Context: an optimization exercise on an open-source flow, tuned for small area, a short achievable clock period and few clock cycles. The choices shown serve that exercise and are no tape-out recipe. At most, simulation tests tie the RTL to the original design; equivalence was not proved. Some runs may be left out. An edit can pass the tests and still lose a function that they never use. The RTL of runs 2 to 4 was laid out without a check of its function. Power is estimated from default activity; no workload was simulated.

### IR drop map, run 1

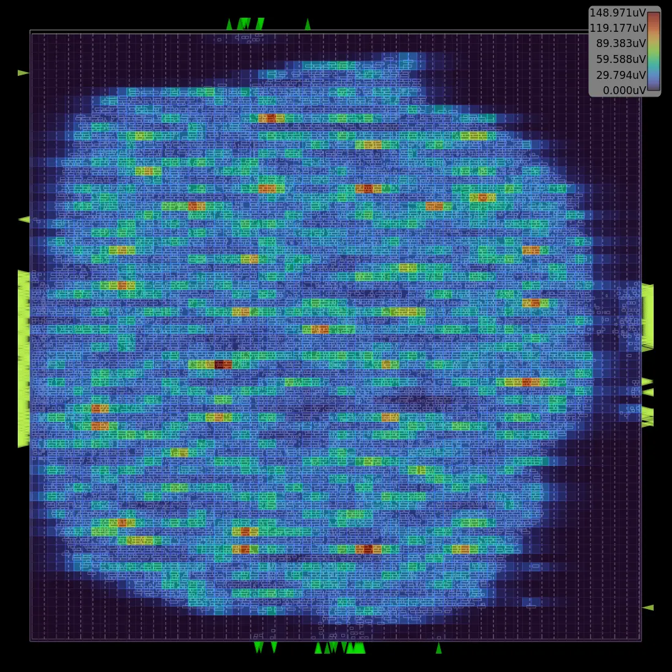
### Nets reached from selected ports, run 1

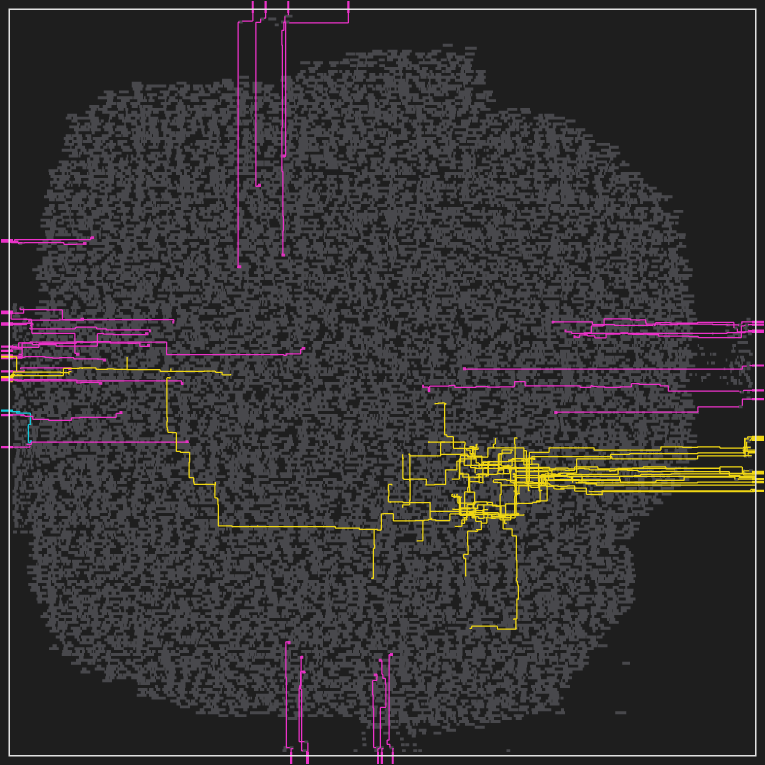
### A small window of the routed layout, run 1

Window x 333 to 363, y 472 to 502 um. Cells in grey, sequential cells in the stronger grey; small squares are vias.
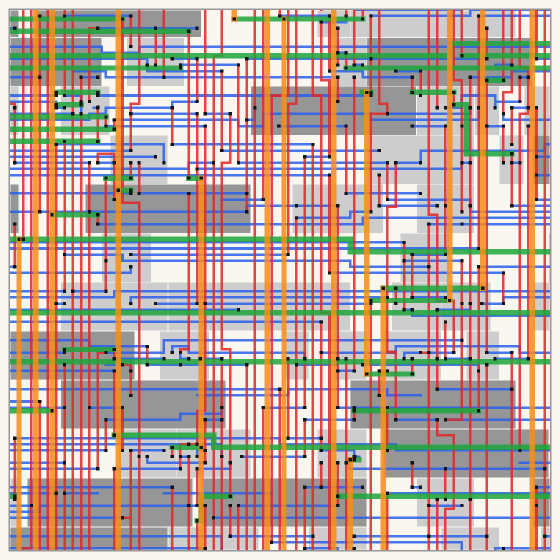
--- design/flow/config.mk ---
export PLATFORM = sky130hd
export DESIGN_NAME = data_memory_system
export DESIGN_NICKNAME = data_memory_system
export VERILOG_FILES = /design/flow/design.v
export SDC_FILE = /design/flow/constraint.sdc
export NUM_CORES = 8
export LEC_CHECK = 0
export CAP_MARGIN = 20
export CORE_MARGIN = 2
export CORE_UTILIZATION = 40
export SETUP_SLACK_MARGIN = 0.4
export SLEW_MARGIN = 20
--- design/flow/constraint.sdc ---
create_clock -name core_clock -period 12.0 [get_ports {CLK}]
set_input_delay 2.4000 -clock core_clock [delete_from_list [all_inputs] [get_ports {CLK}]]
set_output_delay 2.4000 -clock core_clock [all_outputs]
set_load 0.01 [all_outputs]
--- design/flow/design.v ---
module Controller (
	input  wire  rst_n,
	input  wire  CLK,
	input  wire	 Mem_Wr,
	input  wire  Mem_Rd,
	input  wire  Miss,
	input  wire  Ready,
	output reg   block_wr,
	output reg   EnMain_Rd,
	output reg	 stall
);
localparam IDLE       = 2'b00;
localparam READ_DATA  = 2'b01;
localparam WRITE_DATA = 2'b10;
reg [1:0]   CS;
reg [1:0]   NS;
always @(posedge CLK,negedge rst_n) begin
	if(!rst_n) begin
		CS <= IDLE;
	end 
	else begin
		CS <= NS;
	end
end
always @(*) begin
	case (CS)
		IDLE: begin
			if (Mem_Wr) begin
				NS = WRITE_DATA;
			end
			else if (Mem_Rd && Miss) begin
				NS = READ_DATA;
			end
			else begin
				NS = IDLE;
			end
		end
		READ_DATA: begin
			if (Ready) begin
				NS = IDLE;
			end
			else begin
				NS = READ_DATA;
			end
		end
		WRITE_DATA: begin
			if (Ready) begin
				NS = IDLE;
			end
			else begin
				NS = WRITE_DATA;
			end
		end
		default: begin
			NS = IDLE;
		end
	endcase
end
always @(*) begin
	stall     = 1'b0;
	EnMain_Rd = 1'b0;
	block_wr  = 1'b0;
	if ((CS == IDLE && Miss) || (CS == IDLE && Mem_Wr)) begin
		stall     = 1'b1;
	end
	else if (CS == READ_DATA && Ready) begin
		block_wr  = 1'b1;
		stall     = 1'b1;
	end
	else if (CS == READ_DATA) begin
		stall     = 1'b1;
		EnMain_Rd = 1'b1;
	end
	else if (CS == WRITE_DATA && !Ready) begin
		stall      = 1'b1;
	end
	else begin
		stall     = 1'b0;
		EnMain_Rd = 1'b0;
	end
end
endmodule
module Cache_Memory #(
	parameter DATA_WIDTH = 32, 		  
	parameter ADDR_WIDTH = 10,  		    
	parameter BLOCKS_NUM = 32,  		    
	parameter INDEX      = $clog2(BLOCKS_NUM), 
	parameter OFFSET     = 2,               
	parameter TAG        = ADDR_WIDTH - INDEX - OFFSET
)
(
	input  wire 	              rst_n,
	input  wire 	              CLK,
	input  wire                   block_wr,
	input  wire                   Mem_Wr,
	input  wire                   Mem_Rd,
	input  wire [ADDR_WIDTH-1:0]  Address,
	input  wire [DATA_WIDTH-1:0]  Data_in,    
	input  wire [DATA_WIDTH-1:0]  cache_in0,  
	input  wire [DATA_WIDTH-1:0]  cache_in1,
	input  wire [DATA_WIDTH-1:0]  cache_in2,
	input  wire [DATA_WIDTH-1:0]  cache_in3,
	output reg                    Miss,
	output reg  [DATA_WIDTH-1:0]  Data_out    
);
integer i;
wire [INDEX-1:0]     index_mapping;
wire [TAG-1:0]       tag_mapping; 
wire [OFFSET-1:0]    offset_mapping; 
reg [TAG-1:0] tag   [BLOCKS_NUM-1:0];
reg 		  valid [BLOCKS_NUM-1:0];
assign offset_mapping = Address[OFFSET-1:0];
assign index_mapping  = Address[ADDR_WIDTH-TAG-1:ADDR_WIDTH-TAG-INDEX];
assign tag_mapping    = Address[ADDR_WIDTH-1:ADDR_WIDTH-TAG];
reg [DATA_WIDTH-1:0] cache_word0 [BLOCKS_NUM-1:0];
reg [DATA_WIDTH-1:0] cache_word1 [BLOCKS_NUM-1:0];
reg [DATA_WIDTH-1:0] cache_word2 [BLOCKS_NUM-1:0];
reg [DATA_WIDTH-1:0] cache_word3 [BLOCKS_NUM-1:0];
always @(posedge CLK,negedge rst_n) begin
	if (!rst_n) begin
		for (i = 0;i < BLOCKS_NUM;i = i + 1) begin
			valid[i]       <= 1'b0;
			tag[i]         <= 'b0;
			cache_word0[i] <= 'b0;
			cache_word1[i] <= 'b0;
			cache_word2[i] <= 'b0;
			cache_word3[i] <= 'b0;
		end
	end
	else if (block_wr) begin
		cache_word0[index_mapping] <= cache_in0;
		cache_word1[index_mapping] <= cache_in1;
		cache_word2[index_mapping] <= cache_in2;
		cache_word3[index_mapping] <= cache_in3;
		valid[index_mapping]       <= 1'b1;
		tag[index_mapping]         <= tag_mapping;
	end
	else if (Mem_Wr && !Miss) begin
		if (offset_mapping == 2'b00) begin       
			cache_word0[index_mapping] <= Data_in;
		end 
		else if (offset_mapping == 2'b01) begin  
			cache_word1[index_mapping] <= Data_in;
		end
		else if (offset_mapping == 2'b10) begin  
			cache_word2[index_mapping] <= Data_in;
		end
		else begin                          
			cache_word3[index_mapping] <= Data_in;
		end
	end
end
always @(*) begin
	if (Mem_Wr || Mem_Rd) begin
		if ((tag[index_mapping] != tag_mapping) || !valid[index_mapping]) begin
			Miss = 1'b1;
		end
		else begin
			Miss = 1'b0;
		end
	end
	else begin
		Miss = 1'b0;
	end
end
always @(*) begin
	if (offset_mapping == 2'b00) begin
		Data_out = cache_word0[index_mapping];
	end
	else if (offset_mapping == 2'b01) begin
		Data_out = cache_word1[index_mapping];
	end
	else if (offset_mapping == 2'b10) begin
		Data_out = cache_word2[index_mapping];
	end
	else begin
		Data_out = cache_word3[index_mapping];
	end
end
endmodule
module data_memory_system #(
	parameter DATA_WIDTH = 32,
	parameter ADDR_WIDTH = 10
)
(
	input  wire  			     CLK,
	input  wire  				 rst_n,
	input  wire 				 MemRead,
	input  wire  				 MemWrite,
	input  wire [ADDR_WIDTH-1:0] WordAddress,
	input  wire [DATA_WIDTH-1:0] DataIn,
	output wire                  Stall,
	output wire [DATA_WIDTH-1:0] DataOut,
	output wire                  MainRead,
	output wire                  MainWrite,
	output wire [ADDR_WIDTH-1:0] MainAddress,
	output wire [DATA_WIDTH-1:0] MainWriteData,
	input  wire                  MainReady,
	input  wire [DATA_WIDTH-1:0] MainData0,
	input  wire [DATA_WIDTH-1:0] MainData1,
	input  wire [DATA_WIDTH-1:0] MainData2,
	input  wire [DATA_WIDTH-1:0] MainData3
);
wire                  block_wr_int;
wire                  Miss_int;
wire                  EnMain_Rd_int;
Controller ctrl (
	.rst_n(rst_n),
	.CLK(CLK),
	.Mem_Wr(MemWrite),
	.Mem_Rd(MemRead),
	.Miss(Miss_int),
	.Ready(MainReady),
	.block_wr(block_wr_int),
	.EnMain_Rd(EnMain_Rd_int),
	.stall(Stall)
);
Cache_Memory #(
	.DATA_WIDTH(DATA_WIDTH),
	.ADDR_WIDTH(ADDR_WIDTH)
) cache (
	.rst_n(rst_n),
	.CLK(CLK),
	.block_wr(block_wr_int),
	.Address(WordAddress),
	.Data_in(DataIn),
	.Mem_Rd(MemRead),
	.Mem_Wr(MemWrite),
	.cache_in0(MainData0),
	.cache_in1(MainData1),
	.cache_in2(MainData2),
	.cache_in3(MainData3),
	.Miss(Miss_int),
	.Data_out(DataOut)
);
assign MainRead      = EnMain_Rd_int;
assign MainWrite     = MemWrite;
assign MainAddress   = WordAddress;
assign MainWriteData = DataIn;
endmodule
--- design/flow/run.sh ---
#!/bin/bash
# synth_recipe.tcl (not shown) runs the flow's synth.tcl, then flattens the netlist and writes it again
# the make line also repeats each setting of config.mk as NAME=value (left out here)
make -C /OpenROAD-flow-scripts/flow DESIGN_CONFIG=/design/flow/config.mk WORK_HOME=/design/flow/orfs CLKGATE_MAP_FILE= SYNTH_SCRIPT=/design/flow/synth_recipe.tcl finish
==> impl_metrics.py, run 1 <==
metrics = {
    "timing": {
        "fmax_ghz": 0.08952,
        "finClkSkew_ns": 0.08082,
        "post-route-min-period_ns": 11.17,
        "setup_ws_ns": 0.8297,
        "rsz0062_at_grt": "false",
        "hold_ws_ns": 0.4597,
        "tns_ns": 0,
        "min_period_over_period_pct": 93.09,
        "max_slew_margin_pct": 8.395,
        "final-setup-viol-count": 0,
    },
    "synthesis": {
        "synth-warning-count": 8,
        "yosys-mux-area-fraction_pct": 6.233,
        "syn_area_um2": 191100,
        "syn-instance-count": 14610,
        "avgSynthCellArea_um2": 13.08,
        "synth_fa_ha_area_share_pct": 0,
        "ys.flop_type": "dfrtp_1",
        "synthXorXnorAreaFrac_pct": 0.004583,
        "synth-seq-area-share_pct": 55.33,
        "ys_ff_latch": 4226,
        "synth-compound-area-share_pct": 29.44,
        "yosys.area_share.simple_pct": 4.441,
    },
    "final_layout": {
        "final_cells": 21160,
        "nNetsFinal": 14500,
        "fillers": 42830,
        "regArea_um2": 105800,
        "final_area_um2": 217600,
        "synthToLayoutAreaGrowth_pct": 13.84,
        "layout-drive-gt1-share_pct": 29.08,
        "multi_input_area_um2": 78840,
        "final_core_util_pct": 45.76,
    },
    "power_and_ir_drop": {
        "pwr-share-comb_pct": 10.4,
        "clkPwrFrac_pct": 41.3,
        "irDropWorstVdd_mv": 0.1300,
        "power.leakage_nw": 99.63,
        "p_sw_share_pct": 26.14,
    },
    "critical_path": {
        "crit_family": "simple AND/OR/NAND/NOR gates",
        "r2r_end": "cache.cache_word0[8][4]",
        "regToRegSetupSlack_ns": 6.21,
        "cp-start-kind": "input port",
        "slowest_delay_ns": 1.07,
        "r2r_start": "cache.tag[29][0]",
        "crit_fanout": 39,
        "critical_path_buf_inv_count": 5,
        "end_kind": "output port",
        "crit_end": "DataOut[8]",
        "crit_chain": "clkdlybuf4s50_1 -> or2_1 -> nor2_4 -> buf_12 -> buf_4 -> a22oi_1 -> nand2_1 -> nor4_1 -> a21oi_1 -> nor2_1 -> o21ai_0 -> buf_4 -> clkdlybuf4s50_1",
        "cp_num_cells": 13,
        "crit_required_ns": 9.60,
    },
    "die": {
        "rows": 253,
        "start_util_pct": 40.20,
        "die_w_um": 695.2,
        "die_area_um2": 483300,
        "core_um2": 475500,
        "die_y_um": 695.2,
    },
    "grt": {
        "grt_use_met3_pct": 13.84,
        "grt_pass1_vias": 142400,
        "use_met1_pct": 45.29,
        "met2_usage_pct": 47.84,
        "overflow": 0,
        "grt_usage_pct": 34.33,
        "grt_busiest_layer": "met2",
        "grt_pass1_wl_um": 1177000,
    },
    "place": {
        "place_hpwl_um": 504700,
        "placed_cells": 20240,
        "place.gp.congestion": 0.9679,
        "dp_slack_ns": 1.237,
        "port-buffer-count": 251,
        "dpl_cell_area_um2": 202100,
    },
    "detailed_routing": {
        "wl_met3_um": 117900,
        "top_layer": "met5",
        "route.detailed.drc": 0,
        "vias": 147300,
        "ant_nets": 0,
        "drt-pass1-iter-count": 7,
        "wl_met1_um": 328300,
        "wire_per_inst_um": 40.14,
    },
    "cts": {
        "ctsResizeCount": 0,
        "root_buffer": "clkbuf_16",
        "hold_buffers": 0,
        "cts_sinks": 4226,
        "clockBufferDepth": 4,
        "cts_made_buffers": 450,
        "cts_tree": "built",
        "clk-insertion-delay-late_ns": 1.08,
    },
    "worst_hold_path": {
        "min_path_cells": 1,
        "min_to": "cache.valid[28]",
        "hold_class": "reg -> reg",
    },
    "outcome": {
        "status": "finished clean",
    },
    "flow_run": {
        "maxCapViolations": 0,
    },
}
Testbench counts for the RTL of run 1, summed over its fixed seeds: cycles 104,262.
About 'IR drop map':
final total power: 34.87 mW
power density cells: 160.3 nW/um2
sw power: 9.116 mW
internal power: 25.75 mW

About 'Nets reached from selected ports':
| colour | port | bits | direction | end cells | buffers | wire |
|---|---|---|---|---|---|---|
| magenta | DataOut | 32 | output | 32 | 35 | 4,940 um |
| cyan | MainRead | 1 | output | 1 | 1 | 55.2 um |
| yellow | MainAddress | 10 | output | 0 | 28 | 6,780 um |

About 'A small window of the routed layout':
| colour | layer |
|---|---|
| red | metal 2 |
| orange | metal 4 |
| green | metal 3 |
| blue | metal 1 |
most frequent: dfrtp_1 (11), o22a_1 (7), a22oi_1 (5)
sequential cells in the window: 11
netlist names of flops here include: cache.cache_word0 (11)
cells with their middle in the window: 39

run 1: cell usage in the layout (no fill, tap or decap), drive strengths merged, types with 7 or more instances in the layout:
cell type / Yosys / routed
clkbuf: 945 / 679
o211ai: 7 / 7
a21oi: 320 / 320
nor4: 185 / 185
a2111oi: 14 / 14
nor3: 103 / 103
or4: 15 / 15
and3: 24 / 24
o41ai: 26 / 26
o21ai: 187 / 187
o22ai: 52 / 52
bufinv: 0 / 28
a21o: 7 / 7
a22oi: 1883 / 1883
clkinv: 2 / 97
nand2: 1115 / 1115
clkinvlp: 0 / 7
a2bb2oi: 1760 / 1760
a211oi: 15 / 15
mux2: 1041 / 1041
o22a: 1314 / 1314
diode: 0 / 93
nand3b: 10 / 10
mux2i: 19 / 19
a211o: 11 / 11
inv: 12 / 25
nor2b: 24 / 24
dfrtp: 4226 / 4226
buf: 790 / 751
a41oi: 21 / 21
o2bb2ai: 9 / 9
nand4: 79 / 79
or2: 13 / 13
clkdlybuf4s50: 0 / 245
a222oi: 13 / 13
nor2: 141 / 141
nand2b: 56 / 56
nand3: 89 / 89
a221oi: 34 / 34
run 1: power by group through the flow:
stage                     Sequential, mW  Combinational (mW)  Clock [mW]
after floorplan                     16.8                2.25           0
after global placement              17.0                3.45           0
after detailed placement            17.1                3.54           0
after CTS                           16.8                3.54        14.4
after global routing                17.0                3.80        15.0
final                               16.8                3.62        14.4
run 1: synthesized netlist by cell type (187+ instances only):
| cell type | number | area [um2] |
|---|---|---|
| dfrtp_1 | 4226 | 105800 |
| a22oi_1 | 1883 | 14140 |
| a2bb2oi_2 | 1528 | 22940 |
| o22a_1 | 1314 | 11510 |
| nand2_1 | 1115 | 4185 |
| clkbuf_1 | 945 | 3547 |
| mux2_2 | 924 | 10400 |
| buf_2 | 337 | 1687 |
| a2bb2oi_1 | 232 | 2032 |
| a21oi_1 | 226 | 1131 |
| buf_1 | 192 | 720.7 |
| buf_6 | 188 | 2117 |
| o21ai_0 | 187 | 935.9 |
run 1: final cells by class:
type | instances | share of cell area, %
clock buffer | 679 | 6.064
clock inverter | 143 | 0.8396
multi-input combinational | 8636 | 36.24
timing repair buffer | 996 | 4.459
tap | 6375 | 3.666
inverter | 14 | 0.02415
antenna | 93 | 0.1070
sequential | 4226 | 48.60
### Register map, names as in the netlist, run 1

Scale bar: 200 um.
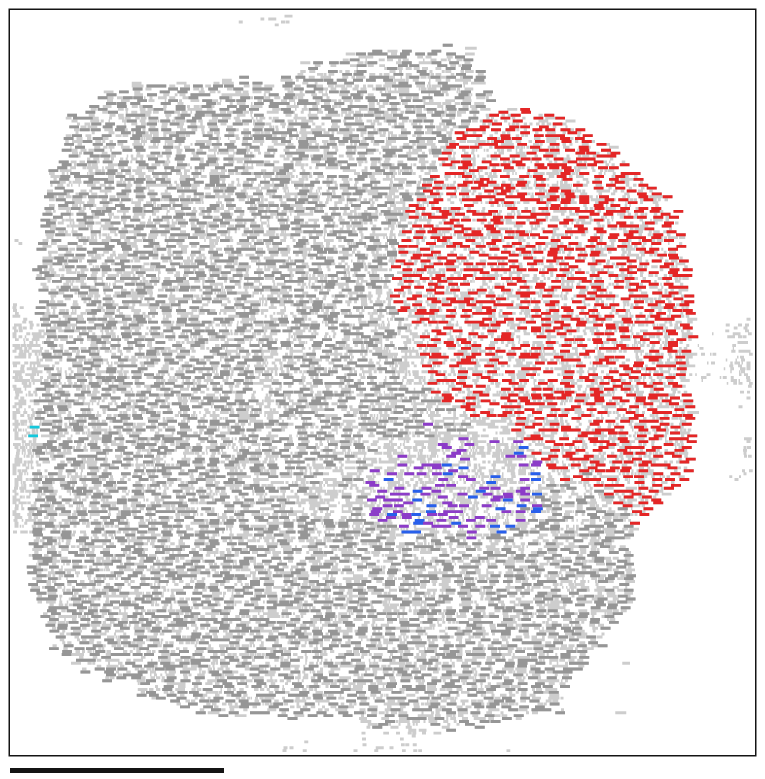

## Run 2: files that changed since run 1, shown whole
==> design/flow/design.v <==
module Controller (
	input  wire  rst_n,
	input  wire  CLK,
	input  wire  Mem_Wr,
	input  wire  Mem_Rd,
	input  wire  Hit,
	input  wire  Ready,
	output wire  idle,
	output wire  mem,
	output reg   EnMain_Rd,
	output reg   EnMain_Wr,
	output reg   st_hit,
	output reg   stall
);
localparam IDLE = 2'd0;
localparam MEM  = 2'd1;
localparam DONE = 2'd2;
reg [1:0] CS;
assign idle = (CS == IDLE);
assign mem  = (CS == MEM);
always @(posedge CLK, negedge rst_n) begin
	if (!rst_n) begin
		CS        <= IDLE;
		stall     <= 1'b1;
		EnMain_Rd <= 1'b0;
		EnMain_Wr <= 1'b0;
	end
	else begin
		case (CS)
			IDLE: begin
				if (Mem_Wr) begin
					CS        <= MEM;
					EnMain_Wr <= 1'b1;
				end
				else if (Mem_Rd && !Hit) begin
					CS        <= MEM;
					EnMain_Rd <= 1'b1;
				end
				else if (Mem_Rd) begin
					CS        <= DONE;
					stall     <= 1'b0;
				end
			end
			MEM: begin
				if (Ready) begin
					CS        <= DONE;
					stall     <= 1'b0;
					EnMain_Rd <= 1'b0;
					EnMain_Wr <= 1'b0;
				end
			end
			default: begin
				CS    <= IDLE;
				stall <= 1'b1;
			end
		endcase
	end
end
always @(posedge CLK) begin
	if (CS == IDLE)
		st_hit <= Hit;
end
endmodule
module Cache_Memory #(
	parameter DATA_WIDTH = 32,
	parameter ADDR_WIDTH = 10,
	parameter BLOCKS_NUM = 32,
	parameter INDEX      = $clog2(BLOCKS_NUM),
	parameter OFFSET     = 2,
	parameter TAG        = ADDR_WIDTH - INDEX - OFFSET
)
(
	input  wire                   rst_n,
	input  wire                   CLK,
	input  wire [ADDR_WIDTH-1:0]  Address,
	output wire                   Hit,
	output wire [DATA_WIDTH-1:0]  Data_out,
	input  wire [ADDR_WIDTH-1:0]  Wr_Address,
	input  wire                   Tag_wr,     
	input  wire                   Fill_wr,    
	input  wire                   Word_wr,    
	input  wire [DATA_WIDTH-1:0]  Word_in,
	input  wire [DATA_WIDTH-1:0]  cache_in0,
	input  wire [DATA_WIDTH-1:0]  cache_in1,
	input  wire [DATA_WIDTH-1:0]  cache_in2,
	input  wire [DATA_WIDTH-1:0]  cache_in3
);
integer i;
wire [INDEX-1:0]  index_mapping  = Address[OFFSET+INDEX-1:OFFSET];
wire [TAG-1:0]    tag_mapping    = Address[ADDR_WIDTH-1:OFFSET+INDEX];
wire [OFFSET-1:0] offset_mapping = Address[OFFSET-1:0];
wire [INDEX-1:0]  wr_index  = Wr_Address[OFFSET+INDEX-1:OFFSET];
wire [TAG-1:0]    wr_tag    = Wr_Address[ADDR_WIDTH-1:OFFSET+INDEX];
wire [OFFSET-1:0] wr_offset = Wr_Address[OFFSET-1:0];
reg [TAG-1:0]        tag   [BLOCKS_NUM-1:0];
reg                  valid [BLOCKS_NUM-1:0];
reg [DATA_WIDTH-1:0] cache_word0 [BLOCKS_NUM-1:0];
reg [DATA_WIDTH-1:0] cache_word1 [BLOCKS_NUM-1:0];
reg [DATA_WIDTH-1:0] cache_word2 [BLOCKS_NUM-1:0];
reg [DATA_WIDTH-1:0] cache_word3 [BLOCKS_NUM-1:0];
always @(posedge CLK, negedge rst_n) begin
	if (!rst_n) begin
		for (i = 0; i < BLOCKS_NUM; i = i + 1)
			valid[i] <= 1'b0;
	end
	else if (Tag_wr) begin
		valid[wr_index] <= 1'b1;
	end
end
always @(posedge CLK) begin
	if (Tag_wr)
		tag[wr_index] <= wr_tag;
	if (Fill_wr || (Word_wr && wr_offset == 2'd0))
		cache_word0[wr_index] <= Fill_wr ? cache_in0 : Word_in;
	if (Fill_wr || (Word_wr && wr_offset == 2'd1))
		cache_word1[wr_index] <= Fill_wr ? cache_in1 : Word_in;
	if (Fill_wr || (Word_wr && wr_offset == 2'd2))
		cache_word2[wr_index] <= Fill_wr ? cache_in2 : Word_in;
	if (Fill_wr || (Word_wr && wr_offset == 2'd3))
		cache_word3[wr_index] <= Fill_wr ? cache_in3 : Word_in;
end
assign Hit = valid[index_mapping] && (tag[index_mapping] == tag_mapping);
reg [DATA_WIDTH-1:0] word;
always @(*) begin
	case (offset_mapping)
		2'd0:    word = cache_word0[index_mapping];
		2'd1:    word = cache_word1[index_mapping];
		2'd2:    word = cache_word2[index_mapping];
		default: word = cache_word3[index_mapping];
	endcase
end
assign Data_out = word;
endmodule
module data_memory_system #(
	parameter DATA_WIDTH = 32,
	parameter ADDR_WIDTH = 10
)
(
	input  wire  			     CLK,
	input  wire  				 rst_n,
	input  wire 				 MemRead,
	input  wire  				 MemWrite,
	input  wire [ADDR_WIDTH-1:0] WordAddress,
	input  wire [DATA_WIDTH-1:0] DataIn,
	output wire                  Stall,
	output wire [DATA_WIDTH-1:0] DataOut,
	output wire                  MainRead,
	output wire                  MainWrite,
	output wire [ADDR_WIDTH-1:0] MainAddress,
	output wire [DATA_WIDTH-1:0] MainWriteData,
	input  wire                  MainReady,
	input  wire [DATA_WIDTH-1:0] MainData0,
	input  wire [DATA_WIDTH-1:0] MainData1,
	input  wire [DATA_WIDTH-1:0] MainData2,
	input  wire [DATA_WIDTH-1:0] MainData3
);
wire                  idle, mem, st_hit, hit;
wire [DATA_WIDTH-1:0] lookup_data;
reg  [ADDR_WIDTH-1:0] addr_q;
reg  [DATA_WIDTH-1:0] wdata_q;
reg  [DATA_WIDTH-1:0] dout_q;
Controller ctrl (
	.rst_n(rst_n),
	.CLK(CLK),
	.Mem_Wr(MemWrite),
	.Mem_Rd(MemRead),
	.Hit(hit),
	.Ready(MainReady),
	.idle(idle),
	.mem(mem),
	.EnMain_Rd(MainRead),
	.EnMain_Wr(MainWrite),
	.st_hit(st_hit),
	.stall(Stall)
);
Cache_Memory #(
	.DATA_WIDTH(DATA_WIDTH),
	.ADDR_WIDTH(ADDR_WIDTH)
) cache (
	.rst_n(rst_n),
	.CLK(CLK),
	.Address(WordAddress),
	.Hit(hit),
	.Data_out(lookup_data),
	.Wr_Address(addr_q),
	.Tag_wr(mem && MainRead),
	.Fill_wr(mem && MainRead),
	.Word_wr(mem && MainWrite && st_hit),
	.Word_in(wdata_q),
	.cache_in0(MainData0),
	.cache_in1(MainData1),
	.cache_in2(MainData2),
	.cache_in3(MainData3)
);
reg [DATA_WIDTH-1:0] main_word;
always @(*) begin
	case (addr_q[1:0])
		2'd0:    main_word = MainData0;
		2'd1:    main_word = MainData1;
		2'd2:    main_word = MainData2;
		default: main_word = MainData3;
	endcase
end
always @(posedge CLK) begin
	if (idle) begin
		addr_q  <= WordAddress;
		wdata_q <= DataIn;
	end
	dout_q <= idle ? lookup_data : main_word;
end
assign DataOut       = dout_q;
assign MainAddress   = addr_q;
assign MainWriteData = wdata_q;
endmodule
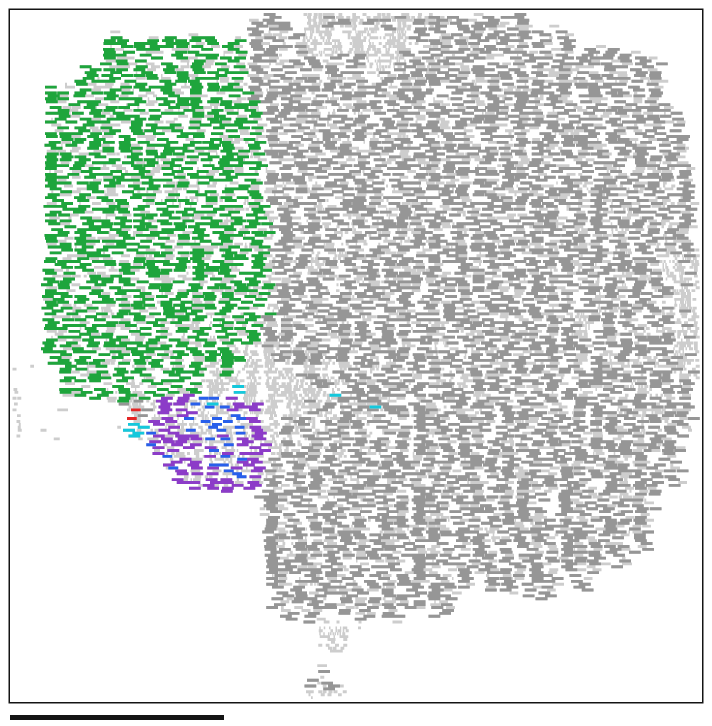
*Register map, names as in the netlist, run 2*
Scale bar: 200 um.
| colour | signal | placed flops |
|---|---|---|
| cyan | addr_q | 10 |
| purple | cache.tag | 96 |
| green | cache.cache_word3 | 1,024 |
| red | ctrl.CS | 2 |
| blue | cache.valid | 32 |
not coloured: 3,140

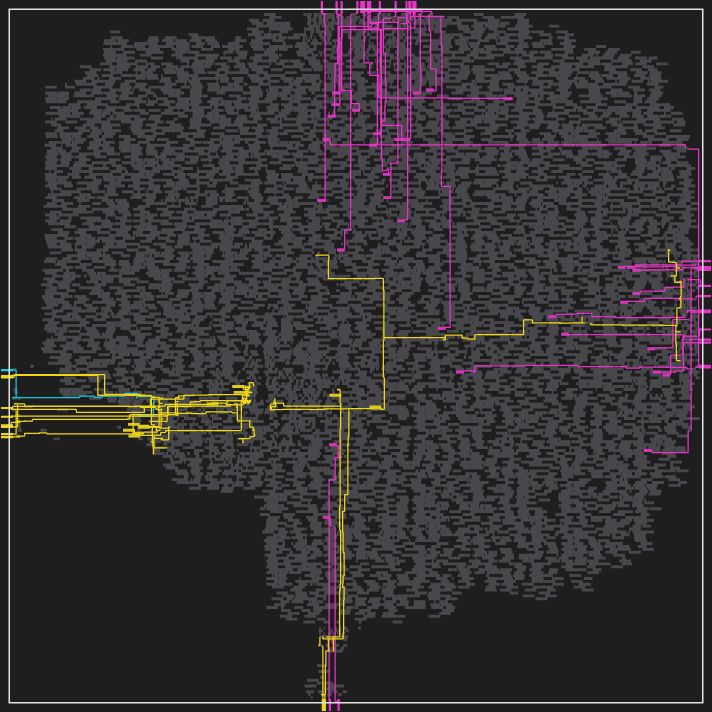
*Nets reached from selected ports, run 2*
| colour | port | bits | direction | end cells | buffers | wire |
|---|---|---|---|---|---|---|
| cyan | MainRead | 1 | output | 1 | 1 | 199 um |
| yellow | MainAddress | 10 | output | 10 | 11 | 3,880 um |
| magenta | DataOut | 32 | output | 32 | 32 | 5,140 um |
# port buffers: 251
Ports: 252

==> run 2 against run 1 <==
  * Global-route usage shrank 11 points
  * Critical path type is now in -> reg
  * Combinational power grew 36%
  * Largest cell class unchanged
  * Clock power down 8%
  * Largest power group unchanged
  * Die area is 13% lower
  * Routed wire length is 41% lower
  * Via count is 43% lower
  * First-iteration DRC count shrank 40%
  * Core utilization grew 0.31 points
  * Design area decreased by 13%
  * Still clean
==> impl_metrics.py, run 2 <==
metrics = {
    "outcome": {
        "status": "finished clean",
    },
    "final_layout": {
        "final_common_cell": "edfxtp_1",
        "final_area_um2": 190200,
        "final_cells": 13620,
        "nNetsFinal": 7938,
        "layout-drive-gt1-share_pct": 29.05,
        "synthToLayoutAreaGrowth_pct": 14.84,
        "final_core_util_pct": 46.07,
    },
    "place": {
        "dpl_cell_area_um2": 176200,
        "dp_slack_ns": 5.061,
        "place_hpwl_um": 276600,
        "placed_cells": 12800,
    },
    "critical_path": {
        "crit_chain": "buf_4 -> inv_8 -> buf_4 -> buf_4 -> mux4_2 -> a32oi_1 -> a31oi_1",
        "crit_fanout": 48,
        "regToRegSetupSlack_ns": 8.04,
        "slowest_delay_ns": 0.84,
        "end_kind": "flip-flop",
        "cp-start-kind": "input port",
        "crit_required_ns": 12.80,
    },
    "timing": {
        "min_period_over_period_pct": 49.45,
        "tns_ns": 0,
        "fmax_ghz": 0.1685,
        "post-route-min-period_ns": 5.934,
        "hold_viol": 0,
        "hold_ws_ns": 0.4605,
        "final-setup-viol-count": 0,
        "rsz0062_at_grt": "false",
        "setup_ws_ns": 6.066,
        "max_slew_margin_pct": 19.10,
    },
    "synthesis": {
        "synth_most_common_cell": "edfxtp_1",
        "synthTopCellsByArea": "edfxtp_1 (77%), mux4_2 (17%), nand2_1 (0.99%), mux2i_1 (0.65%), dfrtp_1 (0.54%)",
        "ys.flop_type": "edfxtp_1",
        "synth-warning-count": 4,
        "ys_ff_latch": 4304,
        "syn_area_um2": 165600,
        "avgSynthCellArea_um2": 22.99,
        "netlist.top_cell.by_area": "edfxtp_1",
        "synth_top_area_share_pct": 76.79,
        "syn-instance-count": 7204,
    },
    "detailed_routing": {
        "ant_nets": 0,
        "wire_per_inst_um": 37.09,
        "route.detailed.drc": 0,
        "vias": 83380,
    },
    "cts": {
        "clk-insertion-delay-late_ns": 1.03,
        "clockBufferDepth": 4,
        "cts_tree": "built",
        "cts_made_buffers": 428,
        "cts_sinks": 4304,
        "root_buffer": "clkbuf_16",
    },
    "power_and_ir_drop": {
        "power.leakage_nw": 58.93,
        "internal_power_mw": 27.39,
        "clkPwrFrac_pct": 35.5,
        "switchingPower_mw": 9.851,
        "p_total_mw": 37.24,
        "p_sw_share_pct": 26.45,
    },
    "die": {
        "rows": 236,
        "start_util_pct": 40.12,
        "core_um2": 412800,
        "die_w_um": 647.5,
        "die_area_um2": 419200,
        "die_y_um": 647.5,
    },
    "grt": {
        "overflow": 0,
        "grt_pass1_vias": 82340,
        "grt_usage_pct": 23.80,
        "grt_pass1_wl_um": 683300,
    },
    "flow_run": {
        "maxCapViolations": 0,
    },
    "worst_hold_path": {
        "hold_class": "reg -> reg",
    },
}
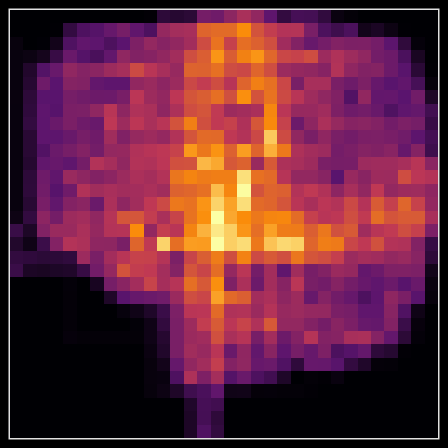
*Routed metal per tile, run 2*
32 x 32 tiles, from black (low) to pale yellow (high), scaled to the fullest tile. Values are wire area over tile area, all layers added.
fullest tile: 0.66
mean over tiles: 0.20
tiles over half the peak: 21%
emptiest ninth of the die: south-west
densest ninth of the die: centre

-- run 2: power groups by stage --
stage / Sequential, mW / Clock [mW] / Combinational (mW)
after floorplan: 19.3 / 0 / 2.26
after global placement: 19.4 / 0 / 4.60
after detailed placement: 19.5 / 0 / 4.84
after CTS: 19.1 / 13.4 / 4.84
after global routing: 19.1 / 13.9 / 5.16
final: 19.1 / 13.2 / 4.92
-- run 2: cells by family (layout without fill, tap and decap cells) --
logic type,Yosys count,after routing,synth area share (%)
muxes,1354,1354,17.50
AOI/OAI and AO/OA,374,374,1.568
other,0,7,0
DFF,4304,4304,77.74
buffers and inverters,401,1335,1.260
and+or+nand+nor,771,771,1.940
-- run 2: worst max-delay path: cells and delay by family --
family                 cells  cell delay [ns]
AO/OA/AOI/OAI              2             0.87
buffers and inverters      4             2.53
multiplexers               1             0.62
-- run 2: final timing paths --
check | from | to | cells after the start
setup / recovery | WordAddress[5] | dout_q[1] | 7
hold / removal | cache.valid[3] | cache.valid[3] | 1
setup reg to reg | ctrl.CS[0] | cache.cache_word0[5][11] | 6
hold reg to reg | cache.valid[3] | cache.valid[3] | 1
max in group asynchronous | rst_n | cache.valid[18] | 1
min in group asynchronous | rst_n | ctrl.EnMain_Wr | 1
-- run 2: area by class of cell --
type	count	area [um2]
tap	5474	6849
sequential	4304	128700
multi-input combinational	2499	36020
timing repair buffer	522	4755
antenna	7	17.52
fill	33760	222600
clock buffer	551	11340
inverter	8	42.54
clock inverter	254	2435
-- run 2: layer usage --
metal | vias to the layer above | track usage (%) | share of wire, %
met4 | 18 | 9.469 | 4.7
met3 | 891 | 5.241 | 11
met5 | - | 0 | 0.025
li1 | 31790 | - | -
met2 | 4925 | 37.89 | 47
met1 | 45750 | 32.02 | 37
### A small window of the routed layout, run 2

Window x 309 to 339, y 438 to 468 um. Cells in grey, sequential cells in the stronger grey; small squares are vias.
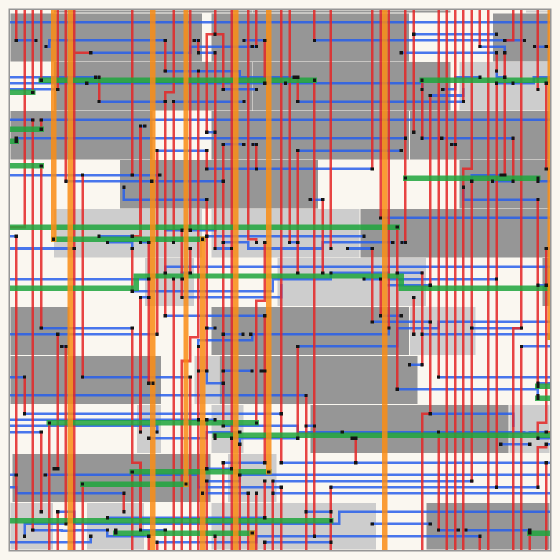

==> run 3: changes to the inputs <==
==> design/flow/flow/run.sh (new file) <==
#!/bin/bash
# Standard ORFS layout, with timing repair aiming at a much tighter
# setup target than the 12 ns clock needs.
set -euo pipefail
bash standard.sh SETUP_SLACK_MARGIN=8.4 finish > make_finish.log 2>&1
==> design/flow/standard.sh (new file) <==
#!/bin/bash
# synth_recipe.tcl (not shown) runs the flow's synth.tcl, then flattens the netlist and writes it again
# the make line also repeats each setting of config.mk as NAME=value (left out here)
make -C /OpenROAD-flow-scripts/flow DESIGN_CONFIG=/design/flow/config.mk WORK_HOME=/design/flow/orfs CLKGATE_MAP_FILE= SYNTH_SCRIPT=/design/flow/synth_recipe.tcl "${@:-finish}"
removed: design/flow/run.sh
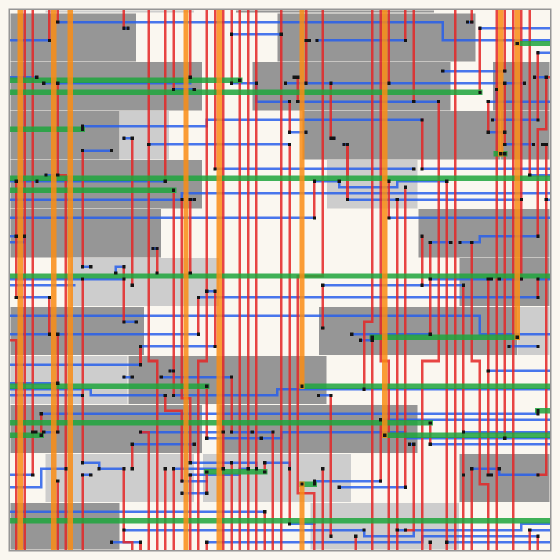
*A small window of the routed layout, run 3*
Window x 309 to 339, y 438 to 468 um. Cells in grey, sequential cells in the stronger grey; small squares are vias.
| colour | layer |
|---|---|
| blue | metal 1 |
| red | metal 2 |
| orange | metal 4 |
| green | metal 3 |
netlist names of flops here include: cache.cache_word2 (15)
sequential cells in the window: 15
most frequent: edfxtp_1 (15), mux4_2 (4)
cells with their middle in the window: 22

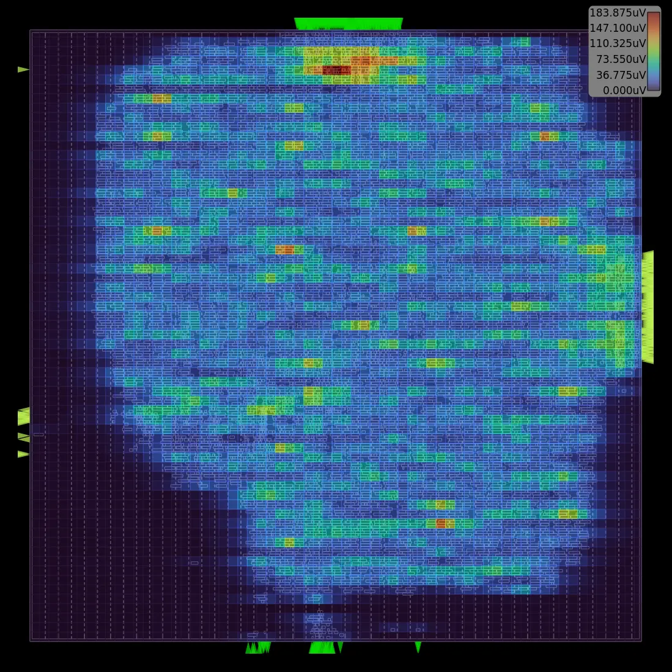
*IR drop map, run 3*
internal power: 27.79 mW
final total power: 37.96 mW
sw power: 10.17 mW

==> run 3 against run 2 <==
  * Core utilization up 2.3 points
  * Design area grew 5.0%
  * Clock power barely moved
  * Global-route usage increased by 1.8 points
  * Fmax grew 40%
  * Still clean
  * Via count grew 4.7%
  * Register-to-register slack got worse by 0.03 ns
==> impl_metrics.py, run 3 <==
metrics = {
    "timing": {
        "min_period_over_period_pct": 35.35,
        "hold_viol": 0,
        "worst_slew_pin_slew_ns": 1.088,
        "slew_viol_final": 0,
        "hold_ws_ns": 0.4623,
        "final-setup-viol-count": 0,
        "finClkSkew_ns": 0.05915,
        "tns_ns": 0,
        "post-route-min-period_ns": 4.241,
        "fmax_ghz": 0.2358,
        "setup_ws_ns": 7.759,
        "max_slew_margin_pct": 27.30,
        "rsz0062_at_grt": "true",
    },
    "grt": {
        "overflow": 0,
        "grt_pass1_vias": 85050,
        "grt_pass1_wl_um": 728500,
        "grt_max_degree": 69,
        "grt_usage_pct": 25.59,
        "antenna_found_initial": 20,
    },
    "final_layout": {
        "final_core_util_pct": 48.38,
        "nNetsFinal": 8334,
        "final_cell_mix": "edfxtp_1 (4,235), mux4_2 (1,231), clkbuf_16 (445)",
        "layout-drive-gt1-share_pct": 36.77,
        "final_common_cell": "edfxtp_1",
        "final_area_um2": 199700,
        "final_cells": 14000,
        "synthToLayoutAreaGrowth_pct": 20.60,
    },
    "cts": {
        "clockBufferDepth": 4,
        "clk-insertion-delay-late_ns": 1.00,
        "cts_made_buffers": 426,
        "clkTransAtPathRegs_ns": 0.06,
        "hold_buffers": 0,
        "cts_max_level": 5,
        "cts_tree": "built",
        "cts_sinks": 4304,
        "root_buffer": "clkbuf_16",
    },
    "synthesis": {
        "synth_edf_count": 4235,
        "synth_cell_types": 64,
        "synth_top_area_share_pct": 76.79,
        "syn-instance-count": 7204,
        "syn_area_um2": 165600,
        "synth_most_common_cell": "edfxtp_1",
        "synth-seq-area-share_pct": 77.74,
        "synthTopCellsByArea": "edfxtp_1 (77%), mux4_2 (17%), nand2_1 (0.99%), mux2i_1 (0.65%), dfrtp_1 (0.54%)",
        "avgSynthCellArea_um2": 22.99,
        "ys.flop_type": "edfxtp_1",
        "netlist.top_cell.by_area": "edfxtp_1",
        "synthArstFlopShare_pct": 0.8597,
        "ys_ff_latch": 4304,
        "synth_commonest_cells": "edfxtp_1 (4,235), mux4_2 (1,231), nand2_1 (436), nor2_1 (206), buf_2 (159)",
        "synth-warning-count": 4,
        "synth_fp_nets": 7379,
    },
    "critical_path": {
        "crit_type": "in -> reg",
        "worstPathArrival_ns": 5.14,
        "slowest_stage": "a311oi_2",
        "cp-start-kind": "input port",
        "crit_required_ns": 12.90,
        "critical_path_buf_inv_count": 4,
        "crit_fanout": 25,
        "end_kind": "flip-flop",
        "crit_chain": "buf_2 -> buf_6 -> buf_12 -> nand2_1 -> buf_4 -> a311oi_2 -> nand3_2 -> a31oi_1",
        "crit_family": "buffers and inverters",
        "slowest_delay_ns": 0.66,
    },
    "die": {
        "start_util_pct": 40.12,
        "die_w_um": 647.5,
        "ios": 252,
        "die_area_um2": 419200,
        "core_um2": 412800,
        "rows": 236,
        "die_y_um": 647.5,
    },
    "detailed_routing": {
        "wl_um": 542900,
        "drtIter0Drc": 14060,
        "routed_via_density": 6.235,
        "route.detailed.drc": 0,
        "drt-pass1-iter-count": 7,
        "wire_per_inst_um": 38.79,
        "vias": 87260,
        "ant_nets": 0,
    },
    "worst_hold_path": {
        "hold_class": "reg -> reg",
    },
    "place": {
        "port-buffer-count": 251,
        "dp_slack_ns": 4.802,
        "place.gp.congestion": 0.8556,
        "dpl_cell_area_um2": 176200,
        "placed_cells": 12800,
        "place_hpwl_um": 282700,
    },
    "power_and_ir_drop": {
        "p_sw_share_pct": 26.80,
        "power.leakage_nw": 63.33,
        "irDropWorstVdd_mv": 0.1663,
        "power_frac_seq_pct": 50.2,
        "pwr-share-comb_pct": 14.8,
        "power_density_nw_per_um2": 190.1,
        "clkPwrFrac_pct": 34.9,
    },
    "outcome": {
        "status": "finished clean",
    },
    "flow_run": {
        "maxCapViolations": 0,
    },
}
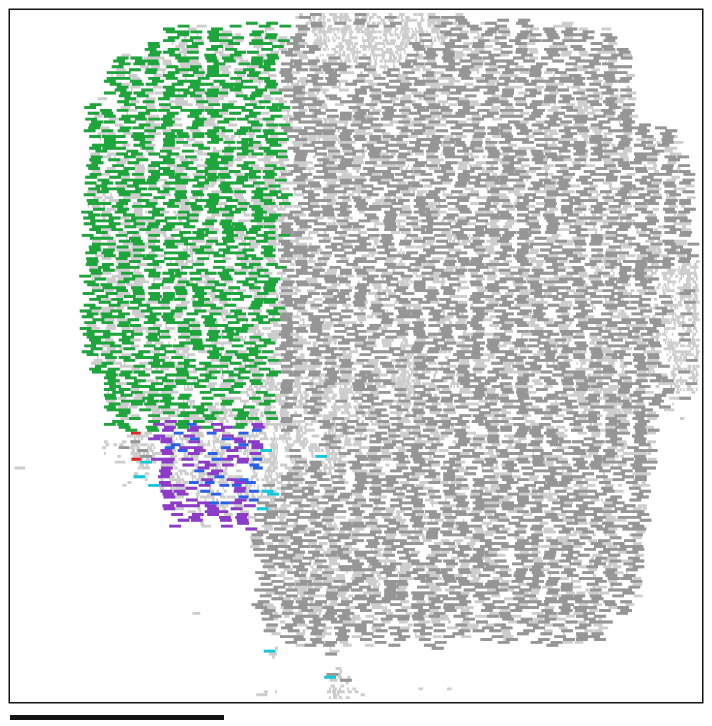
*Register map, names as in the netlist, run 3*
Scale bar: 200 um.
| colour | signal | placed flops |
|---|---|---|
| cyan | addr_q | 10 |
| purple | cache.tag | 96 |
| red | ctrl.CS | 2 |
| blue | cache.valid | 32 |
| green | cache.cache_word3 | 1,024 |

-- run 3: cell count changes in the layout (fill, tap and decap cells not counted), sizes merged, moves of 7 or more --
cell | before | now
inv | 27 | 20
clkbuf | 551 | 540
clkinv | 189 | 200
clkdlybuf4s50 | 243 | 166
bufbuf | 0 | 40
buf | 279 | 698
-- run 3: final cells by class --
class	count	area, um2
Fill cell	32800	213100
Sequential cell	4304	128800
Multi-Input combinational cell	2499	38020
Timing Repair Buffer	919	12210
Clock buffer	525	11340
Tap cell	5474	6849
Clock inverter	258	2381
Inverter	8	55.05
Antenna cell	7	17.52
Timing Repair inverter	1	8.758
-- run 3: cell families after synthesis --
group,count (synthesis),synth area share (%)
and+or+nand+nor,771,1.940
DFF,4304,77.74
buffers and inverters,401,1.260
AOI/OAI and AO/OA,374,1.568
muxes,1354,17.50
-- run 3: routing by layer --
metal / global-route usage, % / share of wire [%]
met3: 5.596 / 11
met1: 33.91 / 36
met5: 0.1966 / 0.034
met4: 11.04 / 5.3
met2: 40.93 / 47
-- run 3: what timing repair did --
action	CTS	global route
gates cloned	100	14
pin swaps	93	78
setup buffers	195	88
setup endpoints to repair	2862	1315
resized for setup	1040	163
-- run 3: power by group through the flow --
stage | sequential [mW] | combinational (mW) | clock [mW]
2_1_floorplan | 19.3 | 2.30 | 0
3_3_place_gp | 19.4 | 4.69 | 0
3_5_place_dp | 19.4 | 4.91 | 0
4_1_cts | 19.1 | 5.43 | 13.4
5_1_grt | 19.1 | 5.84 | 13.9
6_report | 19.1 | 5.63 | 13.3
-- run 3: final timing paths --
check	startpoint	end	slack (ns)	cells after the start
max in group asynchronous	rst_n	ctrl.EnMain_Rd	9.75	1
hold reg to reg	cache.valid[20]	cache.valid[20]	0.46	1
hold / removal	cache.valid[20]	cache.valid[20]	0.46	1
min in group asynchronous	rst_n	ctrl.CS[0]	1.58	1
setup reg to reg	ctrl.CS[0]	dout_q[4]	8.01	8
setup / recovery	WordAddress[1]	dout_q[3]	7.76	8
-- run 3: worst register-to-register path, delay by kind of cell, from the launching register on --
| family | cells | cell delay [ns] |
|---|---|---|
| buf+inv | 4 | 2.33 |
| simple gates | 1 | 0.31 |
| compound gates | 3 | 0.79 |
| flops | 1 | 0.43 |
--- run 4 (changed files replaced; the others as in run 3) ---
==> design/flow/design.v <==
module Controller (
	input  wire  rst_n,
	input  wire  CLK,
	input  wire  Mem_Wr,
	input  wire  Mem_Rd,
	input  wire  Hit,
	input  wire  Ready,
	output reg   idle,
	output reg   mem,
	output reg   fill,        
	output reg   st_hit,      
	output reg   EnMain_Rd,
	output reg   EnMain_Wr,
	output reg   stall
);
always @(posedge CLK, negedge rst_n) begin
	if (!rst_n) begin
		idle      <= 1'b1;
		mem       <= 1'b0;
		stall     <= 1'b1;
		EnMain_Rd <= 1'b0;
		EnMain_Wr <= 1'b0;
	end
	else if (idle) begin
		if (Mem_Wr) begin
			idle      <= 1'b0;
			mem       <= 1'b1;
			EnMain_Wr <= 1'b1;
		end
		else if (Mem_Rd && !Hit) begin
			idle      <= 1'b0;
			mem       <= 1'b1;
			EnMain_Rd <= 1'b1;
		end
		else if (Mem_Rd) begin
			idle      <= 1'b0;
			stall     <= 1'b0;
		end
	end
	else if (mem) begin
		if (Ready) begin
			mem       <= 1'b0;
			stall     <= 1'b0;
			EnMain_Rd <= 1'b0;
			EnMain_Wr <= 1'b0;
		end
	end
	else begin
		idle  <= 1'b1;
		stall <= 1'b1;
	end
end
always @(posedge CLK) begin
	if (idle) begin
		fill   <= Mem_Rd && !Hit;
		st_hit <= Mem_Wr && Hit;
	end
end
endmodule
module Cache_Memory #(
	parameter DATA_WIDTH = 32,
	parameter ADDR_WIDTH = 10,
	parameter BLOCKS_NUM = 32,
	parameter INDEX      = $clog2(BLOCKS_NUM),
	parameter OFFSET     = 2,
	parameter TAG        = ADDR_WIDTH - INDEX - OFFSET
)
(
	input  wire                   rst_n,
	input  wire                   CLK,
	input  wire                   Rd_en,      
	input  wire [ADDR_WIDTH-1:0]  Address,
	output reg                    Hit,
	output reg  [DATA_WIDTH-1:0]  Data_out,
	input  wire [ADDR_WIDTH-1:0]  Wr_Address,
	input  wire                   Fill_wr,    
	input  wire                   Word_wr,    
	input  wire [DATA_WIDTH-1:0]  Word_in,
	input  wire [DATA_WIDTH-1:0]  cache_in0,
	input  wire [DATA_WIDTH-1:0]  cache_in1,
	input  wire [DATA_WIDTH-1:0]  cache_in2,
	input  wire [DATA_WIDTH-1:0]  cache_in3
);
localparam WORDS = BLOCKS_NUM * 4;
integer i;
wire [INDEX-1:0]  index_mapping  = Address[OFFSET+INDEX-1:OFFSET];
wire [TAG-1:0]    tag_mapping    = Address[ADDR_WIDTH-1:OFFSET+INDEX];
wire [OFFSET+INDEX-1:0] word_mapping = Address[OFFSET+INDEX-1:0];
wire [INDEX-1:0]  wr_index  = Wr_Address[OFFSET+INDEX-1:OFFSET];
wire [TAG-1:0]    wr_tag    = Wr_Address[ADDR_WIDTH-1:OFFSET+INDEX];
wire [OFFSET-1:0] wr_offset = Wr_Address[OFFSET-1:0];
reg [TAG-1:0]        tag   [BLOCKS_NUM-1:0];
reg                  valid [BLOCKS_NUM-1:0];
reg [DATA_WIDTH-1:0] data  [WORDS-1:0];      
always @(posedge CLK, negedge rst_n) begin
	if (!rst_n) begin
		for (i = 0; i < BLOCKS_NUM; i = i + 1)
			valid[i] <= 1'b0;
	end
	else begin
		for (i = 0; i < BLOCKS_NUM; i = i + 1)
			if (Fill_wr && wr_index == i)
				valid[i] <= 1'b1;
	end
end
reg [DATA_WIDTH-1:0] wr_word [3:0];
always @(*) begin
	wr_word[0] = Fill_wr ? cache_in0 : Word_in;
	wr_word[1] = Fill_wr ? cache_in1 : Word_in;
	wr_word[2] = Fill_wr ? cache_in2 : Word_in;
	wr_word[3] = Fill_wr ? cache_in3 : Word_in;
end
always @(posedge CLK) begin
	for (i = 0; i < BLOCKS_NUM; i = i + 1)
		if (Fill_wr && wr_index == i)
			tag[i] <= wr_tag;
	for (i = 0; i < WORDS; i = i + 1)
		if ((Fill_wr || (Word_wr && wr_offset == i % 4)) && wr_index == i / 4)
			data[i] <= wr_word[i % 4];
end
always @(*) begin
	Hit = 1'b0;
	for (i = 0; i < BLOCKS_NUM; i = i + 1)
		Hit = Hit | ((index_mapping == i) && valid[i] && tag[i] == tag_mapping);
	Data_out = {DATA_WIDTH{1'b0}};
	for (i = 0; i < WORDS; i = i + 1)
		Data_out = Data_out | (data[i] & {DATA_WIDTH{Rd_en && word_mapping == i}});
end
endmodule
module data_memory_system #(
	parameter DATA_WIDTH = 32,
	parameter ADDR_WIDTH = 10
)
(
	input  wire  			     CLK,
	input  wire  				 rst_n,
	input  wire 				 MemRead,
	input  wire  				 MemWrite,
	input  wire [ADDR_WIDTH-1:0] WordAddress,
	input  wire [DATA_WIDTH-1:0] DataIn,
	output wire                  Stall,
	output wire [DATA_WIDTH-1:0] DataOut,
	output wire                  MainRead,
	output wire                  MainWrite,
	output wire [ADDR_WIDTH-1:0] MainAddress,
	output wire [DATA_WIDTH-1:0] MainWriteData,
	input  wire                  MainReady,
	input  wire [DATA_WIDTH-1:0] MainData0,
	input  wire [DATA_WIDTH-1:0] MainData1,
	input  wire [DATA_WIDTH-1:0] MainData2,
	input  wire [DATA_WIDTH-1:0] MainData3
);
wire                  idle, mem, fill, st_hit, hit;
wire [DATA_WIDTH-1:0] lookup_data;
reg  [ADDR_WIDTH-1:0] addr_q;
reg  [DATA_WIDTH-1:0] wdata_q;
reg  [ADDR_WIDTH-1:0] waddr_c;
reg  [DATA_WIDTH-1:0] wdata_c;
reg  [DATA_WIDTH-1:0] dout_q;
Controller ctrl (
	.rst_n(rst_n),
	.CLK(CLK),
	.Mem_Wr(MemWrite),
	.Mem_Rd(MemRead),
	.Hit(hit),
	.Ready(MainReady),
	.idle(idle),
	.mem(mem),
	.fill(fill),
	.st_hit(st_hit),
	.EnMain_Rd(MainRead),
	.EnMain_Wr(MainWrite),
	.stall(Stall)
);
Cache_Memory #(
	.DATA_WIDTH(DATA_WIDTH),
	.ADDR_WIDTH(ADDR_WIDTH)
) cache (
	.rst_n(rst_n),
	.CLK(CLK),
	.Rd_en(idle),
	.Address(WordAddress),
	.Hit(hit),
	.Data_out(lookup_data),
	.Wr_Address(waddr_c),
	.Fill_wr(mem && fill),
	.Word_wr(mem && st_hit),
	.Word_in(wdata_c),
	.cache_in0(MainData0),
	.cache_in1(MainData1),
	.cache_in2(MainData2),
	.cache_in3(MainData3)
);
reg [DATA_WIDTH-1:0] main_word;
always @(*) begin
	case (waddr_c[1:0])
		2'd0:    main_word = MainData0;
		2'd1:    main_word = MainData1;
		2'd2:    main_word = MainData2;
		default: main_word = MainData3;
	endcase
end
always @(posedge CLK) begin
	if (idle) begin
		addr_q  <= WordAddress;
		wdata_q <= DataIn;
	end
	if (idle && (MemRead || MemWrite))
		waddr_c <= WordAddress;
	if (idle && MemWrite)
		wdata_c <= DataIn;
	dout_q <= lookup_data | (main_word & {DATA_WIDTH{mem}});
end
assign DataOut       = dout_q;
assign MainAddress   = addr_q;
assign MainWriteData = wdata_q;
endmodule
==> design/flow/flow/run.sh <==
#!/bin/bash
# Standard ORFS layout, with timing repair aiming at a much tighter
# setup target than the 12 ns clock needs.
set -euo pipefail
bash standard.sh SETUP_SLACK_MARGIN=8.0 finish > make_finish.log 2>&1
==> design/flow/config.mk <==
export PLATFORM = sky130hd
export DESIGN_NAME = data_memory_system
export DESIGN_NICKNAME = data_memory_system
export VERILOG_FILES = /design/flow/design.v
export SDC_FILE = /design/flow/constraint.sdc
export NUM_CORES = 8
export LEC_CHECK = 0
export CAP_MARGIN = 20
export CORE_MARGIN = 2
export CORE_UTILIZATION = 60
export SETUP_SLACK_MARGIN = 0.4
export SLEW_MARGIN = 20
==> run 4 against run 3 <==
  * The run now fails in global routing
  * Synthesized cell count grew 28%
  * Synthesized area shrank 2.4%
==> impl_metrics.py, run 4 <==
metrics = {
    "synthesis": {
        "synth_commonest_cells": "edfxtp_1 (4,278), a22oi_1 (1,366), nand2_1 (552), clkbuf_1 (406), nor2_1 (373)",
        "synth_fp_nets": 9382,
        "netlist.top_cell.by_area": "edfxtp_1",
        "synth-warning-count": 7,
        "syn_area_um2": 161600,
        "synth_most_common_cell": "edfxtp_1",
        "synthTopCellsByArea": "edfxtp_1 (80%), a22oi_1 (6.3%), nand2_1 (1.3%), clkbuf_1 (0.94%), a22o_1 (0.91%)",
        "ys.flop_type": "edfxtp_1",
        "synth_cell_types": 80,
        "synth_edf_count": 4278,
        "syn-instance-count": 9207,
        "avgSynthCellArea_um2": 17.55,
        "synth-seq-area-share_pct": 80.48,
        "synth_top_area_share_pct": 79.51,
        "ys_ff_latch": 4347,
        "synthArstFlopShare_pct": 0.8512,
    },
    "die": {
        "ios": 252,
        "die_y_um": 522.9,
        "die_w_um": 522.9,
        "start_util_pct": 60.31,
        "rows": 190,
    },
    "grt": {
        "grt_usage_pct": 92.48,
        "grt_pass1_wl_um": 1653000,
        "grt_pass1_vias": 149000,
        "grt_max_degree": 111,
        "overflow": 2737,
    },
    "place": {
        "placed_cells": 13170,
        "dpl_cell_area_um2": 174600,
        "dp_slack_ns": 4.247,
        "place_hpwl_um": 679800,
        "port-buffer-count": 251,
        "place.gp.congestion": 1.215,
    },
    "outcome": {
        "error": "[ERROR GRT-0116] Global routing finished with congestion. Check the congestion regions in the DRC Viewer.",
        "stop_stage": "global routing",
        "status": "did not finish",
    },
    "cts": {
        "cts_made_buffers": 424,
        "cts_max_level": 5,
        "clockBufferDepth": 4,
        "root_buffer": "clkbuf_16",
        "cts_sinks": 4347,
    },
}
==> run 4: repair_timing <==
action | CTS
pin swaps | 301
gates resized for setup | 1395
hold buffers | 0
buffers inserted | 601
cloned | 46
setup endpoints to repair | 171
==> run 4: logic make-up after synthesis <==
family          count (synthesis)  synth area share [%]
compound gates               2272                 10.76
xor+xnor                       96                0.5204
buf+inv                       560                 1.420
flops                        4347                 80.48
mux                           140                 1.146
simple gates                 1792                 5.675
==> run 4: metal layers <==
layer | GRT overflow | global-route usage [%]
met5 | 67 | 79.26
met4 | 785 | 88.84
met3 | 550 | 89.19
met2 | 893 | 97.11
met1 | 442 | 93.33
==> run 4: power groups by stage <==
stage | clock network, mW | logic, mW | registers (mW)
after CTS | 13.2 | 6.75 | 19.2
after detailed placement | 0 | 6.37 | 19.5
after global placement | 0 | 6.29 | 19.5
after floorplan | 0 | 1.85 | 19.4
==> run 4: worst max-delay path by stage <==
stage / start / end / cells after the start / slack, ns
after CTS: WordAddress[5] / dout_q[27] / 10 / 7.36
after detailed placement: WordAddress[0] / dout_q[13] / 11 / 4.25
after global placement: WordAddress[0] / dout_q[13] / 11 / 4.30
after floorplan: WordAddress[0] / dout_q[17] / 10 / 7.14
==> run 5: changes to the inputs <==
--- a/design/flow/design.v
+++ b/design/flow/design.v
@@ -68,7 +68,6 @@
 (
 	input  wire                   rst_n,
 	input  wire                   CLK,
-	input  wire                   Rd_en,      
 	input  wire [ADDR_WIDTH-1:0]  Address,
 	output reg                    Hit,
 	output reg  [DATA_WIDTH-1:0]  Data_out,
@@ -91,7 +90,10 @@
 wire [OFFSET-1:0] wr_offset = Wr_Address[OFFSET-1:0];
 reg [TAG-1:0]        tag   [BLOCKS_NUM-1:0];
 reg                  valid [BLOCKS_NUM-1:0];
-reg [DATA_WIDTH-1:0] data  [WORDS-1:0];      
+reg [DATA_WIDTH-1:0] cache_word0 [BLOCKS_NUM-1:0];
+reg [DATA_WIDTH-1:0] cache_word1 [BLOCKS_NUM-1:0];
+reg [DATA_WIDTH-1:0] cache_word2 [BLOCKS_NUM-1:0];
+reg [DATA_WIDTH-1:0] cache_word3 [BLOCKS_NUM-1:0];
 always @(posedge CLK, negedge rst_n) begin
 	if (!rst_n) begin
 		for (i = 0; i < BLOCKS_NUM; i = i + 1)
@@ -114,17 +116,25 @@
 	for (i = 0; i < BLOCKS_NUM; i = i + 1)
 		if (Fill_wr && wr_index == i)
 			tag[i] <= wr_tag;
-	for (i = 0; i < WORDS; i = i + 1)
-		if ((Fill_wr || (Word_wr && wr_offset == i % 4)) && wr_index == i / 4)
-			data[i] <= wr_word[i % 4];
+	if (Fill_wr || (Word_wr && wr_offset == 2'd0))
+		cache_word0[wr_index] <= wr_word[0];
+	if (Fill_wr || (Word_wr && wr_offset == 2'd1))
+		cache_word1[wr_index] <= wr_word[1];
+	if (Fill_wr || (Word_wr && wr_offset == 2'd2))
+		cache_word2[wr_index] <= wr_word[2];
+	if (Fill_wr || (Word_wr && wr_offset == 2'd3))
+		cache_word3[wr_index] <= wr_word[3];
 end
 always @(*) begin
 	Hit = 1'b0;
 	for (i = 0; i < BLOCKS_NUM; i = i + 1)
 		Hit = Hit | ((index_mapping == i) && valid[i] && tag[i] == tag_mapping);
-	Data_out = {DATA_WIDTH{1'b0}};
-	for (i = 0; i < WORDS; i = i + 1)
-		Data_out = Data_out | (data[i] & {DATA_WIDTH{Rd_en && word_mapping == i}});
+	case (Address[OFFSET-1:0])
+		2'd0:    Data_out = cache_word0[index_mapping];
+		2'd1:    Data_out = cache_word1[index_mapping];
+		2'd2:    Data_out = cache_word2[index_mapping];
+		default: Data_out = cache_word3[index_mapping];
+	endcase
 end
 endmodule
 module data_memory_system #(
@@ -154,8 +164,6 @@
 wire [DATA_WIDTH-1:0] lookup_data;
 reg  [ADDR_WIDTH-1:0] addr_q;
 reg  [DATA_WIDTH-1:0] wdata_q;
-reg  [ADDR_WIDTH-1:0] waddr_c;
-reg  [DATA_WIDTH-1:0] wdata_c;
 reg  [DATA_WIDTH-1:0] dout_q;
 Controller ctrl (
 	.rst_n(rst_n),
@@ -178,14 +186,13 @@
 ) cache (
 	.rst_n(rst_n),
 	.CLK(CLK),
-	.Rd_en(idle),
 	.Address(WordAddress),
 	.Hit(hit),
 	.Data_out(lookup_data),
-	.Wr_Address(waddr_c),
+	.Wr_Address(addr_q),
 	.Fill_wr(mem && fill),
 	.Word_wr(mem && st_hit),
-	.Word_in(wdata_c),
+	.Word_in(wdata_q),
 	.cache_in0(MainData0),
 	.cache_in1(MainData1),
 	.cache_in2(MainData2),
@@ -193,7 +200,7 @@
 );
 reg [DATA_WIDTH-1:0] main_word;
 always @(*) begin
-	case (waddr_c[1:0])
+	case (addr_q[1:0])
 		2'd0:    main_word = MainData0;
 		2'd1:    main_word = MainData1;
 		2'd2:    main_word = MainData2;
@@ -201,15 +208,9 @@
 	endcase
 end
 always @(posedge CLK) begin
-	if (idle) begin
-		addr_q  <= WordAddress;
-		wdata_q <= DataIn;
-	end
-	if (idle && (MemRead || MemWrite))
-		waddr_c <= WordAddress;
-	if (idle && MemWrite)
-		wdata_c <= DataIn;
-	dout_q <= lookup_data | (main_word & {DATA_WIDTH{mem}});
+	addr_q  <= WordAddress;
+	wdata_q <= DataIn;
+	dout_q <= idle ? lookup_data : main_word;
 end
 assign DataOut       = dout_q;
 assign MainAddress   = addr_q;
==> design/flow/flow/run.sh (replaced) <==
#!/bin/bash
# Standard ORFS layout (standard.sh), with timing repair aiming at
# a tighter setup target than the 12 ns clock needs.
set -euo pipefail
bash standard.sh SETUP_SLACK_MARGIN=8.0 finish > make_finish.log 2>&1
--- a/design/flow/config.mk
+++ b/design/flow/config.mk
@@ -7,6 +7,8 @@
 export LEC_CHECK = 0
 export CAP_MARGIN = 20
 export CORE_MARGIN = 2
-export CORE_UTILIZATION = 60
+export CORE_UTILIZATION = 40
+export CTS_CLUSTER_DIAMETER = 150
+export CTS_CLUSTER_SIZE = 30
 export SETUP_SLACK_MARGIN = 0.4
 export SLEW_MARGIN = 20
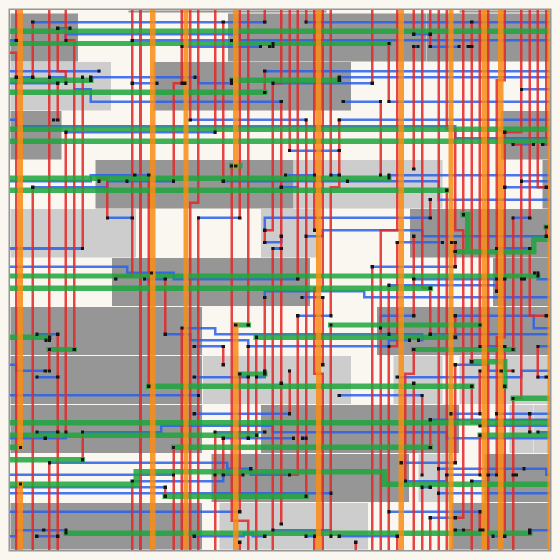
*A small window of the routed layout, run 5*
Window x 309 to 339, y 438 to 468 um. Cells in grey, sequential cells in the stronger grey; small squares are vias.
| colour | layer |
|---|---|
| blue | metal 1 |
| red | metal 2 |
| green | metal 3 |
| orange | metal 4 |
sequential cells in the window: 13
cells with their middle in the window: 23
most frequent: edfxtp_1 (13), mux4_2 (5)
netlist names of flops here include: cache.cache_word2 (13)

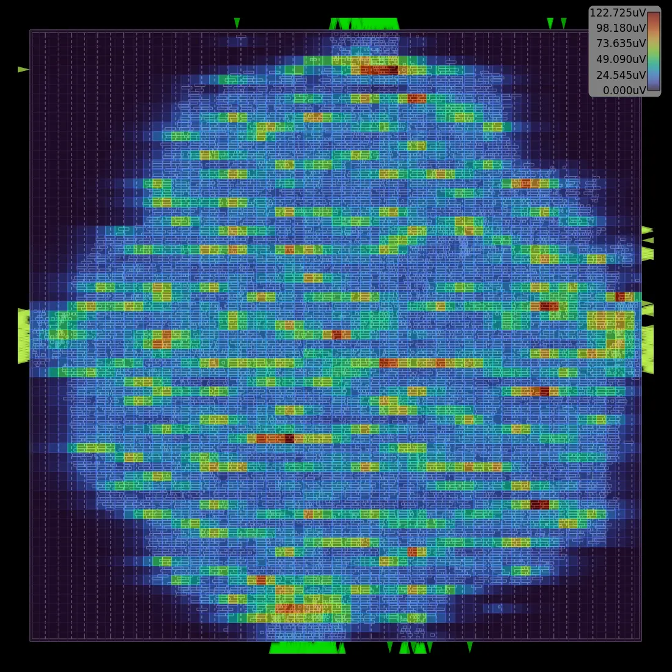
*IR drop map, run 5*
power density cells: 160.5 nW/um2
sw power: 8.409 mW
internal power: 22.14 mW
final total power: 30.55 mW

==> run 5 against run 4 <==
  * Synthesized cell count is 14% lower
  * Now clean on timing, DRC and antenna
  * Synthesized area is 2.5% higher
==> impl_metrics.py, run 5 <==
metrics = {
    "detailed_routing": {
        "route.detailed.drc": 0,
        "drt-pass1-iter-count": 6,
        "ant_nets": 0,
        "wire_per_inst_um": 42.05,
        "routed_via_density": 6.456,
        "wl_met1_um": 209900,
        "wl_met3_um": 76230,
    },
    "synthesis": {
        "avgSynthCellArea_um2": 20.92,
        "synth-seq-area-share_pct": 77.51,
        "ys.flop_type": "edfxtp_1",
        "synthTopCellsByArea": "edfxtp_1 (76%), mux4_2 (12%), mux2i_1 (2.7%), nand2_1 (1.0%), dfxtp_1 (0.89%)",
        "synthArstFlopShare_pct": 0.8595,
        "synth_cell_types": 62,
        "synth-compound-area-share_pct": 3.656,
        "synth-warning-count": 6,
        "syn_area_um2": 165600,
        "netlist.top_cell.by_area": "edfxtp_1",
        "synth_top_family_by_area": "multiplexers",
        "ys_ff_latch": 4305,
        "synth_most_common_cell": "edfxtp_1",
        "synth_edf_count": 4194,
        "synthXorXnorAreaFrac_pct": 0.5078,
        "synth_fp_nets": 8091,
        "synth_commonest_cells": "edfxtp_1 (4,194), mux4_2 (873), mux2i_1 (452), nand2_1 (450), nor2_1 (268)",
        "yosys-mux-area-fraction_pct": 14.63,
        "synth_fa_ha_area_share_pct": 0,
        "syn-instance-count": 7916,
        "synth_top_area_share_pct": 76.06,
        "yosys.area_share.simple_pct": 2.190,
    },
    "critical_path": {
        "startpoint": "WordAddress[2]",
        "cp_num_cells": 11,
        "regToRegSetupSlack_ns": 7.91,
        "ff2ff_path_depth": 4,
        "worstPathArrival_ns": 5.02,
        "crit_end": "dout_q[22]",
        "crit_fanout": 7,
        "crit_family": "multiplexers",
        "r2r_start": "ctrl.mem",
        "critical_path_buf_inv_count": 7,
        "slowest_stage": "mux4_2",
        "crit_type": "in -> reg",
        "r2r_end": "cache.cache_word1[6][28]",
    },
    "timing": {
        "setup_ws_ns": 7.783,
        "tns_ns": 0,
        "post-route-min-period_ns": 4.217,
        "rsz0062_at_grt": "true",
        "finClkSkew_ns": 0.06298,
        "slew_viol_final": 0,
        "min_period_over_period_pct": 35.14,
        "fmax_ghz": 0.2371,
        "max_slew_margin_pct": 24.47,
        "worst_slew_pin_slew_ns": 1.133,
        "hold_viol": 0,
    },
    "grt": {
        "met2_usage_pct": 42.94,
        "overflow": 0,
        "grt_pass1_wl_um": 781500,
        "grt_pass1_vias": 86440,
        "use_met1_pct": 36.53,
        "antenna_found_initial": 34,
        "grt_busiest_layer": "met2",
        "grt_use_met3_pct": 6.558,
        "grt_usage_pct": 27.74,
        "grt_max_degree": 61,
    },
    "die": {
        "die_y_um": 647.4,
        "die_w_um": 647.4,
        "core_um2": 412800,
        "rows": 236,
        "start_util_pct": 40.11,
        "ios": 252,
    },
    "place": {
        "port-buffer-count": 251,
        "dp_slack_ns": 4.630,
        "dpl_cell_area_um2": 176500,
        "place.gp.congestion": 0.8329,
        "placed_cells": 13510,
        "place_hpwl_um": 306000,
    },
    "cts": {
        "cts_made_buffers": 166,
        "root_buffer": "clkbuf_16",
        "cts_max_level": 4,
        "clkTransAtPathRegs_ns": 0.11,
        "post_cts_buffers": 138,
        "clockBufferDepth": 4,
        "hold_buffers": 0,
        "cts_sinks": 4305,
        "ctsResizeCount": 882,
        "cts_tree": "built",
    },
    "power_and_ir_drop": {
        "power_frac_seq_pct": 60.6,
        "p_sw_share_pct": 27.53,
        "irDropWorstVdd_mv": 0.1229,
        "power.leakage_nw": 60.00,
        "clkPwrFrac_pct": 24.0,
        "pwr-share-comb_pct": 15.4,
    },
    "final_layout": {
        "layout-drive-gt1-share_pct": 27.65,
        "final_common_cell": "edfxtp_1",
        "final_cell_mix": "edfxtp_1 (4,194), mux4_2 (873), mux2i_1 (448)",
        "nNetsFinal": 8740,
        "fillers": 34050,
        "final_area_um2": 190400,
        "final_cells": 14180,
        "synthToLayoutAreaGrowth_pct": 14.96,
    },
    "flow_run": {
        "maxCapViolations": 0,
    },
    "outcome": {
        "status": "finished clean",
    },
}
Testbench counts for the RTL of run 5, summed over its fixed seeds: cycles 138,291.
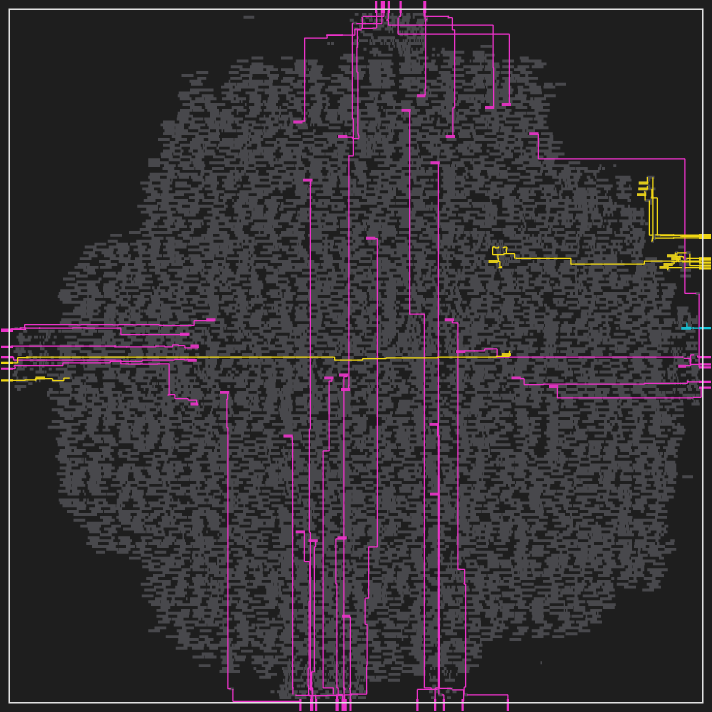
*Nets reached from selected ports, run 5*
| colour | port | bits | direction | end cells | buffers | wire |
|---|---|---|---|---|---|---|
| yellow | MainAddress | 10 | output | 10 | 13 | 1,220 um |
| magenta | DataOut | 32 | output | 32 | 32 | 8,060 um |
| cyan | MainRead | 1 | output | 1 | 1 | 18.7 um |

## run 5: changes by cell type after synthesis, sizes merged, moves of 131 or more
| cell | before | now |
|---|---|---|
| a22oi | 1366 | 183 |
| buf | 149 | 286 |
| a22o | 167 | 36 |
| nand4 | 208 | 13 |
| mux4 | 32 | 873 |
| clkbuf | 406 | 174 |
| mux2i | 71 | 452 |
## run 5: power by group through the flow
| stage | Combinational, mW | Clock [mW] | Sequential [mW] |
|---|---|---|---|
| after floorplan | 1.94 | 0 | 18.6 |
| after global placement | 4.00 | 0 | 18.8 |
| after detailed placement | 4.18 | 0 | 18.8 |
| after CTS | 4.49 | 7.35 | 18.5 |
| after global routing | 4.84 | 7.79 | 18.5 |
| final | 4.70 | 7.33 | 18.5 |
## run 5: stage by stage
step | util, % | total power, mW | hold WS, ns
floorplan | - | 20.56 | 0.4392
global placement | 42.71 | 22.82 | 0.4515
global route | 46.11 | 31.17 | 0.4897
CTS | 45.47 | 30.36 | 0.4816
finish | 46.11 | 30.55 | 0.4815
detailed placement | 42.76 | 23.02 | 0.4535
## run 5: area by class of cell
| type | count | area [um2] | area share [%] |
|---|---|---|---|
| Timing Repair Buffer | 940 | 12210 | 6.412 |
| Multi-Input combinational cell | 3145 | 37840 | 19.88 |
| Tap cell | 5474 | 6849 | 3.598 |
| Sequential cell | 4305 | 128500 | 67.52 |
| Clock inverter | 11 | 188.9 | 0.09925 |
| Antenna cell | 20 | 50.05 | 0.02629 |
| Inverter | 7 | 47.55 | 0.02498 |
| Clock buffer | 274 | 4644 | 2.440 |
## run 5: kinds of logic (layout without fill, tap and decap cells)
logic type	Yosys count	after routing
flip-flops	4305	4305
multiplexers	1329	1329
AND/OR/NAND/NOR	868	869
AO/OA/AOI/OAI	851	851
buffers and inverters	467	1232
XOR/XNOR	96	96
other	0	20
## run 5: worst min path at each step
stage                               start               to  slack [ns]
after floorplan            cache.valid[0]   cache.valid[0]        0.44
after CTS                  cache.valid[5]   cache.valid[5]        0.48
after detailed placement  cache.valid[16]  cache.valid[16]        0.45
after global routing      cache.valid[16]  cache.valid[16]        0.49
final                     cache.valid[18]  cache.valid[18]        0.48
after global placement    cache.valid[15]  cache.valid[15]        0.45
## run 5: worst reg2reg max path, delay by kind of cell (launching register included)
kind	cells	cell delay, ns
simple gates	3	2.43
buf+inv	1	0.75
flops	1	0.65
### Routed metal per tile, run 5

32 x 32 tiles, from black (low) to pale yellow (high), scaled to the fullest tile. Values are wire area over tile area, all layers added.
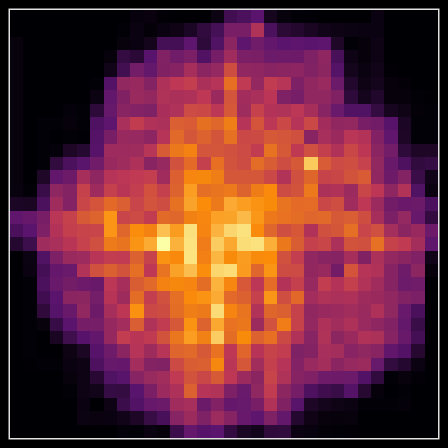

==> run 6: a larger rewrite; changed files in full <==
==> design/flow/design.v <==
module Controller (
	input  wire  rst_n,
	input  wire  CLK,
	input  wire  Mem_Wr,
	input  wire  Mem_Rd,
	input  wire  Hit,
	input  wire  Ready,
	output reg   idle,
	output reg   Fill_wr,
	output reg   Word_wr,
	output reg   EnMain_Rd,
	output reg   EnMain_Wr,
	output reg   stall
);
always @(posedge CLK, negedge rst_n) begin
	if (!rst_n) begin
		idle      <= 1'b1;
		stall     <= 1'b1;
		EnMain_Rd <= 1'b0;
		EnMain_Wr <= 1'b0;
	end
	else if (idle) begin
		if (Mem_Wr) begin
			idle      <= 1'b0;
			EnMain_Wr <= 1'b1;
		end
		else if (Mem_Rd && !Hit) begin
			idle      <= 1'b0;
			EnMain_Rd <= 1'b1;
		end
		else if (Mem_Rd) begin
			idle      <= 1'b0;
			stall     <= 1'b0;
		end
	end
	else if (EnMain_Rd || EnMain_Wr) begin
		if (Ready) begin
			stall     <= 1'b0;
			EnMain_Rd <= 1'b0;
			EnMain_Wr <= 1'b0;
		end
	end
	else begin
		idle  <= 1'b1;
		stall <= 1'b1;
	end
end
always @(posedge CLK, negedge rst_n) begin
	if (!rst_n) begin
		Fill_wr <= 1'b0;
		Word_wr <= 1'b0;
	end
	else if (idle) begin
		Fill_wr <= Mem_Rd && !Mem_Wr && !Hit;
		Word_wr <= Mem_Wr && Hit;
	end
	else if (Ready) begin
		Fill_wr <= 1'b0;
		Word_wr <= 1'b0;
	end
end
endmodule
module Cache_Memory #(
	parameter DATA_WIDTH = 32,
	parameter ADDR_WIDTH = 10,
	parameter BLOCKS_NUM = 32,
	parameter INDEX      = $clog2(BLOCKS_NUM),
	parameter OFFSET     = 2,
	parameter TAG        = ADDR_WIDTH - INDEX - OFFSET
)
(
	input  wire                   rst_n,
	input  wire                   CLK,
	input  wire [ADDR_WIDTH-1:0]  Address,
	output wire                   Hit,
	output reg  [DATA_WIDTH-1:0]  Data_out,
	input  wire [ADDR_WIDTH-1:0]  Wr_Address,
	input  wire                   Fill_wr,    
	input  wire                   Word_wr,    
	input  wire                   Fill_data,  
	input  wire [DATA_WIDTH-1:0]  Word_in,
	input  wire [DATA_WIDTH-1:0]  cache_in0,
	input  wire [DATA_WIDTH-1:0]  cache_in1,
	input  wire [DATA_WIDTH-1:0]  cache_in2,
	input  wire [DATA_WIDTH-1:0]  cache_in3
);
integer i;
wire [INDEX-1:0]  index_mapping  = Address[OFFSET+INDEX-1:OFFSET];
wire [TAG-1:0]    tag_mapping    = Address[ADDR_WIDTH-1:OFFSET+INDEX];
wire [OFFSET-1:0] offset_mapping = Address[OFFSET-1:0];
wire [INDEX-1:0]  wr_index  = Wr_Address[OFFSET+INDEX-1:OFFSET];
wire [TAG-1:0]    wr_tag    = Wr_Address[ADDR_WIDTH-1:OFFSET+INDEX];
wire [OFFSET-1:0] wr_offset = Wr_Address[OFFSET-1:0];
reg [TAG-1:0]        tag   [BLOCKS_NUM-1:0];
reg                  valid [BLOCKS_NUM-1:0];
reg [DATA_WIDTH-1:0] cache_word0 [BLOCKS_NUM-1:0];
reg [DATA_WIDTH-1:0] cache_word1 [BLOCKS_NUM-1:0];
reg [DATA_WIDTH-1:0] cache_word2 [BLOCKS_NUM-1:0];
reg [DATA_WIDTH-1:0] cache_word3 [BLOCKS_NUM-1:0];
always @(posedge CLK, negedge rst_n) begin
	if (!rst_n) begin
		for (i = 0; i < BLOCKS_NUM; i = i + 1)
			valid[i] <= 1'b0;
	end
	else if (Fill_wr) begin
		valid[wr_index] <= 1'b1;
	end
end
always @(posedge CLK) begin
	if (Fill_wr)
		tag[wr_index] <= wr_tag;
	if (Fill_wr || (Word_wr && wr_offset == 2'd0))
		cache_word0[wr_index] <= Fill_data ? cache_in0 : Word_in;
	if (Fill_wr || (Word_wr && wr_offset == 2'd1))
		cache_word1[wr_index] <= Fill_data ? cache_in1 : Word_in;
	if (Fill_wr || (Word_wr && wr_offset == 2'd2))
		cache_word2[wr_index] <= Fill_data ? cache_in2 : Word_in;
	if (Fill_wr || (Word_wr && wr_offset == 2'd3))
		cache_word3[wr_index] <= Fill_data ? cache_in3 : Word_in;
end
assign Hit = valid[index_mapping] && (tag[index_mapping] == tag_mapping);
always @(*) begin
	case (offset_mapping)
		2'd0:    Data_out = cache_word0[index_mapping];
		2'd1:    Data_out = cache_word1[index_mapping];
		2'd2:    Data_out = cache_word2[index_mapping];
		default: Data_out = cache_word3[index_mapping];
	endcase
end
endmodule
module data_memory_system #(
	parameter DATA_WIDTH = 32,
	parameter ADDR_WIDTH = 10
)
(
	input  wire  			     CLK,
	input  wire  				 rst_n,
	input  wire 				 MemRead,
	input  wire  				 MemWrite,
	input  wire [ADDR_WIDTH-1:0] WordAddress,
	input  wire [DATA_WIDTH-1:0] DataIn,
	output wire                  Stall,
	output wire [DATA_WIDTH-1:0] DataOut,
	output wire                  MainRead,
	output wire                  MainWrite,
	output wire [ADDR_WIDTH-1:0] MainAddress,
	output wire [DATA_WIDTH-1:0] MainWriteData,
	input  wire                  MainReady,
	input  wire [DATA_WIDTH-1:0] MainData0,
	input  wire [DATA_WIDTH-1:0] MainData1,
	input  wire [DATA_WIDTH-1:0] MainData2,
	input  wire [DATA_WIDTH-1:0] MainData3
);
wire                  idle, fill_wr, word_wr, hit;
wire [DATA_WIDTH-1:0] lookup_data;
reg  [ADDR_WIDTH-1:0] addr_q;
reg  [DATA_WIDTH-1:0] wdata_q;
reg  [ADDR_WIDTH-1:0] addr_c;
reg  [DATA_WIDTH-1:0] wdata_c;
reg                   rd_c;
reg  [DATA_WIDTH-1:0] dout_q;
Controller ctrl (
	.rst_n(rst_n),
	.CLK(CLK),
	.Mem_Wr(MemWrite),
	.Mem_Rd(MemRead),
	.Hit(hit),
	.Ready(MainReady),
	.idle(idle),
	.Fill_wr(fill_wr),
	.Word_wr(word_wr),
	.EnMain_Rd(MainRead),
	.EnMain_Wr(MainWrite),
	.stall(Stall)
);
Cache_Memory #(
	.DATA_WIDTH(DATA_WIDTH),
	.ADDR_WIDTH(ADDR_WIDTH)
) cache (
	.rst_n(rst_n),
	.CLK(CLK),
	.Address(WordAddress),
	.Hit(hit),
	.Data_out(lookup_data),
	.Wr_Address(addr_c),
	.Fill_wr(fill_wr),
	.Word_wr(word_wr),
	.Fill_data(rd_c),
	.Word_in(wdata_c),
	.cache_in0(MainData0),
	.cache_in1(MainData1),
	.cache_in2(MainData2),
	.cache_in3(MainData3)
);
reg [DATA_WIDTH-1:0] main_word;
always @(*) begin
	case (addr_c[1:0])
		2'd0:    main_word = MainData0;
		2'd1:    main_word = MainData1;
		2'd2:    main_word = MainData2;
		default: main_word = MainData3;
	endcase
end
always @(posedge CLK) begin
	addr_q  <= WordAddress;
	wdata_q <= DataIn;
	if (idle)
		addr_c <= WordAddress;
	wdata_c <= DataIn & {DATA_WIDTH{MemWrite}};
	rd_c    <= MemRead;
	dout_q  <= idle ? lookup_data : main_word;
end
assign DataOut       = dout_q;
assign MainAddress   = addr_q;
assign MainWriteData = wdata_q;
endmodule
==> design/flow/flow/run.sh <==
#!/bin/bash
# The standard ORFS layout (standard.sh, unchanged synthesis) with:
#  - timing repair aiming at a tighter setup target than the 12 ns clock needs
#  - buf_4 as the port buffer cell (buffer_ports picks a delay cell otherwise)
#  - sizing free to change a cell's footprint (so any buffer can be resized)
# Each ORFS step keeps its own log under orfs/logs; make's output goes to
# make_finish.log.
set -euo pipefail
bash standard.sh SETUP_SLACK_MARGIN=8.0 MATCH_CELL_FOOTPRINT=0 \
  "BUFFER_PORTS_ARGS=-buffer_cell sky130_fd_sc_hd__buf_4" finish > make_finish.log 2>&1
==> design/flow/config.mk <==
export PLATFORM = sky130hd
export DESIGN_NAME = data_memory_system
export DESIGN_NICKNAME = data_memory_system
export VERILOG_FILES = /design/flow/design.v
export SDC_FILE = /design/flow/constraint.sdc
export NUM_CORES = 8
export LEC_CHECK = 0
export ABC_AREA = 1
export CAP_MARGIN = 20
export CORE_MARGIN = 2
export CORE_UTILIZATION = 40
export CTS_CLUSTER_DIAMETER = 100
export CTS_CLUSTER_SIZE = 20
export SETUP_SLACK_MARGIN = 0.4
export SLEW_MARGIN = 20
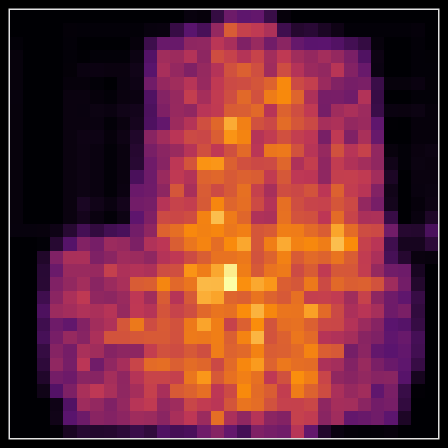
*Routed metal per tile, run 6*
32 x 32 tiles, from black (low) to pale yellow (high), scaled to the fullest tile. Values are wire area over tile area, all layers added.
emptiest ninth of the die: north-west
tiles over half the peak: 33%
nearly empty tiles: 21%
fullest tile: 0.79
DR WL/cell: 36.82 um
Vias: 106,000
Total Routing Usage GR: 27.72%

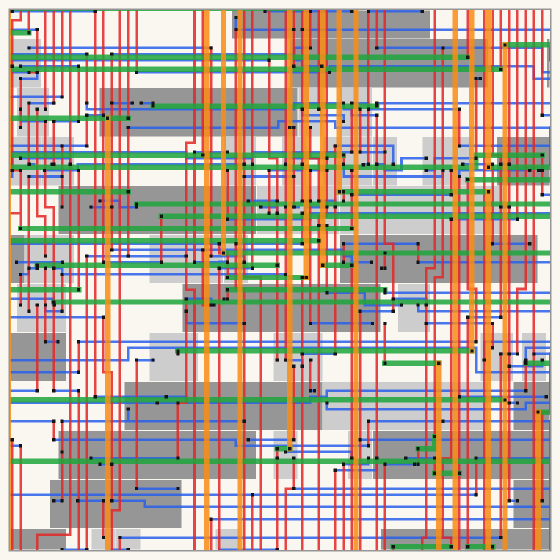
*A small window of the routed layout, run 6*
Window x 306 to 336, y 434 to 464 um. Cells in grey, sequential cells in the stronger grey; small squares are vias.
| colour | layer |
|---|---|
| green | metal 3 |
| blue | metal 1 |
| red | metal 2 |
| orange | metal 4 |
netlist names of flops here include: cache.cache_word0 (9), dout_q (1)
sequential cells in the window: 10
most frequent: edfxtp_1 (9), nand2_1 (7), a22oi_1 (7)
cells with their middle in the window: 36

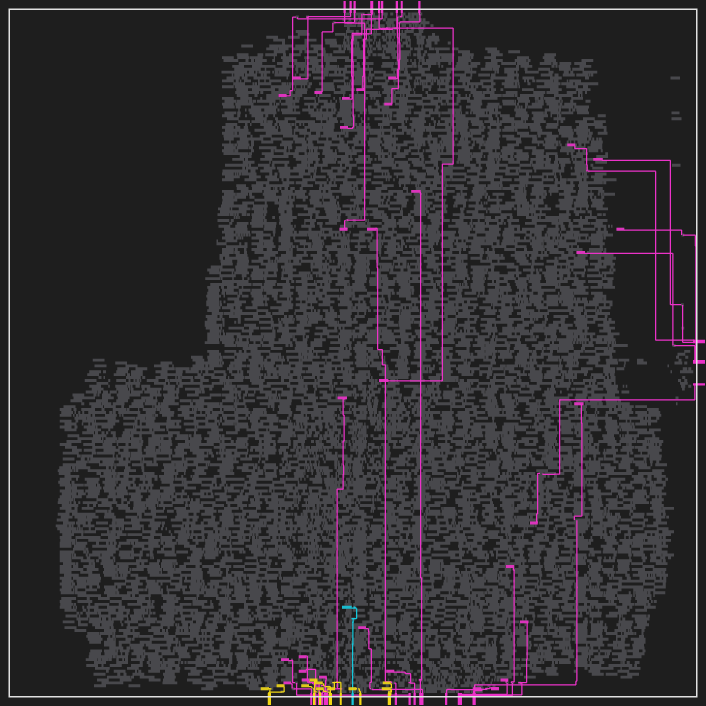
*Nets reached from selected ports, run 6*
| colour | port | bits | direction | end cells | buffers | wire |
|---|---|---|---|---|---|---|
| magenta | DataOut | 32 | output | 32 | 32 | 5,370 um |
| yellow | MainAddress | 10 | output | 10 | 10 | 152 um |
| cyan | MainRead | 1 | output | 1 | 1 | 93.5 um |

==> run 6 against run 5 <==
  * Sequential share of layout area rose by 2.3 points
  * Critical path depth rose by 2
  * Die area fell by 1.8%
  * Total power fell by 3.7%
  * Global-route usage barely moved
  * First-iteration DRC count rose by 15%
  * Core utilization fell by 0.47 points
  * Final cell count rose by 17%
  * Sequential power fell by 6%
  * Clock-buffer cell count rose by 104
  * Non-clock buffer count fell by 160
  * Highest routed layer unchanged
==> impl_metrics.py, run 6 <==
metrics = {
    "outcome": {
        "status": "finished clean",
    },
    "critical_path": {
        "crit_fanout": 13,
        "ff2ff_path_depth": 8,
        "slowest_delay_ns": 0.33,
        "crit_chain": "buf_6 -> clkinvlp_4 -> nand2_8 -> buf_4 -> buf_12 -> a21oi_1 -> or2_2 -> o31ai_4 -> nand3_4 -> nand2_4 -> clkinvlp_4 -> nand2_1 -> nand2_1",
        "worstPathArrival_ns": 5.05,
        "slowest_stage": "o31ai_4",
        "cp-start-kind": "input port",
        "crit_type": "in -> reg",
        "end_kind": "flip-flop",
        "crit_required_ns": 12.86,
    },
    "timing": {
        "min_period_over_period_pct": 34.95,
        "slew_viol_final": 0,
        "hold_ws_ns": 0.4731,
        "post-route-min-period_ns": 4.195,
        "rsz0062_at_grt": "true",
        "fmax_ghz": 0.2384,
        "max_slew_margin_pct": 16.58,
        "hold_viol": 0,
        "finClkSkew_ns": 0.1259,
        "final-setup-viol-count": 0,
        "tns_ns": 0,
        "worst_slew_pin_slew_ns": 1.251,
    },
    "die": {
        "start_util_pct": 40.10,
        "die_y_um": 641.6,
        "die_area_um2": 411600,
        "core_um2": 405500,
        "ios": 252,
        "die_w_um": 641.6,
        "rows": 234,
    },
    "grt": {
        "grt_max_degree": 78,
        "grt_pass1_wl_um": 791900,
        "grt_pass1_vias": 97200,
        "antenna_found_initial": 35,
        "overflow": 0,
    },
    "worst_hold_path": {
        "min_path_cells": 1,
        "hold_class": "reg -> reg",
    },
    "power_and_ir_drop": {
        "power_density_nw_per_um2": 159.0,
        "power.leakage_nw": 59.29,
        "irDropWorstVdd_mv": 0.1436,
        "p_total_mw": 29.43,
    },
    "synthesis": {
        "synth_fp_nets": 10820,
        "synthTopCellsByArea": "edfxtp_1 (78%), a22oi_1 (7.8%), nand2_1 (4.1%), a21oi_1 (2.3%), dfxtp_1 (1.3%)",
        "synth_cell_types": 39,
        "netlist.top_cell.by_area": "edfxtp_1",
        "synth-warning-count": 4,
        "synthArstFlopShare_pct": 0.8742,
        "ys.flop_type": "edfxtp_1",
        "ys_ff_latch": 4347,
        "synth_edf_count": 4202,
        "synth_commonest_cells": "edfxtp_1 (4,202), nand2_1 (1,768), a22oi_1 (1,697), a21oi_1 (741), buf_2 (372)",
        "synth_most_common_cell": "edfxtp_1",
        "avgSynthCellArea_um2": 15.28,
        "syn_area_um2": 162600,
        "synth-seq-area-share_pct": 79.51,
        "synth_top_area_share_pct": 77.60,
        "syn-instance-count": 10640,
    },
    "final_layout": {
        "final_cells": 16610,
        "nNetsFinal": 11170,
        "synthToLayoutAreaGrowth_pct": 13.83,
        "final_common_cell": "edfxtp_1",
        "final_cell_mix": "edfxtp_1 (4,202), nand2_1 (1,724), a22oi_1 (1,684)",
        "fillers": 34660,
        "final_core_util_pct": 45.64,
        "layout-drive-gt1-share_pct": 13.20,
    },
    "detailed_routing": {
        "drtIter0Drc": 18420,
        "wl_um": 611500,
        "routed_via_density": 6.380,
        "drt-pass1-iter-count": 9,
        "route.detailed.drc": 0,
        "ant_nets": 0,
    },
    "flow_run": {
        "maxCapViolations": 0,
    },
    "cts": {
        "clockBufferDepth": 4,
        "cts_tree": "built",
        "clkTransAtPathRegs_ns": 0.09,
        "clk-insertion-delay-late_ns": 1.06,
        "cts_sinks": 4347,
        "cts_made_buffers": 241,
        "root_buffer": "clkbuf_16",
        "cts_max_level": 4,
    },
    "place": {
        "place_hpwl_um": 288200,
        "place.gp.congestion": 0.8662,
        "placed_cells": 15950,
        "port-buffer-count": 251,
    },
}
Testbench counts for the RTL of run 6, summed over its fixed seeds: cycles 138,291.
==> run 6: where the power goes <==
part / leakage, nW / switching [mW] / total [mW] / internal, mW
logic: 16.5 / 2.58 / 3.40 / 0.816
clock network: 3.26 / 4.87 / 8.66 / 3.79
registers: 39.5 / 0.215 / 17.4 / 17.2
==> run 6: cell families after synthesis <==
group / after synthesis / synth area share, %
flops: 4347 / 79.51
compound gates: 2887 / 11.83
simple gates: 2545 / 6.321
buf+inv: 862 / 2.345
==> run 6: critical path, delay by kind of cell <==
family	cells	cell delay [ns]
buffers and inverters	5	1.12
AO/OA/AOI/OAI	2	0.39
AND/OR/NAND/NOR	6	1.07
==> run 6: path summary, 6_finish.rpt <==
path / from / endpoint / slack [ns]
setup / recovery: WordAddress[4] / dout_q[14] / 7.81
hold / removal: cache.valid[23] / cache.valid[23] / 0.47
setup reg to reg: addr_c[1] / cache.cache_word2[3][14] / 7.96
hold reg to reg: cache.valid[23] / cache.valid[23] / 0.47
max in group asynchronous: rst_n / cache.valid[14] / 10.16
min in group asynchronous: rst_n / ctrl.EnMain_Wr / 1.35
==> run 6: stage by stage <==
stage,cell area [um2],setup WS (ns)
final,185100,7.805
after global routing,185000,7.847
after CTS,182200,7.875
after detailed placement,172000,4.774
after global placement,172000,4.775
after floorplan,162600,7.992
==> run 6: routing by layer <==
| layer | vias to the layer above | routed length (um) | track usage, % |
|---|---|---|---|
| met2 | 8332 | 276700 | 44.15 |
| met5 | - | 170 | 0 |
| met4 | 22 | 47390 | 17.16 |
| li1 | 41880 | - | - |
| met3 | 1727 | 78780 | 5.620 |
| met1 | 54000 | 208500 | 34.86 |
==> run 6: area by class of cell <==
type	count	area, um2	share of cell area [%]
Clock buffer	378	6598	3.565
Inverter	189	878.3	0.4746
Antenna cell	30	75.07	0.04056
Tap cell	5428	6792	3.669
Clock inverter	16	231.5	0.1251
Sequential cell	4347	129300	69.87
Multi-Input combinational cell	5433	31910	17.24
Timing Repair Buffer	780	9204	4.973
Timing Repair inverter	7	78.83	0.04259
==> run 6: timing repair <==
| item | CTS | global route |
|---|---|---|
| setup endpoints to repair | 661 | 1706 |
| hold buffers | 0 | 0 |
| gates cloned | 66 | 62 |
| buffers inserted | 32 | 71 |
| gates resized for setup | 404 | 124 |
| pin swaps | 19 | 27 |
### Register map, names as in the netlist, run 6

Scale bar: 200 um.
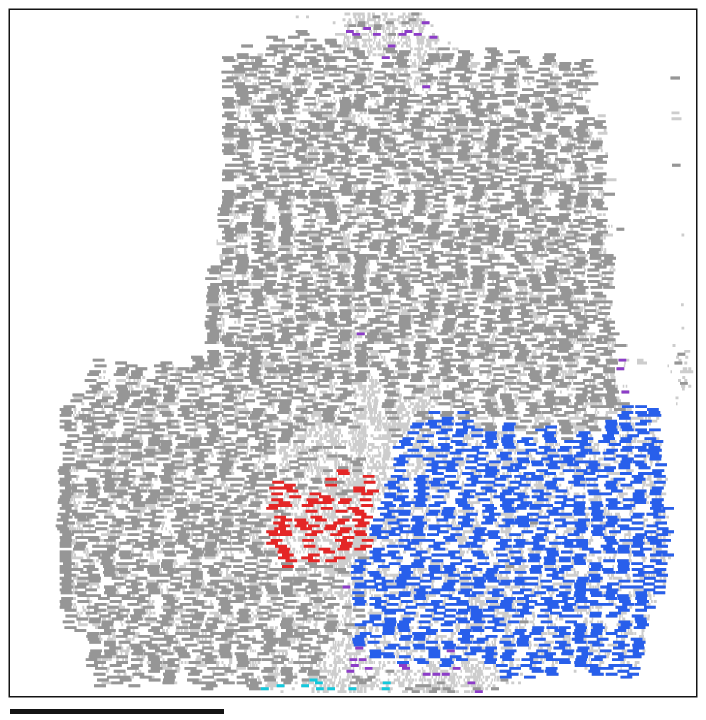

==> run 7: changes to the inputs <==
--- a/design/flow/design.v
+++ b/design/flow/design.v
@@ -10,12 +10,14 @@
 	output reg   Word_wr,
 	output reg   EnMain_Rd,
 	output reg   EnMain_Wr,
-	output reg   stall
-);
+	output wire  stall
+);
+reg done;
+assign stall = !done;
 always @(posedge CLK, negedge rst_n) begin
 	if (!rst_n) begin
 		idle      <= 1'b1;
-		stall     <= 1'b1;
+		done      <= 1'b0;
 		EnMain_Rd <= 1'b0;
 		EnMain_Wr <= 1'b0;
 	end
@@ -30,19 +32,19 @@
 		end
 		else if (Mem_Rd) begin
 			idle      <= 1'b0;
-			stall     <= 1'b0;
+			done      <= 1'b1;
 		end
 	end
 	else if (EnMain_Rd || EnMain_Wr) begin
 		if (Ready) begin
-			stall     <= 1'b0;
+			done      <= 1'b1;
 			EnMain_Rd <= 1'b0;
 			EnMain_Wr <= 1'b0;
 		end
 	end
 	else begin
 		idle  <= 1'b1;
-		stall <= 1'b1;
+		done  <= 1'b0;
 	end
 end
 always @(posedge CLK, negedge rst_n) begin
@@ -204,8 +206,7 @@
 always @(posedge CLK) begin
 	addr_q  <= WordAddress;
 	wdata_q <= DataIn;
-	if (idle)
-		addr_c <= WordAddress;
+	addr_c  <= WordAddress & {ADDR_WIDTH{MemRead || MemWrite}};
 	wdata_c <= DataIn & {DATA_WIDTH{MemWrite}};
 	rd_c    <= MemRead;
 	dout_q  <= idle ? lookup_data : main_word;
==> design/flow/flow/run.sh (replaced) <==
#!/bin/bash
# The standard ORFS layout (standard.sh, unchanged synthesis), with:
#  - timing repair aiming at a tighter setup target than the 12 ns clock
#    needs: 8.0 ns of margin up to CTS, 8.3 ns at global routing (to leave
#    room for what detailed routing adds)
#  - buf_4 as the port buffer cell (buffer_ports picks a delay cell otherwise)
#  - sizing free to change a cell's footprint, so any buffer can be resized
# Each ORFS step keeps its own log under orfs/logs; make's output goes to
# make_cts.log and make_finish.log.
set -euo pipefail
export BUFFER_PORTS_ARGS="-buffer_cell sky130_fd_sc_hd__buf_4"
bash standard.sh SETUP_SLACK_MARGIN=8.0 MATCH_CELL_FOOTPRINT=0 cts > make_cts.log 2>&1
bash standard.sh SETUP_SLACK_MARGIN=8.3 MATCH_CELL_FOOTPRINT=0 finish > make_finish.log 2>&1
--- a/design/flow/config.mk
+++ b/design/flow/config.mk
@@ -9,7 +9,8 @@
 export CAP_MARGIN = 20
 export CORE_MARGIN = 2
 export CORE_UTILIZATION = 40
-export CTS_CLUSTER_DIAMETER = 100
-export CTS_CLUSTER_SIZE = 20
+export CTS_CLUSTER_DIAMETER = 120
+export CTS_CLUSTER_SIZE = 25
 export SETUP_SLACK_MARGIN = 0.4
 export SLEW_MARGIN = 20
+export TNS_END_PERCENT = 10
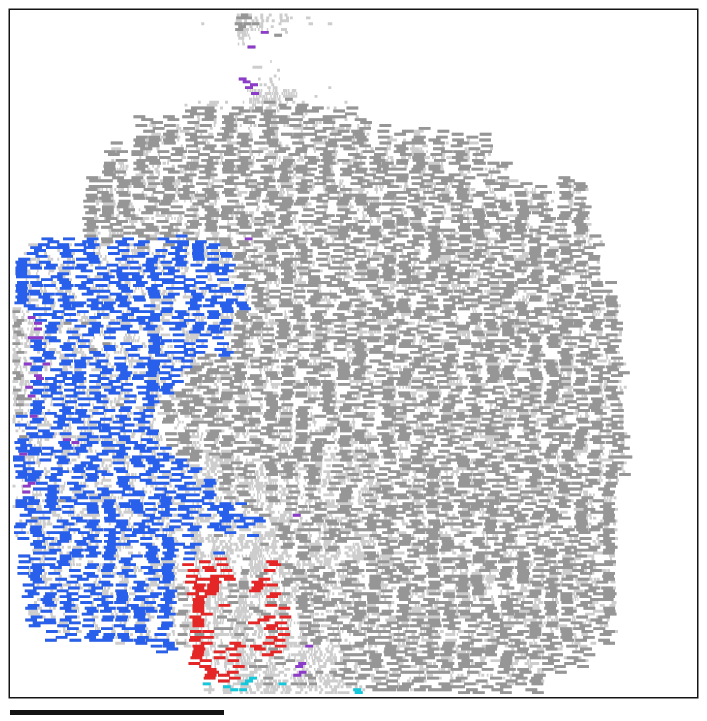
*Register map, names as in the netlist, run 7*
Scale bar: 200 um.
| colour | signal | placed flops |
|---|---|---|
| cyan | addr_q | 10 |
| purple | wdata_c | 32 |
| blue | cache.cache_word3 | 1,024 |
| red | cache.tag | 96 |
Seq. cell area: 129,200 um2
sequential share of cell area: 70.21%
Seq power: 17.1 mW

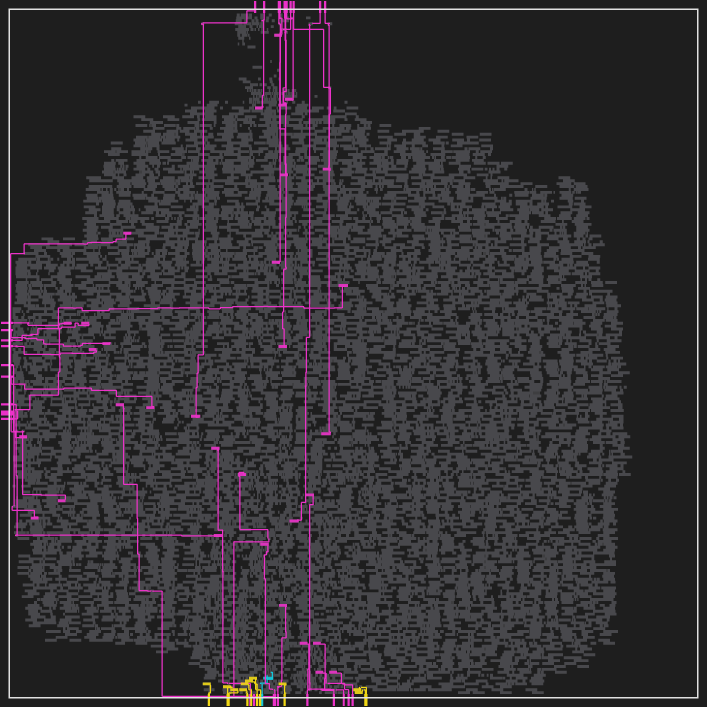
*Nets reached from selected ports, run 7*
| colour | port | bits | direction | end cells | buffers | wire |
|---|---|---|---|---|---|---|
| yellow | MainAddress | 10 | output | 10 | 10 | 139 um |
| cyan | MainRead | 1 | output | 1 | 1 | 38.4 um |
| magenta | DataOut | 32 | output | 32 | 32 | 6,160 um |

==> run 7 against run 6 <==
  * Still clean
  * First-iteration DRC count increased by 0.30%
  * Die area grew 0.28%
  * Final cell count fell by 1.1%
  * Sequential share of layout area grew 0.34 points
  * Via count is 0.61% lower
  * Register-to-register slack better by 0.19 ns
  * Highest routed layer unchanged
==> impl_metrics.py, run 7 <==
metrics = {
    "outcome": {
        "status": "finished clean",
    },
    "synthesis": {
        "synth_commonest_cells": "edfxtp_1 (4,192), a22oi_1 (1,886), nand2_1 (1,454), a21oi_1 (870), buf_2 (391)",
        "synth-seq-area-share_pct": 79.22,
        "syn-instance-count": 10540,
        "synth-warning-count": 4,
        "synth_top_area_share_pct": 77.20,
        "syn_area_um2": 163100,
        "synthTopCellsByArea": "edfxtp_1 (77%), a22oi_1 (8.7%), nand2_1 (3.3%), a21oi_1 (2.7%), dfxtp_1 (1.4%)",
        "synth_fp_nets": 10720,
        "ys.flop_type": "edfxtp_1",
        "synth_edf_count": 4192,
        "avgSynthCellArea_um2": 15.47,
        "synthArstFlopShare_pct": 0.8742,
        "synth_most_common_cell": "edfxtp_1",
        "ys_ff_latch": 4347,
        "synth_cell_types": 40,
        "netlist.top_cell.by_area": "edfxtp_1",
    },
    "cts": {
        "cts_sinks": 4347,
        "clockBufferDepth": 4,
        "ctsResizeCount": 438,
        "clk-insertion-delay-late_ns": 1.01,
        "clkTransAtPathRegs_ns": 0.10,
        "cts_made_buffers": 198,
        "root_buffer": "clkbuf_16",
        "post_cts_buffers": 50,
        "cts_tree": "built",
        "cts_max_level": 4,
        "hold_buffers": 0,
    },
    "critical_path": {
        "r2r_start": "addr_c[1]",
        "slowest_stage": "buf_6",
        "crit_type": "in -> reg",
        "crit_end": "dout_q[0]",
        "r2r_end": "dout_q[8]",
        "crit_required_ns": 12.88,
        "startpoint": "WordAddress[6]",
        "end_kind": "flip-flop",
        "cp-start-kind": "input port",
        "slowest_delay_ns": 0.41,
        "crit_chain": "clkbuf_8 -> inv_16 -> buf_12 -> buf_6 -> a21oi_1 -> nand2_1 -> nand3_2 -> nand3_4 -> o21ai_1 -> nand2_1",
        "crit_fanout": 50,
        "cpMostUsedCell": "nand2_1",
        "worstPathArrival_ns": 5.02,
        "regToRegSetupSlack_ns": 8.15,
        "ff2ff_path_depth": 8,
    },
    "detailed_routing": {
        "vias": 105300,
        "routed_via_density": 6.414,
        "drtIter0Drc": 18480,
        "wire_per_inst_um": 37.50,
        "route.detailed.drc": 0,
        "wl_um": 615700,
        "drt-pass1-iter-count": 10,
        "ant_nets": 0,
    },
    "die": {
        "core_um2": 406100,
        "start_util_pct": 40.15,
        "ios": 252,
        "die_w_um": 642.5,
        "die_y_um": 642.5,
        "rows": 234,
        "die_area_um2": 412800,
    },
    "grt": {
        "grt_pass1_wl_um": 815400,
        "grt_usage_pct": 28.38,
        "grt_pass1_vias": 98190,
        "grt_max_degree": 80,
        "overflow": 0,
        "antenna_found_initial": 30,
    },
    "place": {
        "place_hpwl_um": 299900,
        "port-buffer-count": 251,
        "place.gp.congestion": 0.9488,
        "placed_cells": 15870,
    },
    "timing": {
        "max_slew_margin_pct": 12.21,
        "rsz0062_at_grt": "true",
        "hold_viol": 0,
        "slew_viol_final": 0,
        "post-route-min-period_ns": 4.143,
        "worst_slew_pin_slew_ns": 1.317,
        "tns_ns": 0,
        "hold_ws_ns": 0.4730,
        "min_period_over_period_pct": 34.52,
        "finClkSkew_ns": 0.1010,
        "fmax_ghz": 0.2414,
        "final-setup-viol-count": 0,
    },
    "final_layout": {
        "nNetsFinal": 11040,
        "final_cell_mix": "edfxtp_1 (4,192), a22oi_1 (1,878), nand2_1 (1,417)",
        "synthToLayoutAreaGrowth_pct": 12.87,
        "final_core_util_pct": 45.32,
        "fillers": 34950,
        "layout-drive-gt1-share_pct": 13.35,
        "multi_input_area_um2": 32080,
        "final_common_cell": "edfxtp_1",
        "final_cells": 16420,
    },
    "flow_run": {
        "maxCapViolations": 0,
    },
    "power_and_ir_drop": {
        "power.leakage_nw": 59.20,
        "irDropWorstVdd_mv": 0.1326,
    },
    "worst_hold_path": {
        "hold_class": "reg -> reg",
    },
}
Testbench counts for the RTL of run 7, summed over its fixed seeds: cycles 138,291.
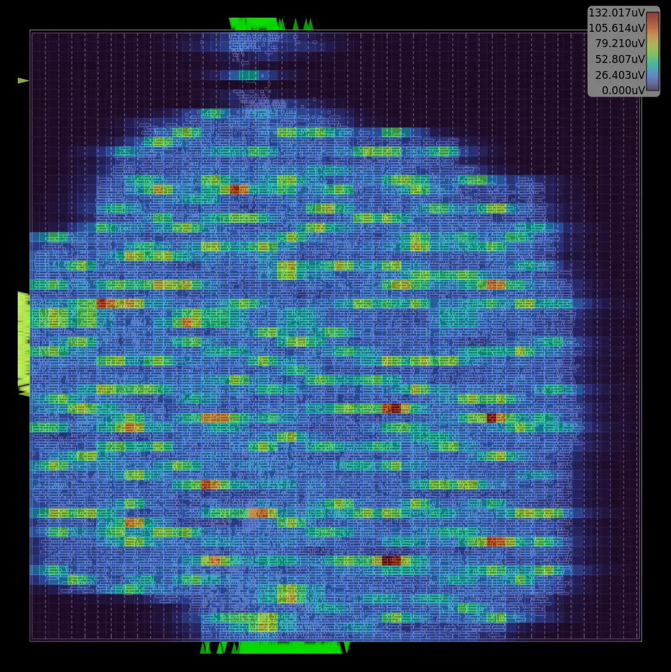
*IR drop map, run 7*
final total power: 27.69 mW
power density cells: 150.4 nW/um2

[run 7: cell count changes after synthesis, sizes merged, moves of 18 or more]
| cell | change |
|---|---|
| nor3 | -57 |
| inv | +18 |
| a31oi | -192 |
| a21oi | +129 |
| nand2 | -313 |
| a22oi | +196 |
| o21ai | +27 |
| o31ai | +35 |
| buf | +86 |
| or2 | +42 |
| clkbuf | -82 |
| nor2 | +20 |
[run 7: worst min path at each step]
stage | from | end | depth (start not counted)
after detailed placement | cache.valid[19] | cache.valid[19] | 1
after floorplan | cache.valid[0] | cache.valid[0] | 2
final | cache.valid[24] | cache.valid[24] | 1
after global routing | cache.valid[2] | cache.valid[2] | 1
after global placement | cache.valid[0] | cache.valid[0] | 2
after CTS | cache.valid[24] | cache.valid[24] | 1
[run 7: metal layers]
layer  GRT usage, %  part of all wire [%]  up-vias
li1               -                     -    41520
met1          36.00                    34    53750
met2          43.78                    45     8375
met3          7.746                    14     1641
met4          16.65                   7.1       22
met5         0.1503                 0.041        -
[run 7: critical path: cells and delay by family]
family	cells	cell delay [ns]
compound gates	2	0.18
buf+inv	4	1.42
simple gates	4	0.80
[run 7: logic make-up after synthesis]
| logic type | synth area share, % |
|---|---|
| AO/OA/AOI/OAI | 12.50 |
| buffers and inverters | 2.615 |
| flip-flops | 79.22 |
| AND/OR/NAND/NOR | 5.668 |
[run 7: where the power goes]
group | total (mW) | leakage, nW | internal, mW | switching (mW)
Combinational | 2.72 | 17.0 | 0.712 | 2.01
Clock | 7.84 | 2.67 | 3.15 | 4.70
Sequential | 17.1 | 39.5 | 16.9 | 0.191
Total | 27.7 | 59.2 | 20.8 | 6.90
[run 7: layout make-up]
type / count / share of cell area [%]
sequential: 4347 / 70.21
multi-input combinational: 5316 / 17.43
timing repair buffer: 789 / 5.065
tap: 5428 / 3.690
clock buffer: 298 / 2.919
inverter: 207 / 0.5221
clock inverter: 14 / 0.1156
timing repair inverter: 5 / 0.03059
antenna: 16 / 0.02175
[run 7: metrics by stage]
stage | area, um2 | setup slack, ns | power, mW
3_5_place_dp | 172200 | 4.736 | 19.73
2_1_floorplan | 163100 | 7.816 | 18.47
3_3_place_gp | 172100 | 4.752 | 19.68
5_1_grt | 184000 | 7.963 | 28.23
4_1_cts | 182100 | 7.923 | 27.46
6_report | 184000 | 7.857 | 27.69
### A small window of the routed layout, run 7

Window x 306 to 336, y 435 to 465 um. Cells in grey, sequential cells in the stronger grey; small squares are vias.
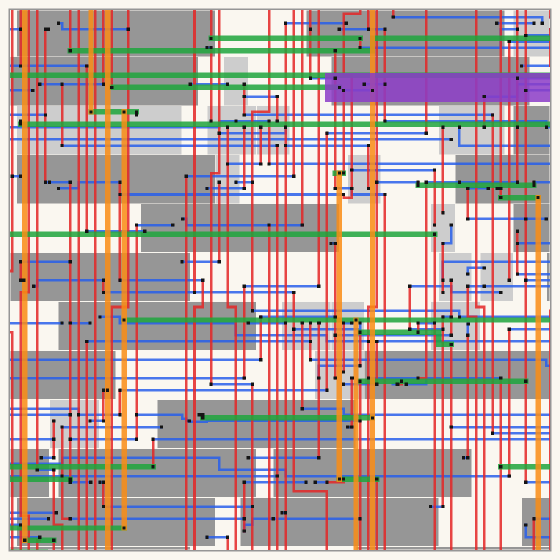

==> run 8: changes to the inputs <==
--- a/design/flow/config.mk
+++ b/design/flow/config.mk
@@ -13,4 +13,4 @@
 export CTS_CLUSTER_SIZE = 25
 export SETUP_SLACK_MARGIN = 0.4
 export SLEW_MARGIN = 20
-export TNS_END_PERCENT = 10
+export TNS_END_PERCENT = 5
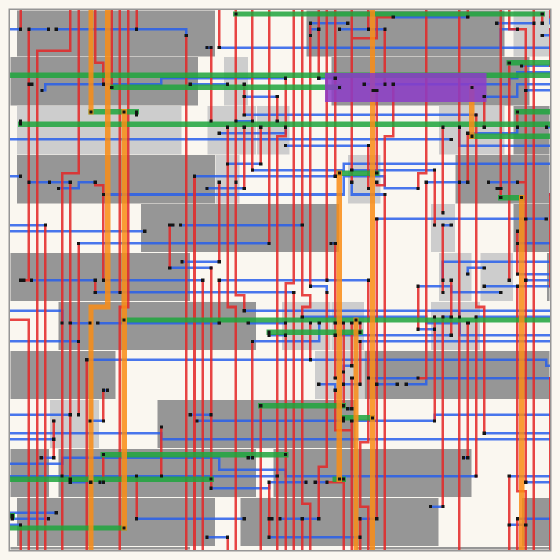
*A small window of the routed layout, run 8*
Window x 306 to 336, y 435 to 465 um. Cells in grey, sequential cells in the stronger grey; small squares are vias.
| colour | layer |
|---|---|
| blue | metal 1 |
| purple | metal 5 |
| orange | metal 4 |
| red | metal 2 |
| green | metal 3 |
netlist names of flops here include: cache.cache_word0 (13), cache.cache_word2 (2)
sequential cells in the window: 15
cells with their middle in the window: 31
most frequent: edfxtp_1 (15), a22oi_1 (6)

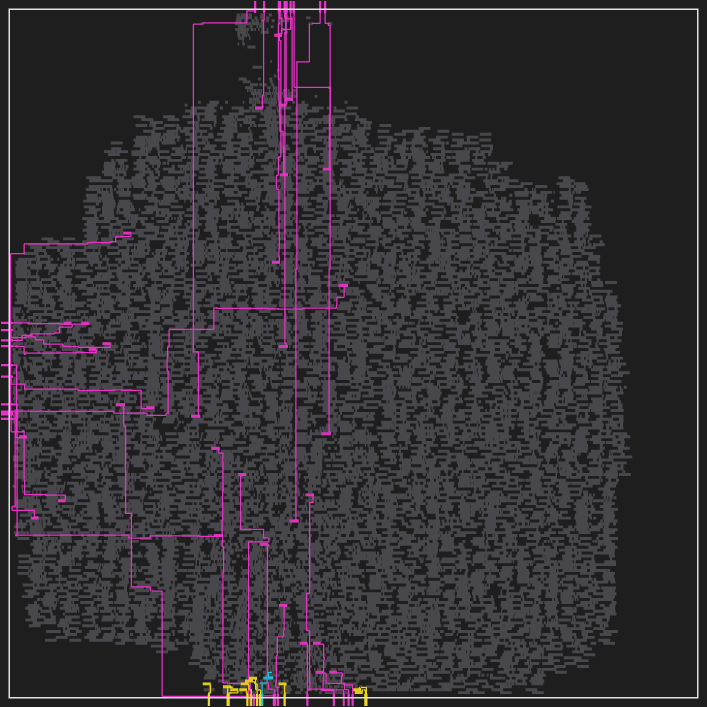
*Nets reached from selected ports, run 8*
| colour | port | bits | direction | end cells | buffers | wire |
|---|---|---|---|---|---|---|
| magenta | DataOut | 32 | output | 32 | 32 | 6,120 um |
| cyan | MainRead | 1 | output | 1 | 1 | 38.6 um |
| yellow | MainAddress | 10 | output | 10 | 10 | 139 um |

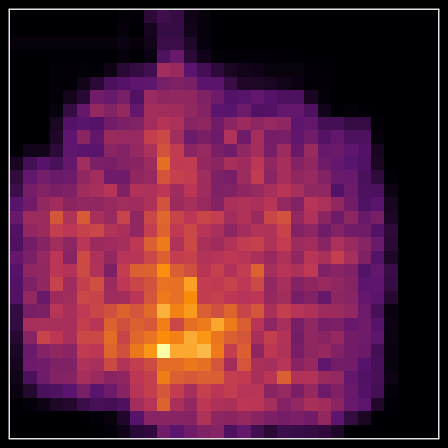
*Routed metal per tile, run 8*
32 x 32 tiles, from black (low) to pale yellow (high), scaled to the fullest tile. Values are wire area over tile area, all layers added.
mean over tiles: 0.27
tiles over half the peak: 15%
emptiest ninth of the die: north-east
nearly empty tiles: 27%
fullest tile: 0.97
DR WL/cell: 37.53 um
Total Routing Usage GR: 28.36%
Vias: 105,500

==> run 8 against run 7 <==
  * Final cell count barely moved
  * Still clean on timing, DRC and antenna
  * Worst hold slack barely moved
  * Die area is the same
  * First-iteration DRC count increased by 1.9%
  * Setup slack better by 0.085 ns
  * Sequential share of layout area barely moved
  * Fmax up 2.1%
  * Non-clock buffer count shrank 9
  * Via count up 0.13%
  * Critical path depth grew 3
==> impl_metrics.py, run 8 <==
metrics = {
    "critical_path": {
        "crit_required_ns": 12.83,
        "worstPathArrival_ns": 4.89,
        "cp-start-kind": "input port",
        "crit_type": "in -> reg",
    },
    "timing": {
        "min_period_over_period_pct": 33.82,
        "hold_viol": 0,
        "max_slew_margin_pct": 13.49,
        "fmax_ghz": 0.2464,
        "hold_ws_ns": 0.4731,
        "slew_viol_final": 0,
        "post-route-min-period_ns": 4.058,
    },
    "cts": {
        "cts_made_buffers": 198,
        "clk-insertion-delay-late_ns": 1.01,
    },
    "synthesis": {
        "syn_area_um2": 163100,
        "ys_ff_latch": 4347,
        "synth_commonest_cells": "edfxtp_1 (4,192), a22oi_1 (1,886), nand2_1 (1,454), a21oi_1 (870), buf_2 (391)",
        "synthTopCellsByArea": "edfxtp_1 (77%), a22oi_1 (8.7%), nand2_1 (3.3%), a21oi_1 (2.7%), dfxtp_1 (1.4%)",
        "synth_cell_types": 40,
        "synth_edf_count": 4192,
        "synth_fp_nets": 10720,
        "netlist.top_cell.by_area": "edfxtp_1",
        "avgSynthCellArea_um2": 15.47,
        "syn-instance-count": 10540,
        "synth_top_area_share_pct": 77.20,
    },
    "final_layout": {
        "final_area_um2": 183900,
        "final_common_cell": "edfxtp_1",
        "final_cells": 16420,
        "layout-drive-gt1-share_pct": 13.24,
        "synthToLayoutAreaGrowth_pct": 12.80,
        "final_cell_mix": "edfxtp_1 (4,192), a22oi_1 (1,875), nand2_1 (1,418)",
        "fillers": 34960,
        "nNetsFinal": 11030,
        "final_core_util_pct": 45.29,
    },
    "detailed_routing": {
        "routed_via_density": 6.424,
        "ant_nets": 0,
        "drtIter0Drc": 18820,
        "wl_um": 616000,
    },
    "worst_hold_path": {
        "hold_class": "reg -> reg",
    },
    "power_and_ir_drop": {
        "power_density_nw_per_um2": 150.5,
        "irDropWorstVdd_mv": 0.1332,
        "power.leakage_nw": 59.13,
    },
    "die": {
        "rows": 234,
        "start_util_pct": 40.15,
        "core_um2": 406100,
        "die_y_um": 642.5,
    },
    "place": {
        "dpl_cell_area_um2": 172200,
    },
    "grt": {
        "antenna_found_initial": 30,
        "grt_pass1_vias": 98120,
    },
    "outcome": {
        "status": "finished clean",
    },
}
-- run 8: cell counts after synthesis --
Identical to the previous run, type by type.
-- run 8: layout make-up --
cell class	count	area, um2	share of cell area [%]
sequential	4347	129200	70.25
multi-input combinational	5316	32060	17.43
timing repair inverter	6	67.56	0.03673
inverter	207	960.9	0.5224
antenna	19	47.55	0.02585
tap	5428	6792	3.692
clock buffer	298	5373	2.921
timing repair buffer	780	9193	4.998
clock inverter	14	212.7	0.1156
-- run 8: report_power, final --
part | switching (mW) | total [mW] | internal [mW]
Sequential | 0.190 | 17.1 | 16.9
Clock | 4.70 | 7.85 | 3.15
Combinational | 2.00 | 2.71 | 0.708
Total | 6.90 | 27.7 | 20.8
-- run 8: repair_timing --
item                       4_1_cts  5_1_grt
setup buffers                   50       51
pin swaps                       20       41
gates resized for setup        431      132
gates cloned                    86       31
setup endpoints to repair       81      928
-- run 8: cell families (layout without fill, tap and decap cells) --
family / count (synthesis) / count (layout) / share of synthesized area [%]
buf+inv: 884 / 1305 / 2.615
flops: 4347 / 4347 / 79.22
simple gates: 2252 / 2257 / 5.668
other cells: 0 / 19 / 0
compound gates: 3059 / 3059 / 12.50
-- run 8: path summary, 6_finish.rpt --
kind / start / end / slack [ns] / cells past startpoint
max in group asynchronous: rst_n / cache.valid[23] / 10.18 / 1
min reg2reg: cache.valid[24] / cache.valid[24] / 0.47 / 1
min in group asynchronous: rst_n / cache.valid[1] / 1.44 / 1
min: cache.valid[24] / cache.valid[24] / 0.47 / 1
max: WordAddress[3] / dout_q[0] / 7.94 / 13
max reg2reg: addr_c[0] / cache.cache_word1[4][15] / 7.99 / 5
-- run 8: per-layer routing --
metal	GRT usage, %	up-vias	share of wire [%]
li1	-	41530	-
met1	36.10	53750	34
met2	43.84	8449	45
met3	7.544	1699	14
met4	16.43	28	7.2
met5	0.1503	-	0.035
-- run 8: critical path: stages --
cell       delay [ns]
buf_16           0.15
nand2_8          0.14
clkinv_16        0.12
buf_8            0.29
buf_16           0.22
a22oi_1          0.20
a21oi_1          0.09
nor3_1           0.21
nand2_1          0.14
nand3_2          0.23
nand3_4          0.26
o21ai_1          0.21
nand2_1          0.07
-- run 8: per-stage QoR --
step / setup WS [ns] / power (mW)
floorplan: 7.816 / 18.47
global placement: 4.752 / 19.68
detailed placement: 4.736 / 19.73
CTS: 7.923 / 27.46
global route: 7.992 / 28.23
finish: 7.942 / 27.69

-- afterwards: timing with drivers on the ports --
How much do the figures lean on ideal ports? The routed layouts below were timed once more, with nothing changed but the port constraints.
Step 1: set_driving_cell puts a clkbuf_16 on CLK and a buf_2 on each other input, an assumption about the parent block.
Step 2 also shifts input and output timing later by t, the mid clock arrival at the registers, as if the neighbouring blocks saw the same clock.
Three values: ideal ports, drivers, drivers and shift; two values: the first two.
| run | shift t [ns] | setup WS [ns] | worst setup path after step 2 | worst slew at a driven data input, ns |
|---|---|---|---|---|
| run 1 | 1.165 | 0.830 / 0.628 / 0.628 | input to output | 0.20 |
| run 2 | 1.079 | 6.066 / 6.151 / 5.071 | input to register | 0.12 |
| run 3 | 1.074 | 7.759 / 7.425 / 6.351 | input to register | 0.57 |
| run 5 | 1.062 | 7.783 / 7.497 / 6.435 | input to register | 0.47 |
| run 6 | 1.097 | 7.805 / 7.636 / 6.540 | input to register | 0.30 |
| run 7 | 1.067 | 7.857 / 7.872 / 6.865 | input to register | 0.17 |
| run 8 | 1.059 | 7.942 / 7.861 / 6.847 | input to register | 0.17 |
After both steps setup and hold are still met in every run listed. The setup slack of run 3, which loses most, moves by -0.334 ns with the drivers and by -1.408 ns with both steps.
